Background: an optimization exercise with open tools, aiming at small area and a short achievable clock period. Do not read the settings as production practice. RTL that was checked went through simulation tests only; none was proved equivalent to the original. Not every run is shown, and edits may drop behaviour that the tests do not exercise. Only the layout flow was run in run 6; the RTL was not checked for function there. No activity file was given, so power comes from the tool's default toggle rates.

==> flow/design.v <==
module ALU(
	input sub,
	input [1:0] ALUSrcB,
	input [31:0] alu_a,
	input [31:0] alu_b,
	input [2:0] alu_op,
	output reg [31:0] alu_out,
	output less,
	output equal,
	output greater,
	output overflow
    );
localparam A_NOP = 3'd0, A_ADD = 3'd1, A_SUB = 3'd2, A_AND = 3'd3,
           A_OR = 3'd4, A_XOR = 3'd5, A_NOR = 3'd6, A_SLL = 3'd7;
wire [31:0] bx = alu_b ^ {32{sub}};
wire [31:0] lo = {1'b0, alu_a[30:0]} + {1'b0, bx[30:0]} + {31'b0, sub};
wire c31 = lo[31];                        
wire [31:0] sum = {alu_a[31] ^ bx[31] ^ c31, lo[30:0]};
wire big_shift = |alu_a[31:5];
wire [31:0] shl = big_shift ? 32'b0 : (alu_b << alu_a[4:0]);
always @(*) begin
	case (alu_op)
	A_ADD, A_SUB: alu_out = sum;
	A_AND: alu_out = alu_a & alu_b;
	A_OR:  alu_out = alu_a | alu_b;
	A_XOR: alu_out = alu_a ^ alu_b;
	A_SLL: alu_out = shl;
	default: alu_out = 32'b0;
	endcase
end
wire eq = (alu_a == alu_b);
assign equal = sub & eq;
assign less = sub & sum[31];
assign greater = sub & !sum[31] & !eq;
wire a31 = alu_a[31], b31 = alu_b[31];
wire is_as = (alu_op == A_ADD) | sub;
wire is_zero = (alu_op == A_NOP) | (alu_op == A_XOR) | (alu_op == A_NOR);
wire is_sll = (alu_op == A_SLL);
wire ovf_as = (a31 ~^ b31) & (c31 ^ a31 ^ sub);
wire ovf_sll = a31 ? b31 : (!b31 & shl[31]);
assign overflow = (ALUSrcB != 2'd3) &
                  ((is_as & ovf_as) | (is_zero & a31 & b31) | (is_sll & ovf_sll));
endmodule
module Decoder(
    input [31:0] Instr,
    output [16:0] ControlSignal,
    output Undefined
);
parameter add_A  =32'b0000_00xx_xxxx_xxxx_xxxx_xxxx_xx10_0000;
parameter addi_A =32'b0010_00xx_xxxx_xxxx_xxxx_xxxx_xxxx_xxxx;
parameter addu_A =32'b0000_00xx_xxxx_xxxx_xxxx_xxxx_xx10_0001;  
parameter sub_A  =32'b0000_00xx_xxxx_xxxx_xxxx_xxxx_xx10_0010; 
parameter subu_A =32'b0000_00xx_xxxx_xxxx_xxxx_xxxx_xx10_0011; 
parameter and_A  =32'b0000_00xx_xxxx_xxxx_xxxx_xxxx_xx10_0100;
parameter andi_A =32'b0011_00xx_xxxx_xxxx_xxxx_xxxx_xxxx_xxxx; 
parameter or_A   =32'b0000_00xx_xxxx_xxxx_xxxx_xxxx_xx10_0101;
parameter nor_A  =32'b0000_00xx_xxxx_xxxx_xxxx_xxxx_xx10_0111;
parameter xor_A  =32'b0000_00xx_xxxx_xxxx_xxxx_xxxx_xx10_0110;
parameter bgtz_A =32'b0001_11xx_xxxx_xxxx_xxxx_xxxx_xxxx_xxxx;
parameter addiu_A=32'b0010_01xx_xxxx_xxxx_xxxx_xxxx_xxxx_xxxx;
parameter bne_A  =32'b0001_01xx_xxxx_xxxx_xxxx_xxxx_xxxx_xxxx;
parameter j_A    =32'b0000_10xx_xxxx_xxxx_xxxx_xxxx_xxxx_xxxx;
parameter jr_A   =32'b0000_00xx_xxx0_0000_0000_0000_0000_1000;
parameter lw_A   =32'b1000_11xx_xxxx_xxxx_xxxx_xxxx_xxxx_xxxx;
parameter sw_A   =32'b1010_11xx_xxxx_xxxx_xxxx_xxxx_xxxx_xxxx;
parameter blez_A =32'b0001_10xx_xxxx_xxxx_xxxx_xxxx_xxxx_xxxx;
parameter beq_A  =32'b0001_00xx_xxxx_xxxx_xxxx_xxxx_xxxx_xxxx;
parameter bgez_A =32'b0000_01xx_xxxx_xxxx_xxxx_xxxx_xxxx_xxxx;
parameter bltz_A = 32'b0000_01xx_xxxx_xxxx_xxxx_xxxx_xxxx_xxxx; 
parameter lb_A = 32'b1000_00xx_xxxx_xxxx_xxxx_xxxx_xxxx_xxxx;
parameter ori_A = 32'b0011_01xx_xxxx_xxxx_xxxx_xxxx_xxxx_xxxx;
parameter sll_A = 32'b0000_00xx_xxxx_xxxx_xxxx_xxxx_xx00_0000;
parameter sllv_A = 32'b0000_00xx_xxxx_xxxx_xxxx_xxxx_xx00_0100;
parameter xori_A = 32'b0011_10xx_xxxx_xxxx_xxxx_xxxx_xxxx_xxxx;
parameter break_A = 32'b0000_00xx_xxxx_xxxx_xxxx_xxxx_xx00_1101;
reg MemToReg;
reg RegWrite;
reg MemWrite;
reg MemRead;
reg [2:0]ALUOp;
reg ALUSrcA;
reg [1:0]ALUSrcB;
reg RegDst;
reg BranchOnEqual;
reg BranchOnGreater;
reg BranchOnLess;
reg breakpoint;
reg Jump;
reg Jr;
assign ControlSignal = {
    Jump,
    Jr,
    breakpoint,
    BranchOnLess,
    BranchOnEqual,
    BranchOnGreater,
    RegDst,
    ALUSrcB[1:0],
    ALUSrcA,
    ALUOp[2:0],
    MemRead,
    MemWrite,
    RegWrite,
    MemToReg
};
always @(*)begin
    casex(Instr)
    j_A     : Jump <= 1;
    default : Jump <= 0;
    endcase
end
always @(*)begin
    casex(Instr)
    jr_A    : Jr <= 1;
    default : Jr <= 0;
    endcase
end
always @(*)begin
    casex(Instr)
    bltz_A  : BranchOnLess <= 1;
    blez_A  : BranchOnLess <= 1;
    bne_A   : BranchOnLess <= 1;
    default:
        BranchOnLess <= 0;
    endcase
end
always @(*)begin
    casex(Instr)
    beq_A   : BranchOnEqual <= 1;
    bgez_A  : BranchOnEqual <= 1;
    default:
        BranchOnEqual <= 0;
    endcase
end
always @(*)begin
    casex(Instr)
    bgtz_A  : BranchOnGreater <= 1;
    bne_A   : BranchOnGreater <= 1;
    bgez_A  : BranchOnGreater <= 1;
    default:
        BranchOnGreater <= 0;
    endcase
end
always @(*)begin
    casex(Instr)
    break_A : breakpoint <= 1;
    default : breakpoint <= 0;
    endcase
end
always @(*)begin
    casex(Instr)
    add_A   : RegDst <= 1;
    addu_A  : RegDst <= 1;
    sub_A   : RegDst <= 1;
    subu_A  : RegDst <= 1;
    and_A   : RegDst <= 1;
    xor_A   : RegDst <= 1;
    or_A    : RegDst <= 1;
    nor_A   : RegDst <= 1;
    sllv_A  : RegDst <= 1;
    sll_A   : RegDst <= 1;
    default:
        RegDst <= 0;
    endcase
end
always @(*)begin
    casex(Instr)
    sll_A   : ALUSrcB <= 1;
    lb_A    : ALUSrcB <= 2;
    addiu_A : ALUSrcB <= 3;
    addu_A  : ALUSrcB <= 3;
    subu_A  : ALUSrcB <= 3;
    default:
        ALUSrcB <= 2'b0;
    endcase
end
always @(*)begin
    casex(Instr)
    addi_A  : ALUSrcA <= 1;
    addiu_A : ALUSrcA <= 1;
    andi_A  : ALUSrcA <= 1;
    ori_A   : ALUSrcA <= 1;
    xori_A  : ALUSrcA <= 1;
    lb_A    : ALUSrcA <= 1;
    lw_A    : ALUSrcA <= 1;
    sw_A    : ALUSrcA <= 1;
    default:
        ALUSrcA <= 0;
    endcase
end
parameter A_NOP = 3'b000;
parameter A_ADD = 3'b001;
parameter A_SUB = 3'b010;
parameter A_AND = 3'b011;
parameter A_OR = 3'b100;
parameter A_XOR = 3'b101;
parameter A_NOR = 3'b110;
parameter A_SLL = 3'b111;
always @(*)begin
    casex(Instr)
    sub_A   : ALUOp <= A_SUB;
    subu_A  : ALUOp <= A_SUB;
    bne_A   : ALUOp <= A_SUB;
    bgez_A  : ALUOp <= A_SUB;
    bgtz_A  : ALUOp <= A_SUB;
    beq_A   : ALUOp <= A_SUB;
    blez_A  : ALUOp <= A_SUB;
    bltz_A  : ALUOp <= A_SUB;
    and_A   : ALUOp <= A_AND;
    andi_A  : ALUOp <= A_AND;
    or_A    : ALUOp <= A_OR;
    ori_A   : ALUOp <= A_OR;
    xori_A  : ALUOp <= A_XOR;
    xor_A   : ALUOp <= A_XOR;
    nor_A   : ALUOp <= A_NOR;
    sllv_A  : ALUOp <= A_SLL;
    sll_A   : ALUOp <= A_SLL;
    default:
        ALUOp <= 3'b001;
    endcase
end
always @(*)begin
    casex(Instr)
    lw_A    : MemRead <= 1;
    lb_A    : MemRead <= 1;
    default:
        MemRead <= 0;
    endcase
end
always @(*)begin
    casex(Instr)
    sw_A : MemWrite <= 1;
    default:
        MemWrite <= 0;
    endcase
end
always @(*)begin
    casex(Instr)
    add_A   : RegWrite <= 1;   
    addu_A  : RegWrite <= 1;       
    sub_A   : RegWrite <= 1;    
    subu_A  : RegWrite <= 1;      
    and_A   : RegWrite <= 1;   
    or_A    : RegWrite <= 1;     
    nor_A   : RegWrite <= 1;   
    xor_A   : RegWrite <= 1;   
    xori_A  : RegWrite <= 1;
    addi_A  : RegWrite <= 1;  
    addiu_A : RegWrite <= 1;   
    andi_A  : RegWrite <= 1;      
    lw_A    : RegWrite <= 1;    
    ori_A   : RegWrite <= 1;
    lb_A    : RegWrite <= 1;
    sllv_A  : RegWrite <= 1;
    sll_A   : RegWrite <= 1;
    default:
        RegWrite <= 0;
    endcase
end
always @(*)begin
    casex(Instr)
    lb_A    : MemToReg <= 1;
    lw_A    : MemToReg <= 1;
    default:
        MemToReg <= 0;
    endcase
end
endmodule
module Forwarding(
    input [4:0] ex_DestAddr,       
    input [4:0] ex_mem_RegWriteAddr,
    input ex_FwdWrite,             
    input mem_RegWrite,
    input stall_n,                 
    input stall_i,                 
    input [4:0] held_Addr,         
    input [4:0] new_Addr,          
    output m_n, output w_n,        
    output m_i, output w_i         
);
wire mh = ex_FwdWrite & (ex_DestAddr == held_Addr);
wire mw = ex_FwdWrite & (ex_DestAddr == new_Addr);
wire wh = mem_RegWrite & (ex_mem_RegWriteAddr == held_Addr);
wire ww = mem_RegWrite & (ex_mem_RegWriteAddr == new_Addr);
assign m_n = stall_n ? mh : mw;
assign w_n = stall_n ? wh : ww;
assign m_i = stall_i ? (held_Addr == 5'd31) : (new_Addr == 5'd31);
assign w_i = stall_i ? wh : ww;
endmodule
module Hazard(
    input [4:0] ex_RegWriteAddr,
    input [4:0] id_RsAddr,
    input [4:0] id_RtAddr,
    input ex_Load,
    output stall
);
assign stall = ex_Load & ((ex_RegWriteAddr == id_RsAddr) || (ex_RegWriteAddr == id_RtAddr));
endmodule
module Interruption(
    input EINT,
    input overflow,
    input instr_break,
    input single_step,
    output interrupt
);
assign interrupt = EINT & (instr_break | single_step | overflow);
endmodule
module RegisterFile(
	input clk,
	input rst_n,
	input [4:0]rAddr1,
	output [31:0]rDout1,
	input [4:0]rAddr2,
	output [31:0]rDout2,
	input [4:0]wAddr,
	input [31:0]wDin,
	input wEna
    );
reg [31:0] file [0:31];
reg [31:0] valid;
always @(posedge clk)
	if (wEna)
		file[wAddr] <= wDin;
always @(posedge clk or negedge rst_n)
	if (!rst_n)
		valid <= 32'b0;
	else if (wEna)
		valid[wAddr] <= 1'b1;
wire [31:0] sel1 = valid & (32'b1 << rAddr1);
wire [31:0] sel2 = valid & (32'b1 << rAddr2);
reg [31:0] r1, r2;
integer i;
always @(*) begin
	r1 = 32'b0;
	r2 = 32'b0;
	for (i = 0; i < 32; i = i + 1) begin
		r1 = r1 | (file[i] & {32{sel1[i]}});
		r2 = r2 | (file[i] & {32{sel2[i]}});
	end
end
assign rDout1 = r1;
assign rDout2 = r2;
endmodule
`timescale 1ns / 1ps
module SignExtend(in, out);
input signed [15:0] in;
output signed [31:0] out;
assign out = in;
endmodule
module CPUTop
(
	input clk,
	input rst_n,
	input single_step,
	input recover,
	output [9:0] imem_addr,
	input [31:0] imem_rdata,
	output [9:0] dmem_addr,
	output [31:0] dmem_wdata,
	output dmem_we,
	input [31:0] dmem_rdata
    );
reg [31:0] PC;
reg [31:0] Instr;
reg [31:0] if_id_NextPC;
reg [14:0] id_ex_Control;
reg [31:0] id_ex_NextPC;
reg [31:0] id_ex_RsData;
reg [31:0] id_ex_RtData;
reg [15:0] id_ex_Imm;
reg [4:0]  id_ex_RsAddr;
reg [4:0]  id_ex_RtAddr;
reg        selA_sh, selA_mem, selA_wb, selA_rs;
reg        selB_imm, selB_mem, selB_wb, selB_rt;
reg        fwdB_any;          
reg        ex_Sub;            
reg        ex_Bubble;         
reg        ex_BubbleOvf;      
reg [3:0]  ex_mem_Control;
reg        ex_mem_ByteLoad;
reg [31:0] ex_mem_AluOut;
reg [31:0] ex_mem_MemWriteData;
reg [4:0]  ex_mem_RegWriteAddr;
reg [31:0] mem_wb_Data;
reg EINT;
wire [16:0] ControlSignal;
wire Undefined;
Decoder decode(Instr, ControlSignal, Undefined);
wire id_Jump = ControlSignal[16];
wire id_JR = ControlSignal[15];
wire [4:0] id_RsAddr = Instr[25:21];
wire [4:0] id_RtAddr = Instr[20:16];
wire [31:0] SignImm;
SignExtend SE(Instr[15:0], SignImm);
wire [31:0] wb_data = mem_wb_Data;
wire [31:0] id_RsData;
wire [31:0] id_RtData;
wire [31:0] JumpAddr = {if_id_NextPC[31:28], Instr[25:0], 2'b00};
wire [31:0] PCPlus4 = PC + 32'd4;
wire [31:0] BranchTarget = {{14{id_ex_Imm[15]}}, id_ex_Imm, 2'b00} + id_ex_NextPC;
wire [31:0] BranchTargetPlus4 = BranchTarget + 32'd4;
wire ex_RegWrite  = id_ex_Control[1];
wire ex_MemRead   = id_ex_Control[3];
wire [2:0] ex_ALUOp = id_ex_Control[6:4];
wire ex_ImmB      = id_ex_Control[7];
wire [1:0] ex_ALUSrcB = id_ex_Control[9:8];
wire ex_RegDst    = id_ex_Control[10];
wire ex_BrGreater = id_ex_Control[11];
wire ex_BrEqual   = id_ex_Control[12];
wire ex_BrLess    = id_ex_Control[13];
wire ex_breakpoint = id_ex_Control[14];
wire mem_MemToReg = ex_mem_Control[0];
wire mem_RegWrite = ex_mem_Control[1];
wire mem_MemWrite = ex_mem_Control[2];
wire [31:0] alu_a = ({32{selA_sh}}  & {27'b0, id_ex_Imm[10:6]}) |
                    ({32{selA_mem}} & ex_mem_AluOut) |
                    ({32{selA_wb}}  & wb_data) |
                    ({32{selA_rs}}  & id_ex_RsData);
wire [31:0] alu_b = ({32{selB_imm}} & {{16{id_ex_Imm[15]}}, id_ex_Imm}) |
                    ({32{selB_mem}} & ex_mem_AluOut) |
                    ({32{selB_wb}}  & wb_data) |
                    ({32{selB_rt}}  & id_ex_RtData);
wire [31:0] alu_out;
wire ex_Less, ex_Equal, ex_Greater, alu_overflow;
ALU MainAlu(ex_Sub, ex_ALUSrcB, alu_a, alu_b, ex_ALUOp, alu_out, ex_Less, ex_Equal, ex_Greater, alu_overflow);
wire overflow = ex_Bubble ? ex_BubbleOvf : alu_overflow;
wire ex_BranchTrue = (ex_BrEqual & ex_Equal) | (ex_BrGreater & ex_Greater) | (ex_BrLess & ex_Less);
wire interrupt;
Interruption CheckInterruption(EINT, overflow, ex_breakpoint, single_step, interrupt);
wire [4:0] ex_DestAddr = ex_RegDst ? id_ex_Imm[15:11] : id_ex_RtAddr;
wire ex_Load = ex_MemRead & ex_RegWrite;
wire stall_n, stall_i;
Hazard HazN(ex_DestAddr, id_RsAddr, id_RtAddr, ex_Load, stall_n);
Hazard HazI(5'd31, id_RsAddr, id_RtAddr, ex_Load, stall_i);
wire stall = interrupt ? stall_i : stall_n;
wire fA_mn, fA_wn, fA_mi, fA_wi, fB_mn, fB_wn, fB_mi, fB_wi;
Forwarding FwdA(ex_DestAddr, ex_mem_RegWriteAddr, ex_RegWrite & !ex_MemRead, mem_RegWrite,
                stall_n, stall_i, id_ex_RsAddr, id_RsAddr, fA_mn, fA_wn, fA_mi, fA_wi);
Forwarding FwdB(ex_DestAddr, ex_mem_RegWriteAddr, ex_RegWrite & !ex_MemRead, mem_RegWrite,
                stall_n, stall_i, id_ex_RtAddr, id_RtAddr, fB_mn, fB_wn, fB_mi, fB_wi);
wire [31:0] spo = dmem_rdata;
wire [1:0] bsel = ex_mem_AluOut[1:0];
wire [31:0] mem_dout = !ex_mem_ByteLoad ? spo :
                       (bsel == 2'd0) ? {24'b0, spo[7:0]}  :
                       (bsel == 2'd1) ? {24'b0, spo[15:8]} :
                       (bsel == 2'd2) ? {24'b0, spo[23:16]} :
                                        {24'b0, spo[31:24]};
wire [31:0] mem_result = mem_MemToReg ? mem_dout : ex_mem_AluOut;
RegisterFile Reg(clk, rst_n, id_RsAddr, id_RsData, id_RtAddr, id_RtData,
                 ex_mem_RegWriteAddr, mem_result, mem_RegWrite);
assign imem_addr = PC[11:2];
assign dmem_addr = ex_mem_AluOut[11:2];
assign dmem_wdata = ex_mem_MemWriteData;
assign dmem_we = mem_MemWrite;
wire [31:0] ex_result = interrupt ? id_ex_NextPC : alu_out;
wire bub_wA = mem_RegWrite & (ex_mem_RegWriteAddr == id_ex_RsAddr);
wire bub_wB = mem_RegWrite & (ex_mem_RegWriteAddr == id_ex_RtAddr);
wire bub_a31_n = bub_wA ? mem_result[31] : id_ex_RsData[31];
wire bub_b31_n = bub_wB ? mem_result[31] : id_ex_RtData[31];
wire bub_a31 = (interrupt & (id_ex_RsAddr == 5'd31)) ? id_ex_NextPC[31] : bub_a31_n;
wire bub_b31 = (interrupt & (id_ex_RtAddr == 5'd31)) ? id_ex_NextPC[31] : bub_b31_n;
wire [31:0] pc_jr = id_JR ? id_RsData : 32'd208;
wire [31:0] pc_n = stall_n ? PC : (id_JR | recover) ? pc_jr : id_Jump ? JumpAddr : PCPlus4;
wire [31:0] pc_i = stall_i ? PC : (id_JR | recover) ? pc_jr : 32'd76;
wire [31:0] pc_next = ex_BranchTrue ? BranchTarget : interrupt ? pc_i : pc_n;
wire [31:0] npc_n = stall_n ? if_id_NextPC : PCPlus4;
wire [31:0] npc_i = stall_i ? if_id_NextPC : PCPlus4;
wire [31:0] npc_next = ex_BranchTrue ? BranchTargetPlus4 : interrupt ? npc_i : npc_n;
wire [31:0] ins_n = stall_n ? Instr : (id_JR | id_Jump) ? 32'b0 : imem_rdata;
wire [31:0] ins_i = stall_i ? Instr : 32'b0;
wire [31:0] ins_next = ex_BranchTrue ? 32'b0 : interrupt ? ins_i : ins_n;
wire [31:0] xpc_n = stall_n ? id_ex_NextPC : if_id_NextPC;
wire [31:0] xpc_i = stall_i ? id_ex_NextPC : if_id_NextPC;
wire [31:0] xpc_next = interrupt ? xpc_i : xpc_n;
wire id_kill = ex_BranchTrue | interrupt | stall;
wire cs_sh  = (ControlSignal[9:8] == 2'd1);      
wire cs_imm = ControlSignal[7];                  
wire sh_n  = !stall_n & cs_sh;
wire imm_n = !stall_n & cs_imm;
wire nA_sh   = !ex_BranchTrue & sh_n;
wire nA_mem  = interrupt ? fA_mi : (!ex_BranchTrue & !sh_n & fA_mn);
wire nA_wb   = interrupt ? (!fA_mi & fA_wi) : (!nA_sh & !(!ex_BranchTrue & fA_mn) & fA_wn);
wire nA_rs   = interrupt ? (!fA_mi & !fA_wi) : (!nA_sh & !(!ex_BranchTrue & fA_mn) & !fA_wn);
wire nB_imm  = !ex_BranchTrue & imm_n;
wire nB_mem  = interrupt ? fB_mi : (!ex_BranchTrue & !imm_n & fB_mn);
wire nB_wb   = interrupt ? (!fB_mi & fB_wi) : (!nB_imm & !(!ex_BranchTrue & fB_mn) & fB_wn);
wire nB_rt   = interrupt ? (!fB_mi & !fB_wi) : (!nB_imm & !(!ex_BranchTrue & fB_mn) & !fB_wn);
wire nB_any  = interrupt ? (fB_mi | fB_wi) : ((!ex_BranchTrue & fB_mn) | fB_wn);
wire n_sub   = !id_kill & (ControlSignal[6:4] == 3'd2);
always @(posedge clk or negedge rst_n) begin
	if (!rst_n) begin
		id_ex_Control <= 15'b0;
		ex_mem_Control <= 4'b0;
		selA_sh <= 1'b0;
		selA_mem <= 1'b0;
		selA_wb <= 1'b0;
		selA_rs <= 1'b0;
		selB_imm <= 1'b0;
		selB_mem <= 1'b0;
		selB_wb <= 1'b0;
		selB_rt <= 1'b0;
		fwdB_any <= 1'b0;
		ex_Sub <= 1'b0;
		ex_Bubble <= 1'b0;
		EINT <= 1'b1;
		PC <= 32'b0;
		Instr <= 32'b0;
		if_id_NextPC <= 32'd4;
	end else begin
		ex_mem_Control <= interrupt ? 4'b0010 : ex_BranchTrue ? 4'b0000 : id_ex_Control[3:0];
		id_ex_Control <= id_kill ? 15'b0 : ControlSignal[14:0];
		selA_sh <= !interrupt & nA_sh;
		selA_mem <= nA_mem;
		selA_wb <= nA_wb;
		selA_rs <= nA_rs;
		selB_imm <= !interrupt & nB_imm;
		selB_mem <= nB_mem;
		selB_wb <= nB_wb;
		selB_rt <= nB_rt;
		fwdB_any <= nB_any;
		ex_Sub <= n_sub;
		ex_Bubble <= stall;
		EINT <= id_JR | (EINT & !interrupt);
		PC <= pc_next;
		if_id_NextPC <= npc_next;
		Instr <= ins_next;
	end
end
always @(posedge clk) begin
	id_ex_Imm <= Instr[15:0];
	id_ex_RsData <= id_RsData;
	id_ex_RtData <= id_RtData;
	id_ex_RsAddr <= id_RsAddr;
	id_ex_RtAddr <= id_RtAddr;
	id_ex_NextPC <= xpc_next;
	ex_BubbleOvf <= bub_a31 & bub_b31;
end
always @(posedge clk) begin
	ex_mem_ByteLoad <= (ex_ALUSrcB == 2'd2);
	ex_mem_AluOut <= ex_result;
	ex_mem_MemWriteData <= fwdB_any ? mem_result : id_ex_RtData;
	ex_mem_RegWriteAddr <= ex_DestAddr | {5{interrupt}};
	mem_wb_Data <= mem_result;
end
endmodule
==> flow/run.sh <==
#!/bin/bash
# synth_recipe.tcl (not shown) runs the flow's synth.tcl, then flattens the netlist and writes it again
# the make line also repeats each setting of config.mk as NAME=value (left out here)
make -C /OpenROAD-flow-scripts/flow DESIGN_CONFIG=/design/flow/config.mk WORK_HOME=/design/flow/orfs CLKGATE_MAP_FILE= SYNTH_SCRIPT=/design/flow/synth_recipe.tcl finish
==> flow/config.mk <==
export PLATFORM = sky130hd
export DESIGN_NAME = CPUTop
export DESIGN_NICKNAME = CPUTop
export VERILOG_FILES = /design/flow/design.v
export SDC_FILE = /design/flow/constraint.sdc
export NUM_CORES = 4
export LEC_CHECK = 0
export CAP_MARGIN = 20
export CORE_MARGIN = 2
export CORE_UTILIZATION = 40
export CTS_CLUSTER_DIAMETER = 80
export CTS_CLUSTER_SIZE = 24
export SETUP_SLACK_MARGIN = 5
export SLEW_MARGIN = 20
==> flow/constraint.sdc <==
create_clock -name core_clock -period 10.0 [get_ports {clk}]
set_input_delay 2.0000 -clock core_clock [delete_from_list [all_inputs] [get_ports {clk}]]
set_output_delay 2.0000 -clock core_clock [all_outputs]
set_load 0.01 [all_outputs]
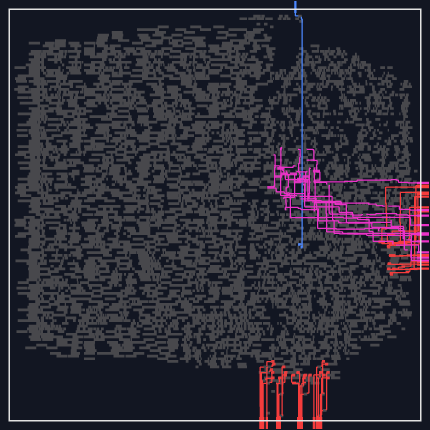
Run 1: I/O nets highlighted
Drawn at 1 px/µm.
| colour | port | direction | end cells | buffers | wire |
|---|---|---|---|---|---|
| red | imem_rdata | input | 32 | 32 | 1830 µm |
| magenta | dmem_addr | output | 10 | 10 | 2060 µm |
| blue | recover | input | 2 | 1 | 243 µm |
IO Count: 121
Port Buffers: 120

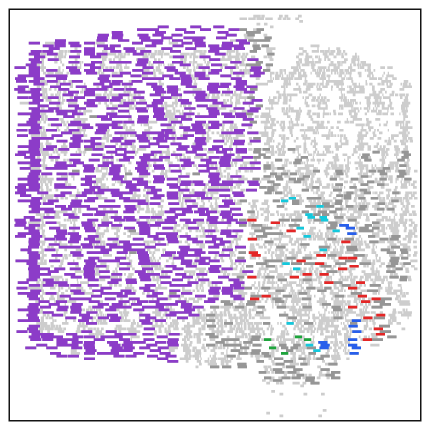
Run 1: sequential cells grouped by signal name
Drawn at 1 px/µm. Other sequential cells in the stronger grey, the rest of the logic in the fainter grey.
| colour | netlist name | placed flops |
|---|---|---|
| green | ex_mem_RegWriteAddr | 5 |
| purple | Reg.file | 1024 |
| cyan | id_ex_Imm | 16 |
| red | if_id_NextPC | 32 |
| blue | id_ex_Control | 13 |
register area: 39500 µm²
end-of-flow core utilization: 45.0%

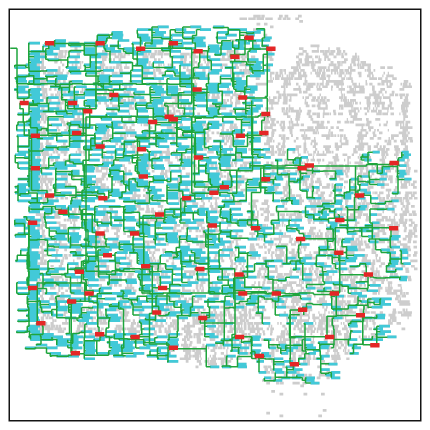
Run 1: clock distribution
Drawn at 1 px/µm.
[red] cells driving clock nets | count: 75
[green] clock wires | length: 16000 µm
[cyan] flip-flops | count: 1405
flops lie: all over the die
routed clock nets: 76
clock share of power: 24.7%
final setup skew: 71.5 ps
Worst-Skew Late Latency: 780 ps
total clock network power: 3.64 mW

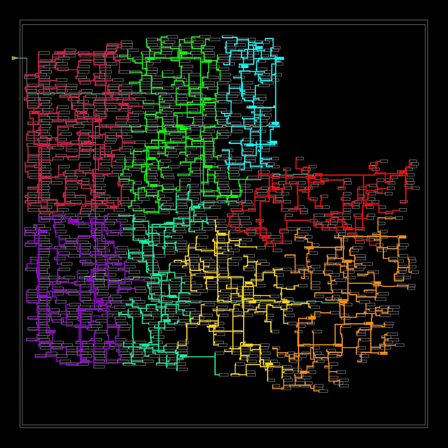
Run 1: clock tree branches
seq_cells: 1405
TritonCTS Buffers: 75
Num Clock Sinks: 1405

==> summary.txt, run 1 <==
status -> no timing/DRC/antenna violations
logic gate share of total power -> 24.2%
synthesized cell area -> 65900 µm²
die area -> 168000 µm²
Power Sequential -> 7.53 mW
Clock Buffer Count -> 106
Worst path top cell family by delay -> compound AO/OA/AOI/OAI gates
commonest register cell after synthesis -> edfxtp_1
Hold Startpoint -> if_id_NextPC[23]
Async SR Flop Fraction -> 11.1%
worst-margin pin slew -> 1210 ps
Seq cells post-synth -> 1405
placed cell area -> 69700 µm²
drt first-iter violations -> 12400
crit path DAT -> 5590 ps
final setup fails -> 0
sequential share of cell area -> 53.8%
Vias/cell -> 7.47
Max power group -> sequential cells
post-synthesis sequential area ratio -> 59.9%
Worst R2R Path Depth -> 13
drt first pass iters -> 13
routed length on met2 -> 135000 µm
highest routed layer -> met5
most flop-heavy register -> Reg.file
Hold Crit Class -> register to register
combinational gate power -> 3.56 mW
first-pass GRT wire length -> 440000 µm
Slew headroom -> 19.2%
GRT met3 Usage -> 15.3%
vias in the first global route -> 52700
Layout non-clock buf frac -> 4.21%
mux contribution to synthesized area -> 2.00%
commonest non-fill, non-tap cell in the layout -> edfxtp_1
sequential power share -> 51.1%
Yosys warning total -> 4
Setup CP Type -> register to register
largest area contributor in the netlist -> edfxtp_1
largest net degree at the start of global routing -> 94
remaining global-route overflow -> 0
Final Cycle Share -> 50.3%
Post-Syn Instances -> 5438
leakage -> 25.8 nW
commonest non-fill, non-tap cells in the layout -> edfxtp_1 (1056), a22oi_1 (607), nand2_1 (391)
Post-Syn Nets -> 5638
met3 wire len -> 53100 µm
GRT met2 Usage -> 54.3%
EDFF count, synth -> 1056
Syn Area/Cell -> 12.1 µm²
Critical Path Slowest Stage Cell -> o41ai_1
CTS max path bufs -> 3
Power Density -> 201 nW/µm²
Die Ht -> 410 µm
Levels on crit path -> 13
==> run 2: changes to the inputs <==
==> flow/flow/run.sh (new file) <==
#!/bin/bash
set -euo pipefail
export SETUP_SLACK_MARGIN=6.5
bash standard.sh > standard.log 2>&1
==> flow/standard.sh (new file) <==
#!/bin/bash
# synth_recipe.tcl (not shown) runs the flow's synth.tcl, then flattens the netlist and writes it again
# the make line also repeats each setting of config.mk as NAME=value (left out here)
make -C /OpenROAD-flow-scripts/flow DESIGN_CONFIG=/design/flow/config.mk WORK_HOME=/design/flow/orfs CLKGATE_MAP_FILE= SYNTH_SCRIPT=/design/flow/synth_recipe.tcl "${@:-finish}"
--- a/flow/config.mk
+++ b/flow/config.mk
@@ -12,3 +12,3 @@
 export CTS_CLUSTER_SIZE = 24
-export SETUP_SLACK_MARGIN = 5
 export SLEW_MARGIN = 20
+export TNS_END_PERCENT = 0
removed: flow/run.sh
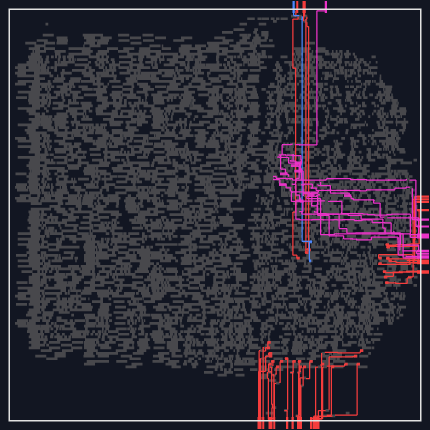
Run 2: I/O nets highlighted
Drawn at 1 px/µm.
| colour | port | direction | end cells | buffers | wire |
|---|---|---|---|---|---|
| magenta | dmem_addr | output | 10 | 10 | 1990 µm |
| red | imem_rdata | input | 32 | 32 | 2760 µm |
| blue | recover | input | 2 | 1 | 266 µm |

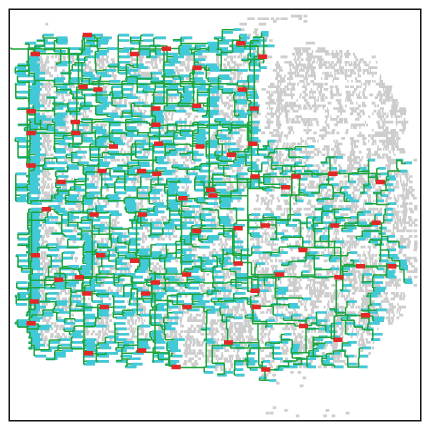
Run 2: clock distribution
Drawn at 1 px/µm.
[green] clock wires | length: 15400 µm
[red] cells driving clock nets | count: 73
[cyan] flip-flops | count: 1405
flops lie: all over the die
clock share of power: 24.3%
final setup skew: 74.8 ps
total clock network power: 3.57 mW
Worst-Skew Late Latency: 750 ps

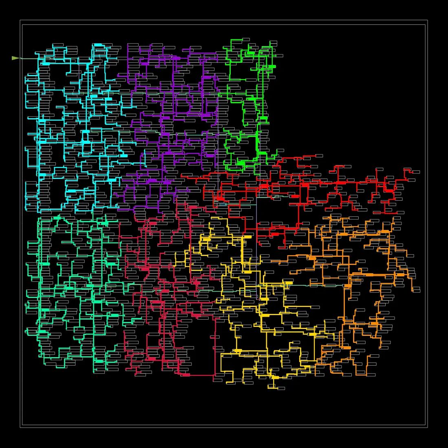
Run 2: clock tree branches
TritonCTS Buffers: 73
root buffer cell: clkbuf_16
H-tree levels: 3

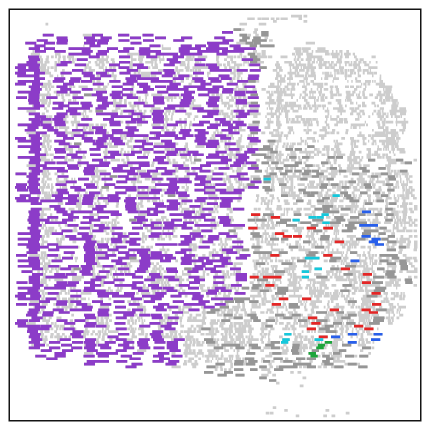
Run 2: sequential cells grouped by signal name
Drawn at 1 px/µm. Other sequential cells in the stronger grey, the rest of the logic in the fainter grey.
| colour | netlist name | placed flops |
|---|---|---|
| purple | Reg.file | 1024 |
| red | if_id_NextPC | 32 |
| cyan | id_ex_Imm | 16 |
| green | ex_mem_RegWriteAddr | 5 |
| blue | id_ex_Control | 13 |
Power Sequential: 7.53 mW
sequential share of cell area: 53.6%

==> run 2 against run 1 <==
Critical path type unchanged. Utilization rose by 0.23 points. Flip-flop and latch count did not move. Worst hold slack got worse by 12 ps. Largest power group unchanged. Final cell count rose by 0.12%. Combinational power barely moved. Total power fell by 0.30%. Still clean.
==> summary.txt, run 2 <==
Clock Buffer Count -> 112 (was 106)
Vias -> 56900 (was 57200)
R2R setup slack -> 5120 ps (was 4970 ps)
CTS max path bufs -> 3 (unchanged)
most flop-heavy register -> Reg.file (unchanged)
Worst R2R Path Depth -> 19 (was 13)
remaining global-route overflow -> 0 (unchanged)
Port Buffers -> 120 (unchanged)
highest routed layer -> met5 (unchanged)
synthesized cell area -> 65900 µm² (unchanged)
Levels on crit path -> 19 (was 13)
largest area contributor in the netlist -> edfxtp_1 (unchanged)
Synth Area in XOR/XNOR -> 2.25% (unchanged)
worst r2r src -> selA_mem (was selA_wb)
Post-Syn Instances -> 5438 (unchanged)
Hold Path End -> ex_mem_ByteLoad (was id_ex_NextPC[23])
DRC -> 0 (unchanged)
Most Crowded Layer GR -> met2 (unchanged)
Max Cap Viol -> 0 (unchanged)
Post-Syn Nets -> 5638 (unchanged)
Power Density -> 199 nW/µm² (was 201 nW/µm²)
die area -> 168000 µm² (unchanged)
Syn Area/Cell -> 12.1 µm² (unchanged)
area occupied by multi-input gates -> 25400 µm² (was 25100 µm²)
drt first pass iters -> 12 (was 13)
Final Cell Area -> 73700 µm² (was 73300 µm²)
Final Cycle Share -> 48.8% (was 50.3%)
mux contribution to synthesized area -> 2.00% (unchanged)
seq_cells -> 1405 (unchanged)
leakage -> 25.8 nW (about the same)
logic gate share of total power -> 24.5% (was 24.2%)
crit path DAT -> 5560 ps (was 5590 ps)
Total Power -> 14.7 mW (about the same)
Peak Freq -> 0.205 GHz (was 0.199 GHz)
worst setup path start -> selA_mem (was selA_wb)
routed length on met2 -> 133000 µm (was 135000 µm)
top cell type's share of synthesized area -> 48.1% (unchanged)
Slew headroom -> 19.7% (was 19.2%)
final setup fails -> 0 (unchanged)
routed wire length per instance -> 42.5 µm (was 42.9 µm)
CP Cell Sequence -> buf_12 -> a222oi_1 -> buf_4 -> inv_4 -> ha_4 -> nand3_4 -> and4b_1 -> o311a_4 -> o2111ai_4 -> buf_6 -> a2111oi_4 -> nor4_4 -> buf_4 -> a31oi_4 -> mux2_4 -> buf_12 -> nor2_4 -> clkbuf_16 -> a22o_1 (was buf_8 -> a222oi_1 -> buf_4 -> inv_1 -> ha_4 -> nand3_1 -> and4b_1 -> o311a_4 -> o2111ai_4 -> a21oi_4 -> or4_4 -> and3_2 -> o41ai_1)
first-pass GRT wire length -> 437000 µm (was 440000 µm)
commonest non-fill, non-tap cells in the layout -> edfxtp_1 (1056), a22oi_1 (593), nand2_1 (375) (was edfxtp_1 (1056), a22oi_1 (607), nand2_1 (391))
Setup CP Type -> register to register (unchanged)
Async SR Flop Fraction -> 11.1% (unchanged)
Seq cells post-synth -> 1405 (unchanged)
Vias/cell -> 7.42 (was 7.47)
final hold viol count -> 0 (unchanged)
worst reg2reg endpoint -> Instr[26] (was selA_mem)
worst-margin pin slew -> 1200 ps (was 1210 ps)
Critical Path Slowest Stage Cell -> dfrtp_2 (was o41ai_1)
post-cts sizing count -> 85 (was 63)
Placement Setup Slack -> 3650 ps (was 3510 ps)
Adder-Cell Fraction of Synth Area -> 2.53% (unchanged)
n_diodes -> 24 (was 26)
GRT met2 Usage -> 54.2% (was 54.3%)
combinational gate power -> 3.59 mW (was 3.56 mW)
EDFF count, synth -> 1056 (unchanged)
placed cell area -> 70000 µm² (was 69700 µm²)
Hold Startpoint -> id_ex_Control[8] (was if_id_NextPC[23])
initial antenna violation count -> 29 (was 31)
drt first-iter violations -> 11800 (was 12400)
area delta synth->final -> 11.8% (was 11.3%)
GRT met3 Usage -> 15.7% (was 15.3%)
register area -> 39500 µm² (unchanged)
Yosys warning total -> 4 (unchanged)
Hold Crit Class -> register to register (unchanged)
Routed WL -> 326000 µm (was 329000 µm)
Worst path top cell family by delay -> compound AO/OA/AOI/OAI gates (unchanged)
status -> no timing/DRC/antenna violations (unchanged)
largest net degree at the start of global routing -> 98 (was 94)
IO Count -> 121 (unchanged)
setup TNS -> 0 ps (unchanged)
Die Ht -> 410 µm (unchanged)
commonest register cell after synthesis -> edfxtp_1 (unchanged)
vias in the first global route -> 52500 (was 52700)
Max power group -> sequential cells (unchanged)
DRT met1 WL -> 108000 µm (was 109000 µm)
Num Clock Sinks -> 1405 (unchanged)
HPWL Detailed -> 185000 µm (was 189000 µm)
sequential power share -> 51.2% (was 51.1%)
met3 wire len -> 53800 µm (was 53100 µm)
layout cell share with drive strength beyond 1 -> 11.8% (was 11.1%)
commonest non-fill, non-tap cell in the layout -> edfxtp_1 (unchanged)
post-synthesis sequential area ratio -> 59.9% (unchanged)
count leader, synth -> edfxtp_1 (unchanged)
Layout non-clock buf frac -> 4.44% (was 4.21%)
end-of-flow core utilization -> 45.2% (was 45.0%)
post-route ant nets -> 0 (unchanged)
==> run 3: changes to the inputs <==
--- a/flow/config.mk
+++ b/flow/config.mk
@@ -9,3 +9,3 @@
 export CORE_MARGIN = 2
-export CORE_UTILIZATION = 40
+export CORE_UTILIZATION = 45
 export CTS_CLUSTER_DIAMETER = 80
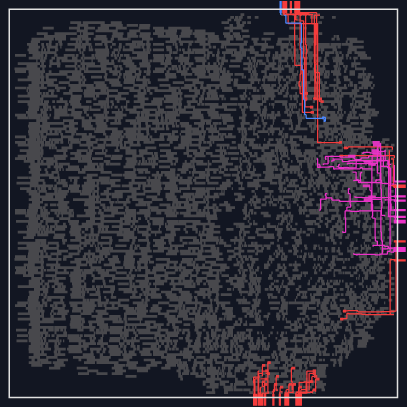
Run 3: I/O nets highlighted
Drawn at 1 px/µm.
| colour | port | direction | end cells | buffers | wire |
|---|---|---|---|---|---|
| magenta | dmem_addr | output | 10 | 10 | 1370 µm |
| blue | recover | input | 2 | 1 | 154 µm |
| red | imem_rdata | input | 32 | 32 | 1890 µm |

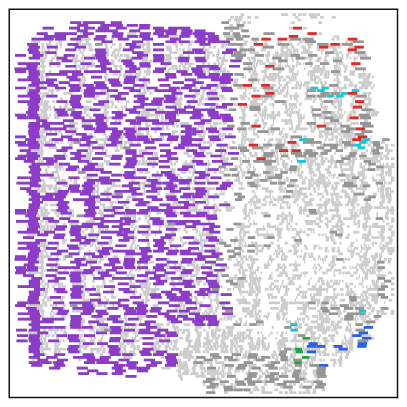
Run 3: sequential cells grouped by signal name
Drawn at 1 px/µm. Other sequential cells in the stronger grey, the rest of the logic in the fainter grey.
| colour | netlist name | placed flops |
|---|---|---|
| green | ex_mem_RegWriteAddr | 5 |
| blue | id_ex_Control | 13 |
| cyan | id_ex_Imm | 16 |
| purple | Reg.file | 1024 |
| red | if_id_NextPC | 32 |
not coloured: 315
sequential share of cell area: 53.4%
register area: 39500 µm²
end-of-flow core utilization: 50.8%

==> run 3 against run 2 <==
Register-to-register slack improved by 130 ps. Clock power increased by 7.6%. Non-clock buffer count increased by 21. Critical path type unchanged.
==> summary.txt, run 3 <==
area delta synth->final -> 12.1% (was 11.8%)
Hold Startpoint -> id_ex_Control[8] (unchanged)
Setup CP Type -> register to register (unchanged)
Max power group -> sequential cells (unchanged)
largest net degree at the start of global routing -> 77 (was 98)
Clock Buffer Count -> 104 (was 112)
HPWL Detailed -> 188000 µm (was 185000 µm)
routed wire length per instance -> 44.6 µm (was 42.5 µm)
worst setup path start -> selA_mem (unchanged)
first-pass GRT wire length -> 444000 µm (was 437000 µm)
Vias -> 56800 (was 56900)
final setup fails -> 0 (unchanged)
largest area contributor in the netlist -> edfxtp_1 (unchanged)
placed cell area -> 69600 µm² (was 70000 µm²)
setup TNS -> 0 ps (unchanged)
seq_cells -> 1405 (unchanged)
R2R setup slack -> 5240 ps (was 5120 ps)
commonest non-fill, non-tap cells in the layout -> edfxtp_1 (1056), a22oi_1 (593), nand2_1 (377) (was edfxtp_1 (1056), a22oi_1 (593), nand2_1 (375))
Worst path top cell family by delay -> compound AO/OA/AOI/OAI gates (unchanged)
die area -> 150000 µm² (was 168000 µm²)
Hold Crit Class -> register to register (unchanged)
crit path DAT -> 5440 ps (was 5560 ps)
Slew headroom -> 17.9% (was 19.7%)
IO Count -> 121 (unchanged)
CTS max path bufs -> 3 (unchanged)
Layout non-clock buf frac -> 4.43% (was 4.44%)
n_diodes -> 20 (was 24)
worst r2r src -> selA_mem (unchanged)
drt first pass iters -> 11 (was 12)
routed length on met2 -> 137000 µm (was 133000 µm)
Synth Area in XOR/XNOR -> 2.25% (unchanged)
initial antenna violation count -> 26 (was 29)
Power Sequential -> 7.53 mW (about the same)
Placement Setup Slack -> 3550 ps (was 3650 ps)
most flop-heavy register -> Reg.file (unchanged)
met3 wire len -> 50700 µm (was 53800 µm)
final hold viol count -> 0 (unchanged)
mux contribution to synthesized area -> 2.00% (unchanged)
Num Clock Sinks -> 1405 (unchanged)
drt first-iter violations -> 11300 (was 11800)
post-synthesis sequential area ratio -> 59.9% (unchanged)
GRT met3 Usage -> 17.0% (was 15.7%)
vias in the first global route -> 53300 (was 52500)
Die Ht -> 387 µm (was 410 µm)
post-cts sizing count -> 103 (was 85)
H-tree levels -> 3 (unchanged)
Routed WL -> 332000 µm (was 326000 µm)
Peak Freq -> 0.210 GHz (was 0.205 GHz)
commonest non-fill, non-tap cell in the layout -> edfxtp_1 (unchanged)
DRT met1 WL -> 109000 µm (was 108000 µm)
highest routed layer -> met5 (unchanged)
post-route ant nets -> 0 (unchanged)
Final Cell Area -> 73900 µm² (was 73700 µm²)
worst-margin pin slew -> 1230 ps (was 1200 ps)
commonest register cell after synthesis -> edfxtp_1 (unchanged)
Power Density -> 203 nW/µm² (was 199 nW/µm²)
Seq cells post-synth -> 1405 (unchanged)
area occupied by multi-input gates -> 25500 µm² (was 25400 µm²)
status -> no timing/DRC/antenna violations (unchanged)
EDFF count, synth -> 1056 (unchanged)
DRC -> 0 (unchanged)
Total Power -> 15.0 mW (was 14.7 mW)
logic gate share of total power -> 24.2% (was 24.5%)
leakage -> 26.2 nW (was 25.8 nW)
Async SR Flop Fraction -> 11.1% (unchanged)
Post-Syn Nets -> 5638 (unchanged)
count leader, synth -> edfxtp_1 (unchanged)
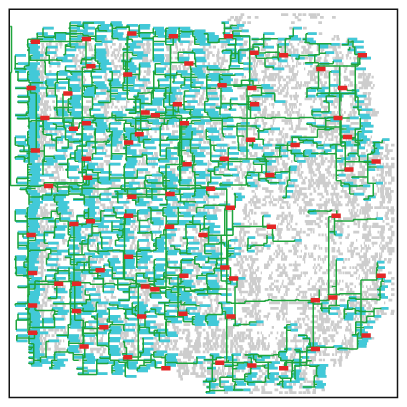
Run 3: clock distribution
Drawn at 1 px/µm.
[cyan] flip-flops | count: 1405
[red] cells driving clock nets | count: 80
[green] clock wires | length: 15500 µm
flops lie: all over the die
final setup skew: 54.2 ps
total clock network power: 3.84 mW
Worst-Skew Late Latency: 780 ps
clock share of power: 25.6%

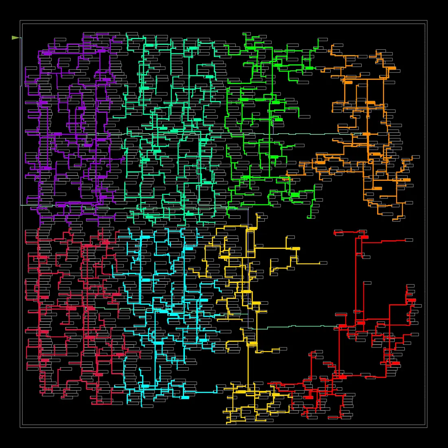
Run 3: clock tree branches
TritonCTS Buffers: 80

==> run 4: changes to the inputs <==
--- a/flow/config.mk
+++ b/flow/config.mk
@@ -9,3 +9,3 @@
 export CORE_MARGIN = 2
-export CORE_UTILIZATION = 45
+export CORE_UTILIZATION = 50
 export CTS_CLUSTER_DIAMETER = 80
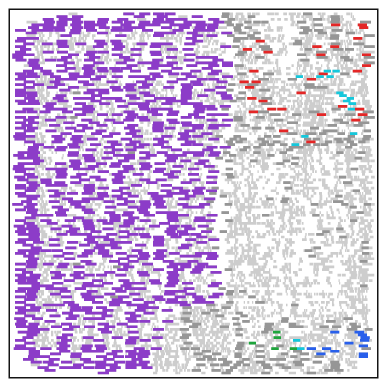
Run 4: sequential cells grouped by signal name
Drawn at 1 px/µm. Other sequential cells in the stronger grey, the rest of the logic in the fainter grey.
| colour | netlist name | placed flops |
|---|---|---|
| purple | Reg.file | 1024 |
| green | ex_mem_RegWriteAddr | 5 |
| blue | id_ex_Control | 13 |
| cyan | id_ex_Imm | 16 |
| red | if_id_NextPC | 32 |
not coloured: 315
sequential share of cell area: 52.9%
end-of-flow core utilization: 57.0%
Power Sequential: 7.50 mW

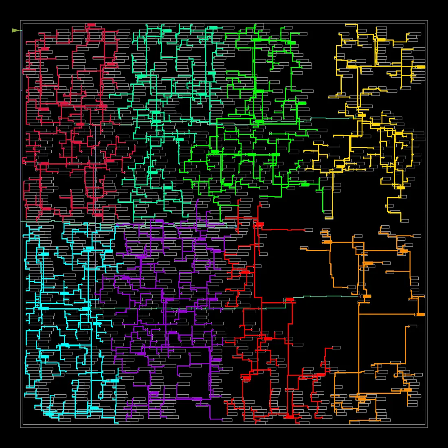
Run 4: clock tree branches

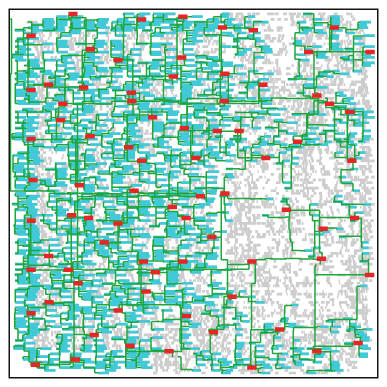
Run 4: clock distribution
Drawn at 1 px/µm.
[green] clock wires | length: 16100 µm
[cyan] flip-flops | count: 1405
[red] cells driving clock nets | count: 80
flops lie: all over the die
routed clock nets: 81
final setup skew: 73.7 ps
clock share of power: 25.7%
total clock network power: 3.90 mW
Worst-Skew Late Latency: 810 ps

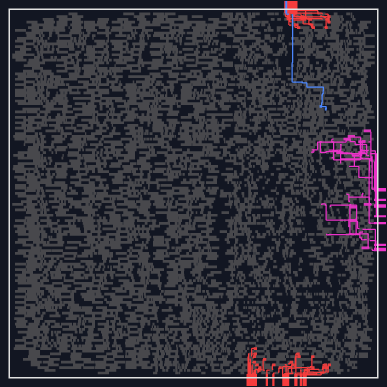
Run 4: I/O nets highlighted
Drawn at 1 px/µm.
| colour | port | direction | end cells | buffers | wire |
|---|---|---|---|---|---|
| blue | recover | input | 2 | 1 | 141 µm |
| magenta | dmem_addr | output | 10 | 10 | 1090 µm |
| red | imem_rdata | input | 32 | 32 | 798 µm |

==> run 4 against run 3 <==
Setup slack improved by 5.8 ps. Via count rose by 1.3%. Utilization rose by 6.2 points. Clock power rose by 2%. Non-clock buffer count rose by 61. Synthesized cell count did not move. Largest power group unchanged. Flip-flop and latch count did not move. Sequential power barely moved. Clock skew rose by 20 ps. Maximum frequency rose by 0.12%. Largest cell class unchanged. Critical endpoint is now PC[7]. Worst hold slack improved by 5.7 ps. Count of clock-buffer cells in the layout fell by 1.
==> summary.txt, run 4 <==
most flop-heavy register -> Reg.file (unchanged)
layout cell share with drive strength beyond 1 -> 14.6% (was 13.0%)
Vias/cell -> 7.83 (was 7.63)
Peak Freq -> 0.210 GHz (about the same)
Chip Width -> 367 µm (was 387 µm)
Seq cells post-synth -> 1405 (unchanged)
Most Crowded Layer GR -> met2 (unchanged)
top cell type's share of synthesized area -> 48.1% (unchanged)
initial antenna violation count -> 32 (was 26)
HPWL Detailed -> 191000 µm (was 188000 µm)
GRT met3 Usage -> 18.6% (was 17.0%)
largest area contributor in the netlist -> edfxtp_1 (unchanged)
area delta synth->final -> 13.3% (was 12.1%)
Routed WL -> 337000 µm (was 332000 µm)
logic gate share of total power -> 25.0% (was 24.2%)
post-route ant nets -> 0 (unchanged)
worst r2r src -> selA_mem (unchanged)
Inverters -> 117 (unchanged)
post-synthesis sequential area ratio -> 59.9% (unchanged)
H-tree levels -> 3 (unchanged)
first-pass GRT wire length -> 450000 µm (was 444000 µm)
sequential power share -> 49.3% (was 50.2%)
final hold viol count -> 0 (unchanged)
Post CTS Setup Buffer Count -> 94 (was 63)
unrepaired setup endpoints after global routing -> true (unchanged)
commonest non-fill, non-tap cells in the layout -> edfxtp_1 (1056), a22oi_1 (586), nand2_1 (377) (was edfxtp_1 (1056), a22oi_1 (593), nand2_1 (377))
count leader, synth -> edfxtp_1 (unchanged)
Levels on crit path -> 16 (was 18)
die area -> 135000 µm² (was 150000 µm²)
leakage -> 26.6 nW (was 26.2 nW)
Hold Crit Class -> register to register (unchanged)
Syn Area/Cell -> 12.1 µm² (unchanged)
Async SR Flop Fraction -> 11.1% (unchanged)
routed wire length per instance -> 45.9 µm (was 44.6 µm)
Worst R2R Path Depth -> 16 (was 18)
crit path DAT -> 5380 ps (was 5440 ps)
Clock Buffer Count -> 103 (was 104)
DRT met1 WL -> 109000 µm (about the same)
worst reg2reg endpoint -> PC[7] (was Instr[17])
EDFF count, synth -> 1056 (unchanged)
Hold Startpoint -> id_ex_Control[8] (unchanged)
CTS max path bufs -> 3 (unchanged)
Placement Setup Slack -> 3140 ps (was 3550 ps)
Final Cell Area -> 74700 µm² (was 73900 µm²)
synth unique cells -> 92 (unchanged)
GRT met2 Usage -> 69.4% (was 62.1%)
area occupied by multi-input gates -> 25600 µm² (was 25500 µm²)
Post-Syn Instances -> 5438 (unchanged)
Final Cycle Share -> 47.5% (was 47.6%)
setup TNS -> 0 ps (unchanged)
TritonCTS Buffers -> 80 (unchanged)
largest net degree at the start of global routing -> 80 (was 77)
Adder-Cell Fraction of Synth Area -> 2.53% (unchanged)
Num Clock Sinks -> 1405 (unchanged)
status -> no timing/DRC/antenna violations (unchanged)
root buffer cell -> clkbuf_16 (unchanged)
Max power group -> sequential cells (unchanged)
Slew headroom -> 16.0% (was 17.9%)
Max Cap Viol -> 0 (unchanged)
Post-Syn Nets -> 5638 (unchanged)
Worst path top cell family by delay -> compound AO/OA/AOI/OAI gates (unchanged)
Port Buffers -> 120 (unchanged)
Yosys warning total -> 4 (unchanged)
Vias -> 57500 (was 56800)
post-cts sizing count -> 174 (was 103)
Power Density -> 204 nW/µm² (was 203 nW/µm²)
Hold Path End -> ex_mem_ByteLoad (unchanged)
IO Count -> 121 (unchanged)
Layout non-clock buf frac -> 5.48% (was 4.43%)
synthesized cell area -> 65900 µm² (unchanged)
WP buf/inv -> 5 (was 6)
Total Power -> 15.2 mW (was 15.0 mW)
register area -> 39500 µm² (unchanged)
n_diodes -> 28 (was 20)
Setup CP Type -> register to register (unchanged)
Die Ht -> 367 µm (was 387 µm)
met3 wire len -> 51000 µm (was 50700 µm)
seq_cells -> 1405 (unchanged)
drt first pass iters -> 13 (was 11)
R2R setup slack -> 5250 ps (was 5240 ps)
highest routed layer -> met5 (unchanged)
CP Cell Sequence -> buf_12 -> a222oi_1 -> inv_1 -> ha_2 -> nand4_1 -> or2_2 -> o221a_4 -> a2111oi_4 -> nor4_4 -> a31oi_4 -> buf_12 -> mux2_4 -> buf_12 -> bufbuf_16 -> nor3_2 -> a21oi_1 (was buf_12 -> a222oi_1 -> inv_1 -> ha_2 -> nand3_1 -> nor3_4 -> o311a_4 -> o2111ai_4 -> a2111oi_4 -> nor4_4 -> buf_4 -> a31oi_4 -> buf_12 -> mux2_8 -> buf_4 -> nor2_4 -> buf_12 -> a22o_1)
remaining global-route overflow -> 0 (unchanged)
routed length on met2 -> 137000 µm (about the same)
placed cell area -> 69500 µm² (was 69600 µm²)
drt first-iter violations -> 12100 (was 11300)
Sw Pwr -> 5.19 mW (was 5.08 mW)
==> run 5: changes to the inputs <==
--- a/flow/design.v
+++ b/flow/design.v
@@ -493,12 +493,2 @@
 		ex_mem_Control <= 4'b0;
-		selA_sh <= 1'b0;
-		selA_mem <= 1'b0;
-		selA_wb <= 1'b0;
-		selA_rs <= 1'b0;
-		selB_imm <= 1'b0;
-		selB_mem <= 1'b0;
-		selB_wb <= 1'b0;
-		selB_rt <= 1'b0;
-		fwdB_any <= 1'b0;
-		ex_Sub <= 1'b0;
 		ex_Bubble <= 1'b0;
@@ -511,12 +501,2 @@
 		id_ex_Control <= id_kill ? 15'b0 : ControlSignal[14:0];
-		selA_sh <= !interrupt & nA_sh;
-		selA_mem <= nA_mem;
-		selA_wb <= nA_wb;
-		selA_rs <= nA_rs;
-		selB_imm <= !interrupt & nB_imm;
-		selB_mem <= nB_mem;
-		selB_wb <= nB_wb;
-		selB_rt <= nB_rt;
-		fwdB_any <= nB_any;
-		ex_Sub <= n_sub;
 		ex_Bubble <= stall;
@@ -528,2 +508,14 @@
 end
+always @(posedge clk) begin
+	selA_sh <= !interrupt & nA_sh;
+	selA_mem <= nA_mem;
+	selA_wb <= nA_wb;
+	selA_rs <= nA_rs;
+	selB_imm <= !interrupt & nB_imm;
+	selB_mem <= nB_mem;
+	selB_wb <= nB_wb;
+	selB_rt <= nB_rt;
+	fwdB_any <= nB_any;
+	ex_Sub <= n_sub;
+end
 always @(posedge clk) begin
--- a/flow/config.mk
+++ b/flow/config.mk
@@ -9,3 +9,3 @@
 export CORE_MARGIN = 2
-export CORE_UTILIZATION = 50
+export CORE_UTILIZATION = 40
 export CTS_CLUSTER_DIAMETER = 80
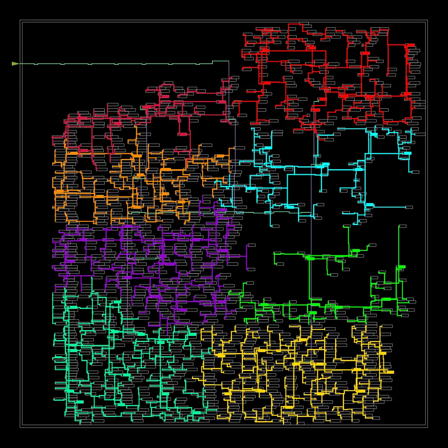
Run 5: clock tree branches
TritonCTS Buffers: 83

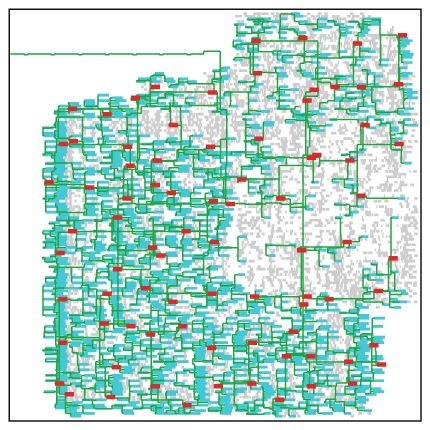
Run 5: clock distribution
Drawn at 1 px/µm.
[green] clock wires | length: 16200 µm
[cyan] flip-flops | count: 1405
[red] cells driving clock nets | count: 83
routed clock nets: 84
flops lie: all over the die
final setup skew: 78.4 ps
clock share of power: 27.4%

==> run 5 against run 4 <==
Non-clock buffer count fell by 24. Synthesized area rose by 0.12%. Largest power group unchanged. Critical path depth rose by 6. Setup slack got worse by 41 ps. Via count fell by 0.38%. Final cell count rose by 5.3%. First-iteration DRC count fell by 1.8%. Maximum frequency fell by 0.86%. Count of clock-buffer cells in the layout rose by 5. Worst hold slack got worse by 0.83 ps. Routed wire length fell by 1.8%. Sequential share of layout area fell by 0.16 points.
==> summary.txt, run 5 <==
synth unique cells -> 98 (was 92)
commonest non-fill, non-tap cells in the layout -> edfxtp_1 (1056), a22oi_1 (638), nand2_1 (367) (was edfxtp_1 (1056), a22oi_1 (586), nand2_1 (377))
met3 wire len -> 51300 µm (was 51000 µm)
worst-margin pin slew -> 1210 ps (was 1260 ps)
Levels on crit path -> 22 (was 16)
Total Power -> 14.5 mW (was 15.2 mW)
layout net count -> 5655 (was 5699)
Critical Path Slowest Stage Cell -> dfxtp_4 (was a222oi_1)
vias in the first global route -> 53400 (was 53500)
Hold Crit Class -> register to register (unchanged)
setup TNS -> 0 ps (unchanged)
Hold Path End -> id_ex_NextPC[22] (was ex_mem_ByteLoad)
Seq cells post-synth -> 1405 (unchanged)
remaining global-route overflow -> 0 (unchanged)
CTS max path bufs -> 3 (unchanged)
H-tree levels -> 3 (unchanged)
Placed Cells -> 7429 (was 7028)
logic gate share of total power -> 21.5% (was 25.0%)
Routed WL -> 331000 µm (was 337000 µm)
crit path DAT -> 5430 ps (was 5380 ps)
worst reg2reg endpoint -> PC[4] (was PC[7])
post-synthesis sequential area ratio -> 59.8% (was 59.9%)
Layout non-clock buf frac -> 5.05% (was 5.48%)
die area -> 168000 µm² (was 135000 µm²)
seq_cells -> 1405 (unchanged)
Sw Pwr -> 4.78 mW (was 5.19 mW)
initial antenna violation count -> 23 (was 32)
R2R setup slack -> 5210 ps (was 5250 ps)
Num Clock Sinks -> 1405 (unchanged)
total clock network power -> 3.98 mW (was 3.90 mW)
Async SR Flop Fraction -> 10.4% (was 11.1%)
Max Cap Viol -> 0 (unchanged)
combinational gate power -> 3.12 mW (was 3.80 mW)
Crit path largest cell delay -> 390 ps (was 460 ps)
Setup CP Type -> register to register (unchanged)
count leader, synth -> edfxtp_1 (unchanged)
GRT met3 Usage -> 14.1% (was 18.6%)
CP Cell Sequence -> buf_12 -> buf_12 -> a222oi_1 -> buf_4 -> buf_4 -> buf_4 -> buf_4 -> buf_4 -> buf_4 -> nand4_1 -> nor3_1 -> nand2_1 -> clkinv_2 -> nand3_1 -> o211a_4 -> a21oi_4 -> buf_12 -> mux2i_4 -> buf_12 -> clkinv_8 -> nand2_8 -> mux2_2 (was buf_12 -> a222oi_1 -> inv_1 -> ha_2 -> nand4_1 -> or2_2 -> o221a_4 -> a2111oi_4 -> nor4_4 -> a31oi_4 -> buf_12 -> mux2_4 -> buf_12 -> bufbuf_16 -> nor3_2 -> a21oi_1)
highest routed layer -> met5 (unchanged)
synthesized cell area -> 66000 µm² (was 65900 µm²)
Post-Syn Nets -> 5606 (was 5638)
Worst-Skew Late Latency -> 790 ps (was 810 ps)
WP buf/inv -> 12 (was 5)
post-route ant nets -> 0 (unchanged)
Worst Setup EP -> PC[4] (was PC[7])
Worst path top cell family by delay -> buffers and inverters (was compound AO/OA/AOI/OAI gates)
IO Count -> 121 (unchanged)
final hold viol count -> 0 (unchanged)
unrepaired setup endpoints after global routing -> true (unchanged)
Vias/cell -> 7.41 (was 7.83)
Power Density -> 194 nW/µm² (was 204 nW/µm²)
crit path launch type -> register (unchanged)
most flop-heavy register -> Reg.file (unchanged)
routed length on met2 -> 136000 µm (was 137000 µm)
Most Crowded Layer GR -> met2 (unchanged)
Placement Setup Slack -> 3300 ps (was 3140 ps)
row count -> 149 (was 133)
Vias -> 57300 (was 57500)
area delta synth->final -> 13.5% (was 13.3%)
worst r2r src -> selA_mem (unchanged)
Worst R2R Path Depth -> 22 (was 16)
n_diodes -> 27 (was 28)
Inverters -> 117 (unchanged)
placed cell area -> 70000 µm² (was 69500 µm²)
Peak Freq -> 0.209 GHz (was 0.210 GHz)
Slew headroom -> 19.5% (was 16.0%)
Yosys warning total -> 4 (unchanged)
Max power group -> sequential cells (unchanged)
final setup fails -> 0 (unchanged)
routed wire length per instance -> 42.8 µm (was 45.9 µm)
sequential power share -> 51.1% (was 49.3%)
layout cell share with drive strength beyond 1 -> 14.3% (was 14.6%)
DRC -> 0 (unchanged)
commonest non-fill, non-tap cell in the layout -> edfxtp_1 (unchanged)
largest area contributor in the netlist -> edfxtp_1 (unchanged)
Final Cycle Share -> 47.9% (was 47.5%)
Critical Path RT -> 10640 ps (was 10630 ps)
Syn Area/Cell -> 12.2 µm² (was 12.1 µm²)
GRT met2 Usage -> 54.2% (was 69.4%)
first-pass GRT wire length -> 442000 µm (was 450000 µm)
Die Ht -> 410 µm (was 367 µm)
Max-area cell class -> sequential cells (unchanged)
largest net degree at the start of global routing -> 97 (was 80)
Port Buffers -> 120 (unchanged)
Hold Startpoint -> if_id_NextPC[22] (was id_ex_Control[8])
Final Cell Area -> 74900 µm² (was 74700 µm²)
Clock Buffer Count -> 108 (was 103)
top cell type's share of synthesized area -> 48.1% (about the same)
root buffer cell -> clkbuf_16 (unchanged)
HPWL Detailed -> 194000 µm (was 191000 µm)
Chip Width -> 410 µm (was 367 µm)
area occupied by multi-input gates -> 25600 µm² (about the same)
post-cts sizing count -> 158 (was 174)
worst setup path start -> selA_mem (unchanged)
DRT met1 WL -> 114000 µm (was 109000 µm)
drt first-iter violations -> 11900 (was 12100)
Hold Slack -> 445 ps (was 446 ps)
drt first pass iters -> 15 (was 13)
commonest register cell after synthesis -> edfxtp_1 (unchanged)
status -> no timing/DRC/antenna violations (unchanged)
Post-Syn Instances -> 5406 (was 5438)
Synth Area in XOR/XNOR -> 2.34% (was 2.25%)
Post CTS Setup Buffer Count -> 102 (was 94)
Adder-Cell Fraction of Synth Area -> 2.53% (about the same)
leakage -> 27.0 nW (was 26.6 nW)
core area -> 164000 µm² (was 131000 µm²)
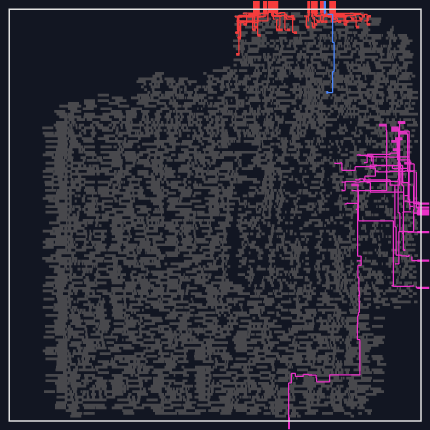
Run 5: I/O nets highlighted
Drawn at 1 px/µm.
| colour | port | direction | end cells | buffers | wire |
|---|---|---|---|---|---|
| red | imem_rdata | input | 32 | 32 | 1000 µm |
| magenta | dmem_addr | output | 10 | 10 | 2010 µm |
| blue | recover | input | 1 | 1 | 95.1 µm |

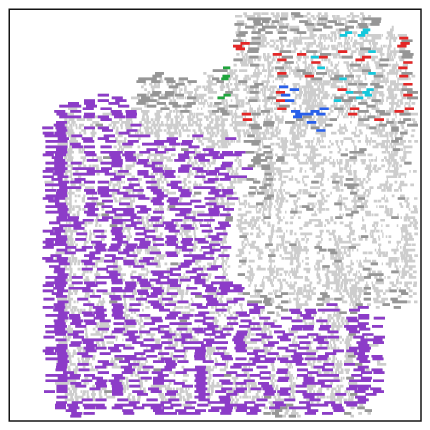
Run 5: sequential cells grouped by signal name
Drawn at 1 px/µm. Other sequential cells in the stronger grey, the rest of the logic in the fainter grey.
| colour | netlist name | placed flops |
|---|---|---|
| red | if_id_NextPC | 32 |
| green | ex_mem_RegWriteAddr | 5 |
| purple | Reg.file | 1024 |
| blue | id_ex_Control | 13 |
| cyan | id_ex_Imm | 16 |
sequential share of cell area: 52.7%
end-of-flow core utilization: 45.5%
register area: 39500 µm²
Power Sequential: 7.42 mW

==> run 6: changes to the inputs <==
--- a/flow/design.v
+++ b/flow/design.v
@@ -1,3 +1,2 @@
 module ALU(
-	input sub,
 	input [1:0] ALUSrcB,
@@ -14,2 +13,3 @@
            A_OR = 3'd4, A_XOR = 3'd5, A_NOR = 3'd6, A_SLL = 3'd7;
+wire sub = (alu_op == A_SUB);
 wire [31:0] bx = alu_b ^ {32{sub}};
@@ -273,17 +273,15 @@
     input mem_RegWrite,
-    input stall_n,                 
-    input stall_i,                 
+    input branch_taken,
+    input interrupt,
+    input stall,
     input [4:0] held_Addr,         
     input [4:0] new_Addr,          
-    output m_n, output w_n,        
-    output m_i, output w_i         
+    output next_mem,
+    output next_wb
 );
-wire mh = ex_FwdWrite & (ex_DestAddr == held_Addr);
-wire mw = ex_FwdWrite & (ex_DestAddr == new_Addr);
-wire wh = mem_RegWrite & (ex_mem_RegWriteAddr == held_Addr);
-wire ww = mem_RegWrite & (ex_mem_RegWriteAddr == new_Addr);
-assign m_n = stall_n ? mh : mw;
-assign w_n = stall_n ? wh : ww;
-assign m_i = stall_i ? (held_Addr == 5'd31) : (new_Addr == 5'd31);
-assign w_i = stall_i ? wh : ww;
+wire [4:0] a = stall ? held_Addr : new_Addr;
+wire m = interrupt ? (a == 5'd31) : (!branch_taken & ex_FwdWrite & (ex_DestAddr == a));
+wire w = mem_RegWrite & (ex_mem_RegWriteAddr == a);
+assign next_mem = m;
+assign next_wb = !m & w;
 endmodule
@@ -340,4 +338,4 @@
 end
-assign rDout1 = r1;
-assign rDout2 = r2;
+assign rDout1 = (rAddr1 == wAddr && wEna == 1) ? wDin : r1;
+assign rDout2 = (rAddr2 == wAddr && wEna == 1) ? wDin : r2;
 endmodule
@@ -365,2 +363,3 @@
 reg [31:0] if_id_NextPC;
+reg [31:0] if_PCTemp;
 reg [14:0] id_ex_Control;
@@ -372,6 +371,3 @@
 reg [4:0]  id_ex_RtAddr;
-reg        selA_sh, selA_mem, selA_wb, selA_rs;
-reg        selB_imm, selB_mem, selB_wb, selB_rt;
-reg        fwdB_any;          
-reg        ex_Sub;            
+reg        fwdA_mem, fwdA_wb, fwdB_mem, fwdB_wb;
 reg        ex_Bubble;         
@@ -383,3 +379,5 @@
 reg [4:0]  ex_mem_RegWriteAddr;
+reg [1:0]  mem_wb_Control;
 reg [31:0] mem_wb_Data;
+reg [4:0]  mem_wb_RegWriteAddr;
 reg EINT;
@@ -390,2 +388,3 @@
 wire id_JR = ControlSignal[15];
+wire id_Branch = ControlSignal[13] | ControlSignal[12] | ControlSignal[11];
 wire [4:0] id_RsAddr = Instr[25:21];
@@ -394,2 +393,3 @@
 SignExtend SE(Instr[15:0], SignImm);
+wire wb_RegWrite = mem_wb_Control[1];
 wire [31:0] wb_data = mem_wb_Data;
@@ -397,6 +397,8 @@
 wire [31:0] id_RtData;
+RegisterFile Reg(clk, rst_n, id_RsAddr, id_RsData, id_RtAddr, id_RtData,
+                 mem_wb_RegWriteAddr, wb_data, wb_RegWrite);
+wire [31:0] BranchAddr = {SignImm[29:0], 2'b00} + if_id_NextPC;
 wire [31:0] JumpAddr = {if_id_NextPC[31:28], Instr[25:0], 2'b00};
 wire [31:0] PCPlus4 = PC + 32'd4;
-wire [31:0] BranchTarget = {{14{id_ex_Imm[15]}}, id_ex_Imm, 2'b00} + id_ex_NextPC;
-wire [31:0] BranchTargetPlus4 = BranchTarget + 32'd4;
+wire [31:0] PCTempPlus4 = if_PCTemp + 32'd4;
 wire ex_RegWrite  = id_ex_Control[1];
@@ -414,13 +416,9 @@
 wire mem_MemWrite = ex_mem_Control[2];
-wire [31:0] alu_a = ({32{selA_sh}}  & {27'b0, id_ex_Imm[10:6]}) |
-                    ({32{selA_mem}} & ex_mem_AluOut) |
-                    ({32{selA_wb}}  & wb_data) |
-                    ({32{selA_rs}}  & id_ex_RsData);
-wire [31:0] alu_b = ({32{selB_imm}} & {{16{id_ex_Imm[15]}}, id_ex_Imm}) |
-                    ({32{selB_mem}} & ex_mem_AluOut) |
-                    ({32{selB_wb}}  & wb_data) |
-                    ({32{selB_rt}}  & id_ex_RtData);
+wire [31:0] fwdA = fwdA_mem ? ex_mem_AluOut : fwdA_wb ? wb_data : id_ex_RsData;
+wire [31:0] fwdB = fwdB_mem ? ex_mem_AluOut : fwdB_wb ? wb_data : id_ex_RtData;
+wire [31:0] alu_a = (ex_ALUSrcB == 2'd1) ? {27'b0, id_ex_Imm[10:6]} : fwdA;
+wire [31:0] alu_b = ex_ImmB ? {{16{id_ex_Imm[15]}}, id_ex_Imm} : fwdB;
 wire [31:0] alu_out;
 wire ex_Less, ex_Equal, ex_Greater, alu_overflow;
-ALU MainAlu(ex_Sub, ex_ALUSrcB, alu_a, alu_b, ex_ALUOp, alu_out, ex_Less, ex_Equal, ex_Greater, alu_overflow);
+ALU MainAlu(ex_ALUSrcB, alu_a, alu_b, ex_ALUOp, alu_out, ex_Less, ex_Equal, ex_Greater, alu_overflow);
 wire overflow = ex_Bubble ? ex_BubbleOvf : alu_overflow;
@@ -435,7 +433,7 @@
 wire stall = interrupt ? stall_i : stall_n;
-wire fA_mn, fA_wn, fA_mi, fA_wi, fB_mn, fB_wn, fB_mi, fB_wi;
+wire nfA_mem, nfA_wb, nfB_mem, nfB_wb;
 Forwarding FwdA(ex_DestAddr, ex_mem_RegWriteAddr, ex_RegWrite & !ex_MemRead, mem_RegWrite,
-                stall_n, stall_i, id_ex_RsAddr, id_RsAddr, fA_mn, fA_wn, fA_mi, fA_wi);
+                ex_BranchTrue, interrupt, stall, id_ex_RsAddr, id_RsAddr, nfA_mem, nfA_wb);
 Forwarding FwdB(ex_DestAddr, ex_mem_RegWriteAddr, ex_RegWrite & !ex_MemRead, mem_RegWrite,
-                stall_n, stall_i, id_ex_RtAddr, id_RtAddr, fB_mn, fB_wn, fB_mi, fB_wi);
+                ex_BranchTrue, interrupt, stall, id_ex_RtAddr, id_RtAddr, nfB_mem, nfB_wb);
 wire [31:0] spo = dmem_rdata;
@@ -448,4 +446,2 @@
 wire [31:0] mem_result = mem_MemToReg ? mem_dout : ex_mem_AluOut;
-RegisterFile Reg(clk, rst_n, id_RsAddr, id_RsData, id_RtAddr, id_RtData,
-                 ex_mem_RegWriteAddr, mem_result, mem_RegWrite);
 assign imem_addr = PC[11:2];
@@ -455,8 +451,4 @@
 wire [31:0] ex_result = interrupt ? id_ex_NextPC : alu_out;
-wire bub_wA = mem_RegWrite & (ex_mem_RegWriteAddr == id_ex_RsAddr);
-wire bub_wB = mem_RegWrite & (ex_mem_RegWriteAddr == id_ex_RtAddr);
-wire bub_a31_n = bub_wA ? mem_result[31] : id_ex_RsData[31];
-wire bub_b31_n = bub_wB ? mem_result[31] : id_ex_RtData[31];
-wire bub_a31 = (interrupt & (id_ex_RsAddr == 5'd31)) ? id_ex_NextPC[31] : bub_a31_n;
-wire bub_b31 = (interrupt & (id_ex_RtAddr == 5'd31)) ? id_ex_NextPC[31] : bub_b31_n;
+wire bub_a31 = nfA_mem ? ex_result[31] : nfA_wb ? mem_result[31] : id_ex_RsData[31];
+wire bub_b31 = nfB_mem ? ex_result[31] : nfB_wb ? mem_result[31] : id_ex_RtData[31];
 wire [31:0] pc_jr = id_JR ? id_RsData : 32'd208;
@@ -464,6 +456,6 @@
 wire [31:0] pc_i = stall_i ? PC : (id_JR | recover) ? pc_jr : 32'd76;
-wire [31:0] pc_next = ex_BranchTrue ? BranchTarget : interrupt ? pc_i : pc_n;
+wire [31:0] pc_next = ex_BranchTrue ? if_PCTemp : interrupt ? pc_i : pc_n;
 wire [31:0] npc_n = stall_n ? if_id_NextPC : PCPlus4;
 wire [31:0] npc_i = stall_i ? if_id_NextPC : PCPlus4;
-wire [31:0] npc_next = ex_BranchTrue ? BranchTargetPlus4 : interrupt ? npc_i : npc_n;
+wire [31:0] npc_next = ex_BranchTrue ? PCTempPlus4 : interrupt ? npc_i : npc_n;
 wire [31:0] ins_n = stall_n ? Instr : (id_JR | id_Jump) ? 32'b0 : imem_rdata;
@@ -474,17 +466,2 @@
 wire [31:0] xpc_next = interrupt ? xpc_i : xpc_n;
-wire id_kill = ex_BranchTrue | interrupt | stall;
-wire cs_sh  = (ControlSignal[9:8] == 2'd1);      
-wire cs_imm = ControlSignal[7];                  
-wire sh_n  = !stall_n & cs_sh;
-wire imm_n = !stall_n & cs_imm;
-wire nA_sh   = !ex_BranchTrue & sh_n;
-wire nA_mem  = interrupt ? fA_mi : (!ex_BranchTrue & !sh_n & fA_mn);
-wire nA_wb   = interrupt ? (!fA_mi & fA_wi) : (!nA_sh & !(!ex_BranchTrue & fA_mn) & fA_wn);
-wire nA_rs   = interrupt ? (!fA_mi & !fA_wi) : (!nA_sh & !(!ex_BranchTrue & fA_mn) & !fA_wn);
-wire nB_imm  = !ex_BranchTrue & imm_n;
-wire nB_mem  = interrupt ? fB_mi : (!ex_BranchTrue & !imm_n & fB_mn);
-wire nB_wb   = interrupt ? (!fB_mi & fB_wi) : (!nB_imm & !(!ex_BranchTrue & fB_mn) & fB_wn);
-wire nB_rt   = interrupt ? (!fB_mi & !fB_wi) : (!nB_imm & !(!ex_BranchTrue & fB_mn) & !fB_wn);
-wire nB_any  = interrupt ? (fB_mi | fB_wi) : ((!ex_BranchTrue & fB_mn) | fB_wn);
-wire n_sub   = !id_kill & (ControlSignal[6:4] == 3'd2);
 always @(posedge clk or negedge rst_n) begin
@@ -493,2 +470,7 @@
 		ex_mem_Control <= 4'b0;
+		mem_wb_Control <= 2'b0;
+		fwdA_mem <= 1'b0;
+		fwdA_wb <= 1'b0;
+		fwdB_mem <= 1'b0;
+		fwdB_wb <= 1'b0;
 		ex_Bubble <= 1'b0;
@@ -499,4 +481,9 @@
 	end else begin
+		mem_wb_Control <= ex_mem_Control[1:0];
 		ex_mem_Control <= interrupt ? 4'b0010 : ex_BranchTrue ? 4'b0000 : id_ex_Control[3:0];
-		id_ex_Control <= id_kill ? 15'b0 : ControlSignal[14:0];
+		id_ex_Control <= (ex_BranchTrue | interrupt | stall) ? 15'b0 : ControlSignal[14:0];
+		fwdA_mem <= nfA_mem;
+		fwdA_wb <= nfA_wb;
+		fwdB_mem <= nfB_mem;
+		fwdB_wb <= nfB_wb;
 		ex_Bubble <= stall;
@@ -508,14 +495,5 @@
 end
-always @(posedge clk) begin
-	selA_sh <= !interrupt & nA_sh;
-	selA_mem <= nA_mem;
-	selA_wb <= nA_wb;
-	selA_rs <= nA_rs;
-	selB_imm <= !interrupt & nB_imm;
-	selB_mem <= nB_mem;
-	selB_wb <= nB_wb;
-	selB_rt <= nB_rt;
-	fwdB_any <= nB_any;
-	ex_Sub <= n_sub;
-end
+always @(posedge clk)
+	if (id_Branch)
+		if_PCTemp <= BranchAddr;
 always @(posedge clk) begin
@@ -532,5 +510,6 @@
 	ex_mem_AluOut <= ex_result;
-	ex_mem_MemWriteData <= fwdB_any ? mem_result : id_ex_RtData;
+	ex_mem_MemWriteData <= (fwdB_mem | fwdB_wb) ? mem_result : id_ex_RtData;
 	ex_mem_RegWriteAddr <= ex_DestAddr | {5{interrupt}};
 	mem_wb_Data <= mem_result;
+	mem_wb_RegWriteAddr <= ex_mem_RegWriteAddr;
 end
==> flow/run.sh (new file) <==
#!/bin/bash
# synth_recipe.tcl (not shown) runs the flow's synth.tcl, then flattens the netlist and writes it again
# the make line also repeats each setting of config.mk as NAME=value (left out here)
make -C /OpenROAD-flow-scripts/flow DESIGN_CONFIG=/design/flow/config.mk WORK_HOME=/design/flow/orfs CLKGATE_MAP_FILE= SYNTH_SCRIPT=/design/flow/synth_recipe.tcl finish
--- a/flow/config.mk
+++ b/flow/config.mk
@@ -9,6 +9,5 @@
 export CORE_MARGIN = 2
-export CORE_UTILIZATION = 40
-export CTS_CLUSTER_DIAMETER = 80
-export CTS_CLUSTER_SIZE = 24
+export CORE_UTILIZATION = 35
+export PLACE_DENSITY = 0.5
+export SETUP_SLACK_MARGIN = 5
 export SLEW_MARGIN = 20
-export TNS_END_PERCENT = 0
removed: flow/flow/run.sh
removed: flow/standard.sh
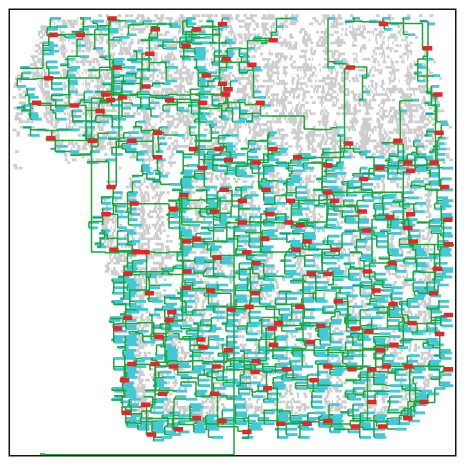
Run 6: clock distribution
Drawn at 1 px/µm.
[green] clock wires | length: 19400 µm
[cyan] flip-flops | count: 1438
[red] cells driving clock nets | count: 160
routed clock nets: 161
Worst-Skew Late Latency: 850 ps
clock share of power: 38.3%
final setup skew: 50.7 ps
total clock network power: 6.25 mW

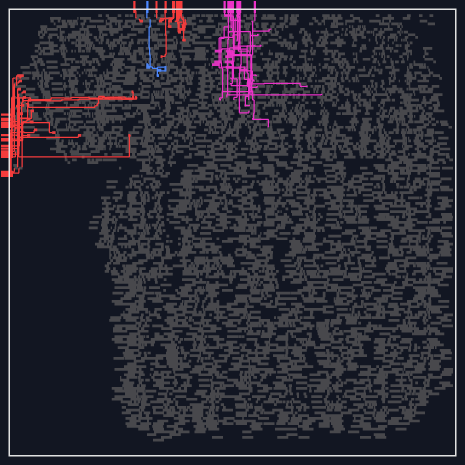
Run 6: I/O nets highlighted
Drawn at 1 px/µm.
| colour | port | direction | end cells | buffers | wire |
|---|---|---|---|---|---|
| blue | recover | input | 6 | 1 | 94.7 µm |
| magenta | dmem_addr | output | 10 | 10 | 1480 µm |
| red | imem_rdata | input | 32 | 32 | 1820 µm |

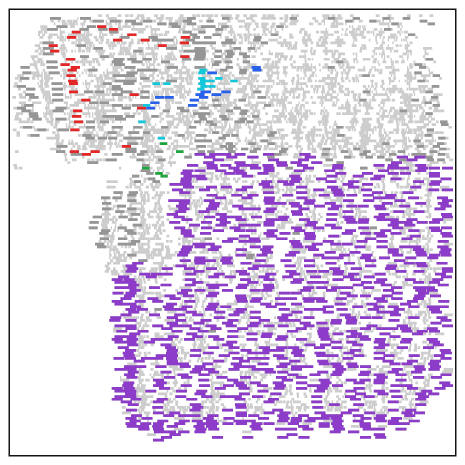
Run 6: sequential cells grouped by signal name
Drawn at 1 px/µm. Other sequential cells in the stronger grey, the rest of the logic in the fainter grey.
| colour | netlist name | placed flops |
|---|---|---|
| cyan | id_ex_Imm | 16 |
| red | if_id_NextPC | 32 |
| blue | id_ex_Control | 14 |
| green | ex_mem_RegWriteAddr | 5 |
| purple | Reg.file | 1024 |
sequential share of cell area: 50.1%
end-of-flow core utilization: 41.9%
register area: 40500 µm²

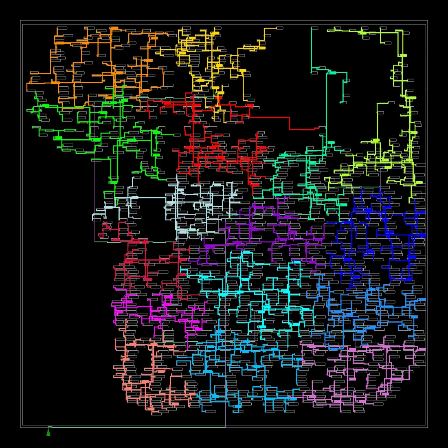
Run 6: clock tree branches
Num Clock Sinks: 1438
H-tree levels: 4
seq_cells: 1438
TritonCTS Buffers: 160

==> run 6 against run 5 <==
Global-route usage decreased by 2.3 points. Die area increased by 18%. Sequential power decreased by 0.5%. Critical endpoint is now ex_BubbleOvf. Synthesized cell count increased by 4.8%. Final cell count increased by 10%. Total power increased by 13%. Flip-flop and latch count increased by 33. Clock power increased by 57%.
==> summary.txt, run 6 <==
Peak Freq -> 0.185 GHz (was 0.209 GHz)
post-synthesis sequential area ratio -> 59.4% (was 59.8%)
Power Density -> 202 nW/µm² (was 194 nW/µm²)
Levels on crit path -> 20 (was 22)
Die Ht -> 445 µm (was 410 µm)
area occupied by multi-input gates -> 26900 µm² (was 25600 µm²)
die area -> 198000 µm² (was 168000 µm²)
root buffer cell -> clkbuf_16 (unchanged)
unrepaired setup endpoints after global routing -> true (unchanged)
Critical Path RT -> 10760 ps (was 10640 ps)
Worst R2R Path Depth -> 20 (was 22)
Chip Width -> 445 µm (was 410 µm)
Power Sequential -> 7.38 mW (was 7.42 mW)
Slew headroom -> 20.8% (was 19.5%)
Critical Path Slowest Stage Cell -> dfrtp_4 (was dfxtp_4)
Routed WL -> 363000 µm (was 331000 µm)
Routability Congestion -> 0.974 (was 1.05)
most flop-heavy register -> Reg.file (unchanged)
CTS max path bufs -> 3 (unchanged)
setup TNS -> 0 ps (unchanged)
CP Cell Sequence -> buf_4 -> mux2i_2 -> a221o_2 -> inv_6 -> ha_1 -> buf_4 -> a32o_2 -> o31ai_4 -> o21bai_4 -> a21oi_4 -> o31ai_4 -> xor2_2 -> mux2i_4 -> o21a_4 -> buf_16 -> or3_4 -> o41ai_4 -> and2_4 -> nor3b_2 -> nor4b_4 (was buf_12 -> buf_12 -> a222oi_1 -> buf_4 -> buf_4 -> buf_4 -> buf_4 -> buf_4 -> buf_4 -> nand4_1 -> nor3_1 -> nand2_1 -> clkinv_2 -> nand3_1 -> o211a_4 -> a21oi_4 -> buf_12 -> mux2i_4 -> buf_12 -> clkinv_8 -> nand2_8 -> mux2_2)
Async SR Flop Fraction -> 10.6% (was 10.4%)
Placement Setup Slack -> 2720 ps (was 3300 ps)
Seq cells post-synth -> 1438 (was 1405)
worst setup path start -> fwdA_wb (was selA_mem)
synthesized cell area -> 68100 µm² (was 66000 µm²)
Max-area cell class -> sequential cells (unchanged)
Hold Path End -> mem_wb_RegWriteAddr[1] (was id_ex_NextPC[22])
EDFF count, synth -> 1088 (was 1056)
Max power group -> sequential cells (unchanged)
placed cell area -> 72400 µm² (was 70000 µm²)
mux contribution to synthesized area -> 2.67% (was 2.90%)
row count -> 161 (was 149)
Placed Cells -> 8042 (was 7429)
Crit path largest cell delay -> 570 ps (was 390 ps)
Post-Syn Instances -> 5667 (was 5406)
drt first-iter violations -> 12300 (was 11900)
Sw Pwr -> 4.85 mW (was 4.78 mW)
Max Cap Viol -> 0 (unchanged)
Layout non-clock buf frac -> 5.25% (was 5.05%)
worst r2r src -> fwdA_wb (was selA_mem)
post-cts sizing count -> 234 (was 158)
commonest non-fill, non-tap cells in the layout -> edfxtp_1 (1088), a22oi_1 (703), nand2_1 (298) (was edfxtp_1 (1056), a22oi_1 (638), nand2_1 (367))
Initial Util -> 35.3% (was 40.1%)
logic gate share of total power -> 16.6% (was 21.5%)
Total Power -> 16.3 mW (was 14.5 mW)
first-pass GRT wire length -> 484000 µm (was 442000 µm)
GRT met2 Usage -> 48.8% (was 54.2%)
DRT met1 WL -> 137000 µm (was 114000 µm)
Port Buffers -> 120 (unchanged)
crit path launch type -> register (unchanged)
synth unique cells -> 106 (was 98)
routed length on met2 -> 143000 µm (was 136000 µm)
Final Cycle Share -> 54.1% (was 47.9%)
routed wire length per instance -> 42.7 µm (was 42.8 µm)
worst reg2reg endpoint -> ex_BubbleOvf (was PC[4])
remaining global-route overflow -> 0 (unchanged)
top cell type's share of synthesized area -> 48.0% (was 48.1%)
Vias -> 59500 (was 57300)
layout net count -> 6014 (was 5655)
n_diodes -> 35 (was 27)
Setup CP Type -> register to register (unchanged)
Hold Slack -> 391 ps (was 445 ps)
R2R setup slack -> 4590 ps (was 5210 ps)
Final Cell Area -> 80800 µm² (was 74900 µm²)
Synth Area in XOR/XNOR -> 2.17% (was 2.34%)
final hold viol count -> 0 (unchanged)
combinational gate power -> 2.70 mW (was 3.12 mW)
count leader, synth -> edfxtp_1 (unchanged)
WP buf/inv -> 4 (was 12)
GRT met3 Usage -> 13.8% (was 14.1%)
Post-Syn Nets -> 5867 (was 5606)
Most Crowded Layer GR -> met2 (unchanged)
Hold Startpoint -> ex_mem_RegWriteAddr[1] (was if_id_NextPC[22])
Worst path top cell family by delay -> compound AO/OA/AOI/OAI gates (was buffers and inverters)
Hold Crit Class -> register to register (unchanged)
DRC -> 0 (unchanged)
Syn Area/Cell -> 12.0 µm² (was 12.2 µm²)
Adder-Cell Fraction of Synth Area -> 2.45% (was 2.53%)
met3 wire len -> 57800 µm (was 51300 µm)
Post CTS Setup Buffer Count -> 101 (was 102)
commonest register cell after synthesis -> edfxtp_1 (unchanged)
layout cell share with drive strength beyond 1 -> 16.9% (was 14.3%)
sequential power share -> 45.2% (was 51.1%)
vias in the first global route -> 55400 (was 53400)
crit path DAT -> 6170 ps (was 5430 ps)
Yosys warning total -> 4 (unchanged)
worst-margin pin slew -> 1170 ps (was 1210 ps)
initial antenna violation count -> 42 (was 23)
IO Count -> 121 (unchanged)
Clock Buffer Count -> 191 (was 108)
status -> no timing/DRC/antenna violations (unchanged)
commonest non-fill, non-tap cell in the layout -> edfxtp_1 (unchanged)
drt first pass iters -> 9 (was 15)
area delta synth->final -> 18.8% (was 13.5%)

[static timing again, ports no longer ideal]
The flow's constraints put no driver on any port. The routed layouts listed below were extracted and timed again, unchanged, in two steps. Step 1: set_driving_cell puts a clkbuf_16 on clk and a buf_2 on each other input, an assumption about the parent block. Step 2 times the ports against the registers' clock, not the clock port: input delays grow and output delays shrink by t, the midpoint of the rising clock arrivals with the driver on. Slacks: no drivers / after step 1 / after step 2; pairs: no drivers / after step 1.
| run | shift t [ns] | setup slack, ns | hold slack, ns | clock arrival spread, ns | worst data-port slew with drivers (ns) |
|---|---|---|---|---|---|
| run 1 | 0.833 | 4.971 / 4.971 / 4.971 | 0.452 / 0.452 / 0.452 | 0.078 / 0.078 | 0.17 |
| run 2 | 0.799 | 5.118 / 5.118 / 5.087 | 0.440 / 0.440 / 0.440 | 0.080 / 0.080 | 0.20 |
| run 3 | 0.830 | 5.243 / 5.243 / 5.150 | 0.440 / 0.440 / 0.440 | 0.057 / 0.057 | 0.06 |
| run 4 | 0.850 | 5.249 / 5.249 / 4.967 | 0.446 / 0.446 / 0.446 | 0.079 / 0.079 | 0.06 |
| run 5 | 0.823 | 5.208 / 5.208 / 4.789 | 0.445 / 0.445 / 0.445 | 0.084 / 0.084 | 0.06 |
| run 6 | 0.901 | 4.586 / 4.586 / 4.586 | 0.391 / 0.391 / 0.391 | 0.055 / 0.055 | 0.07 |
After both steps setup and hold are still met in every run listed. For run 5, which loses most, drivers alone change the setup slack by 0.000 ns; drivers and shift together by -0.419 ns.
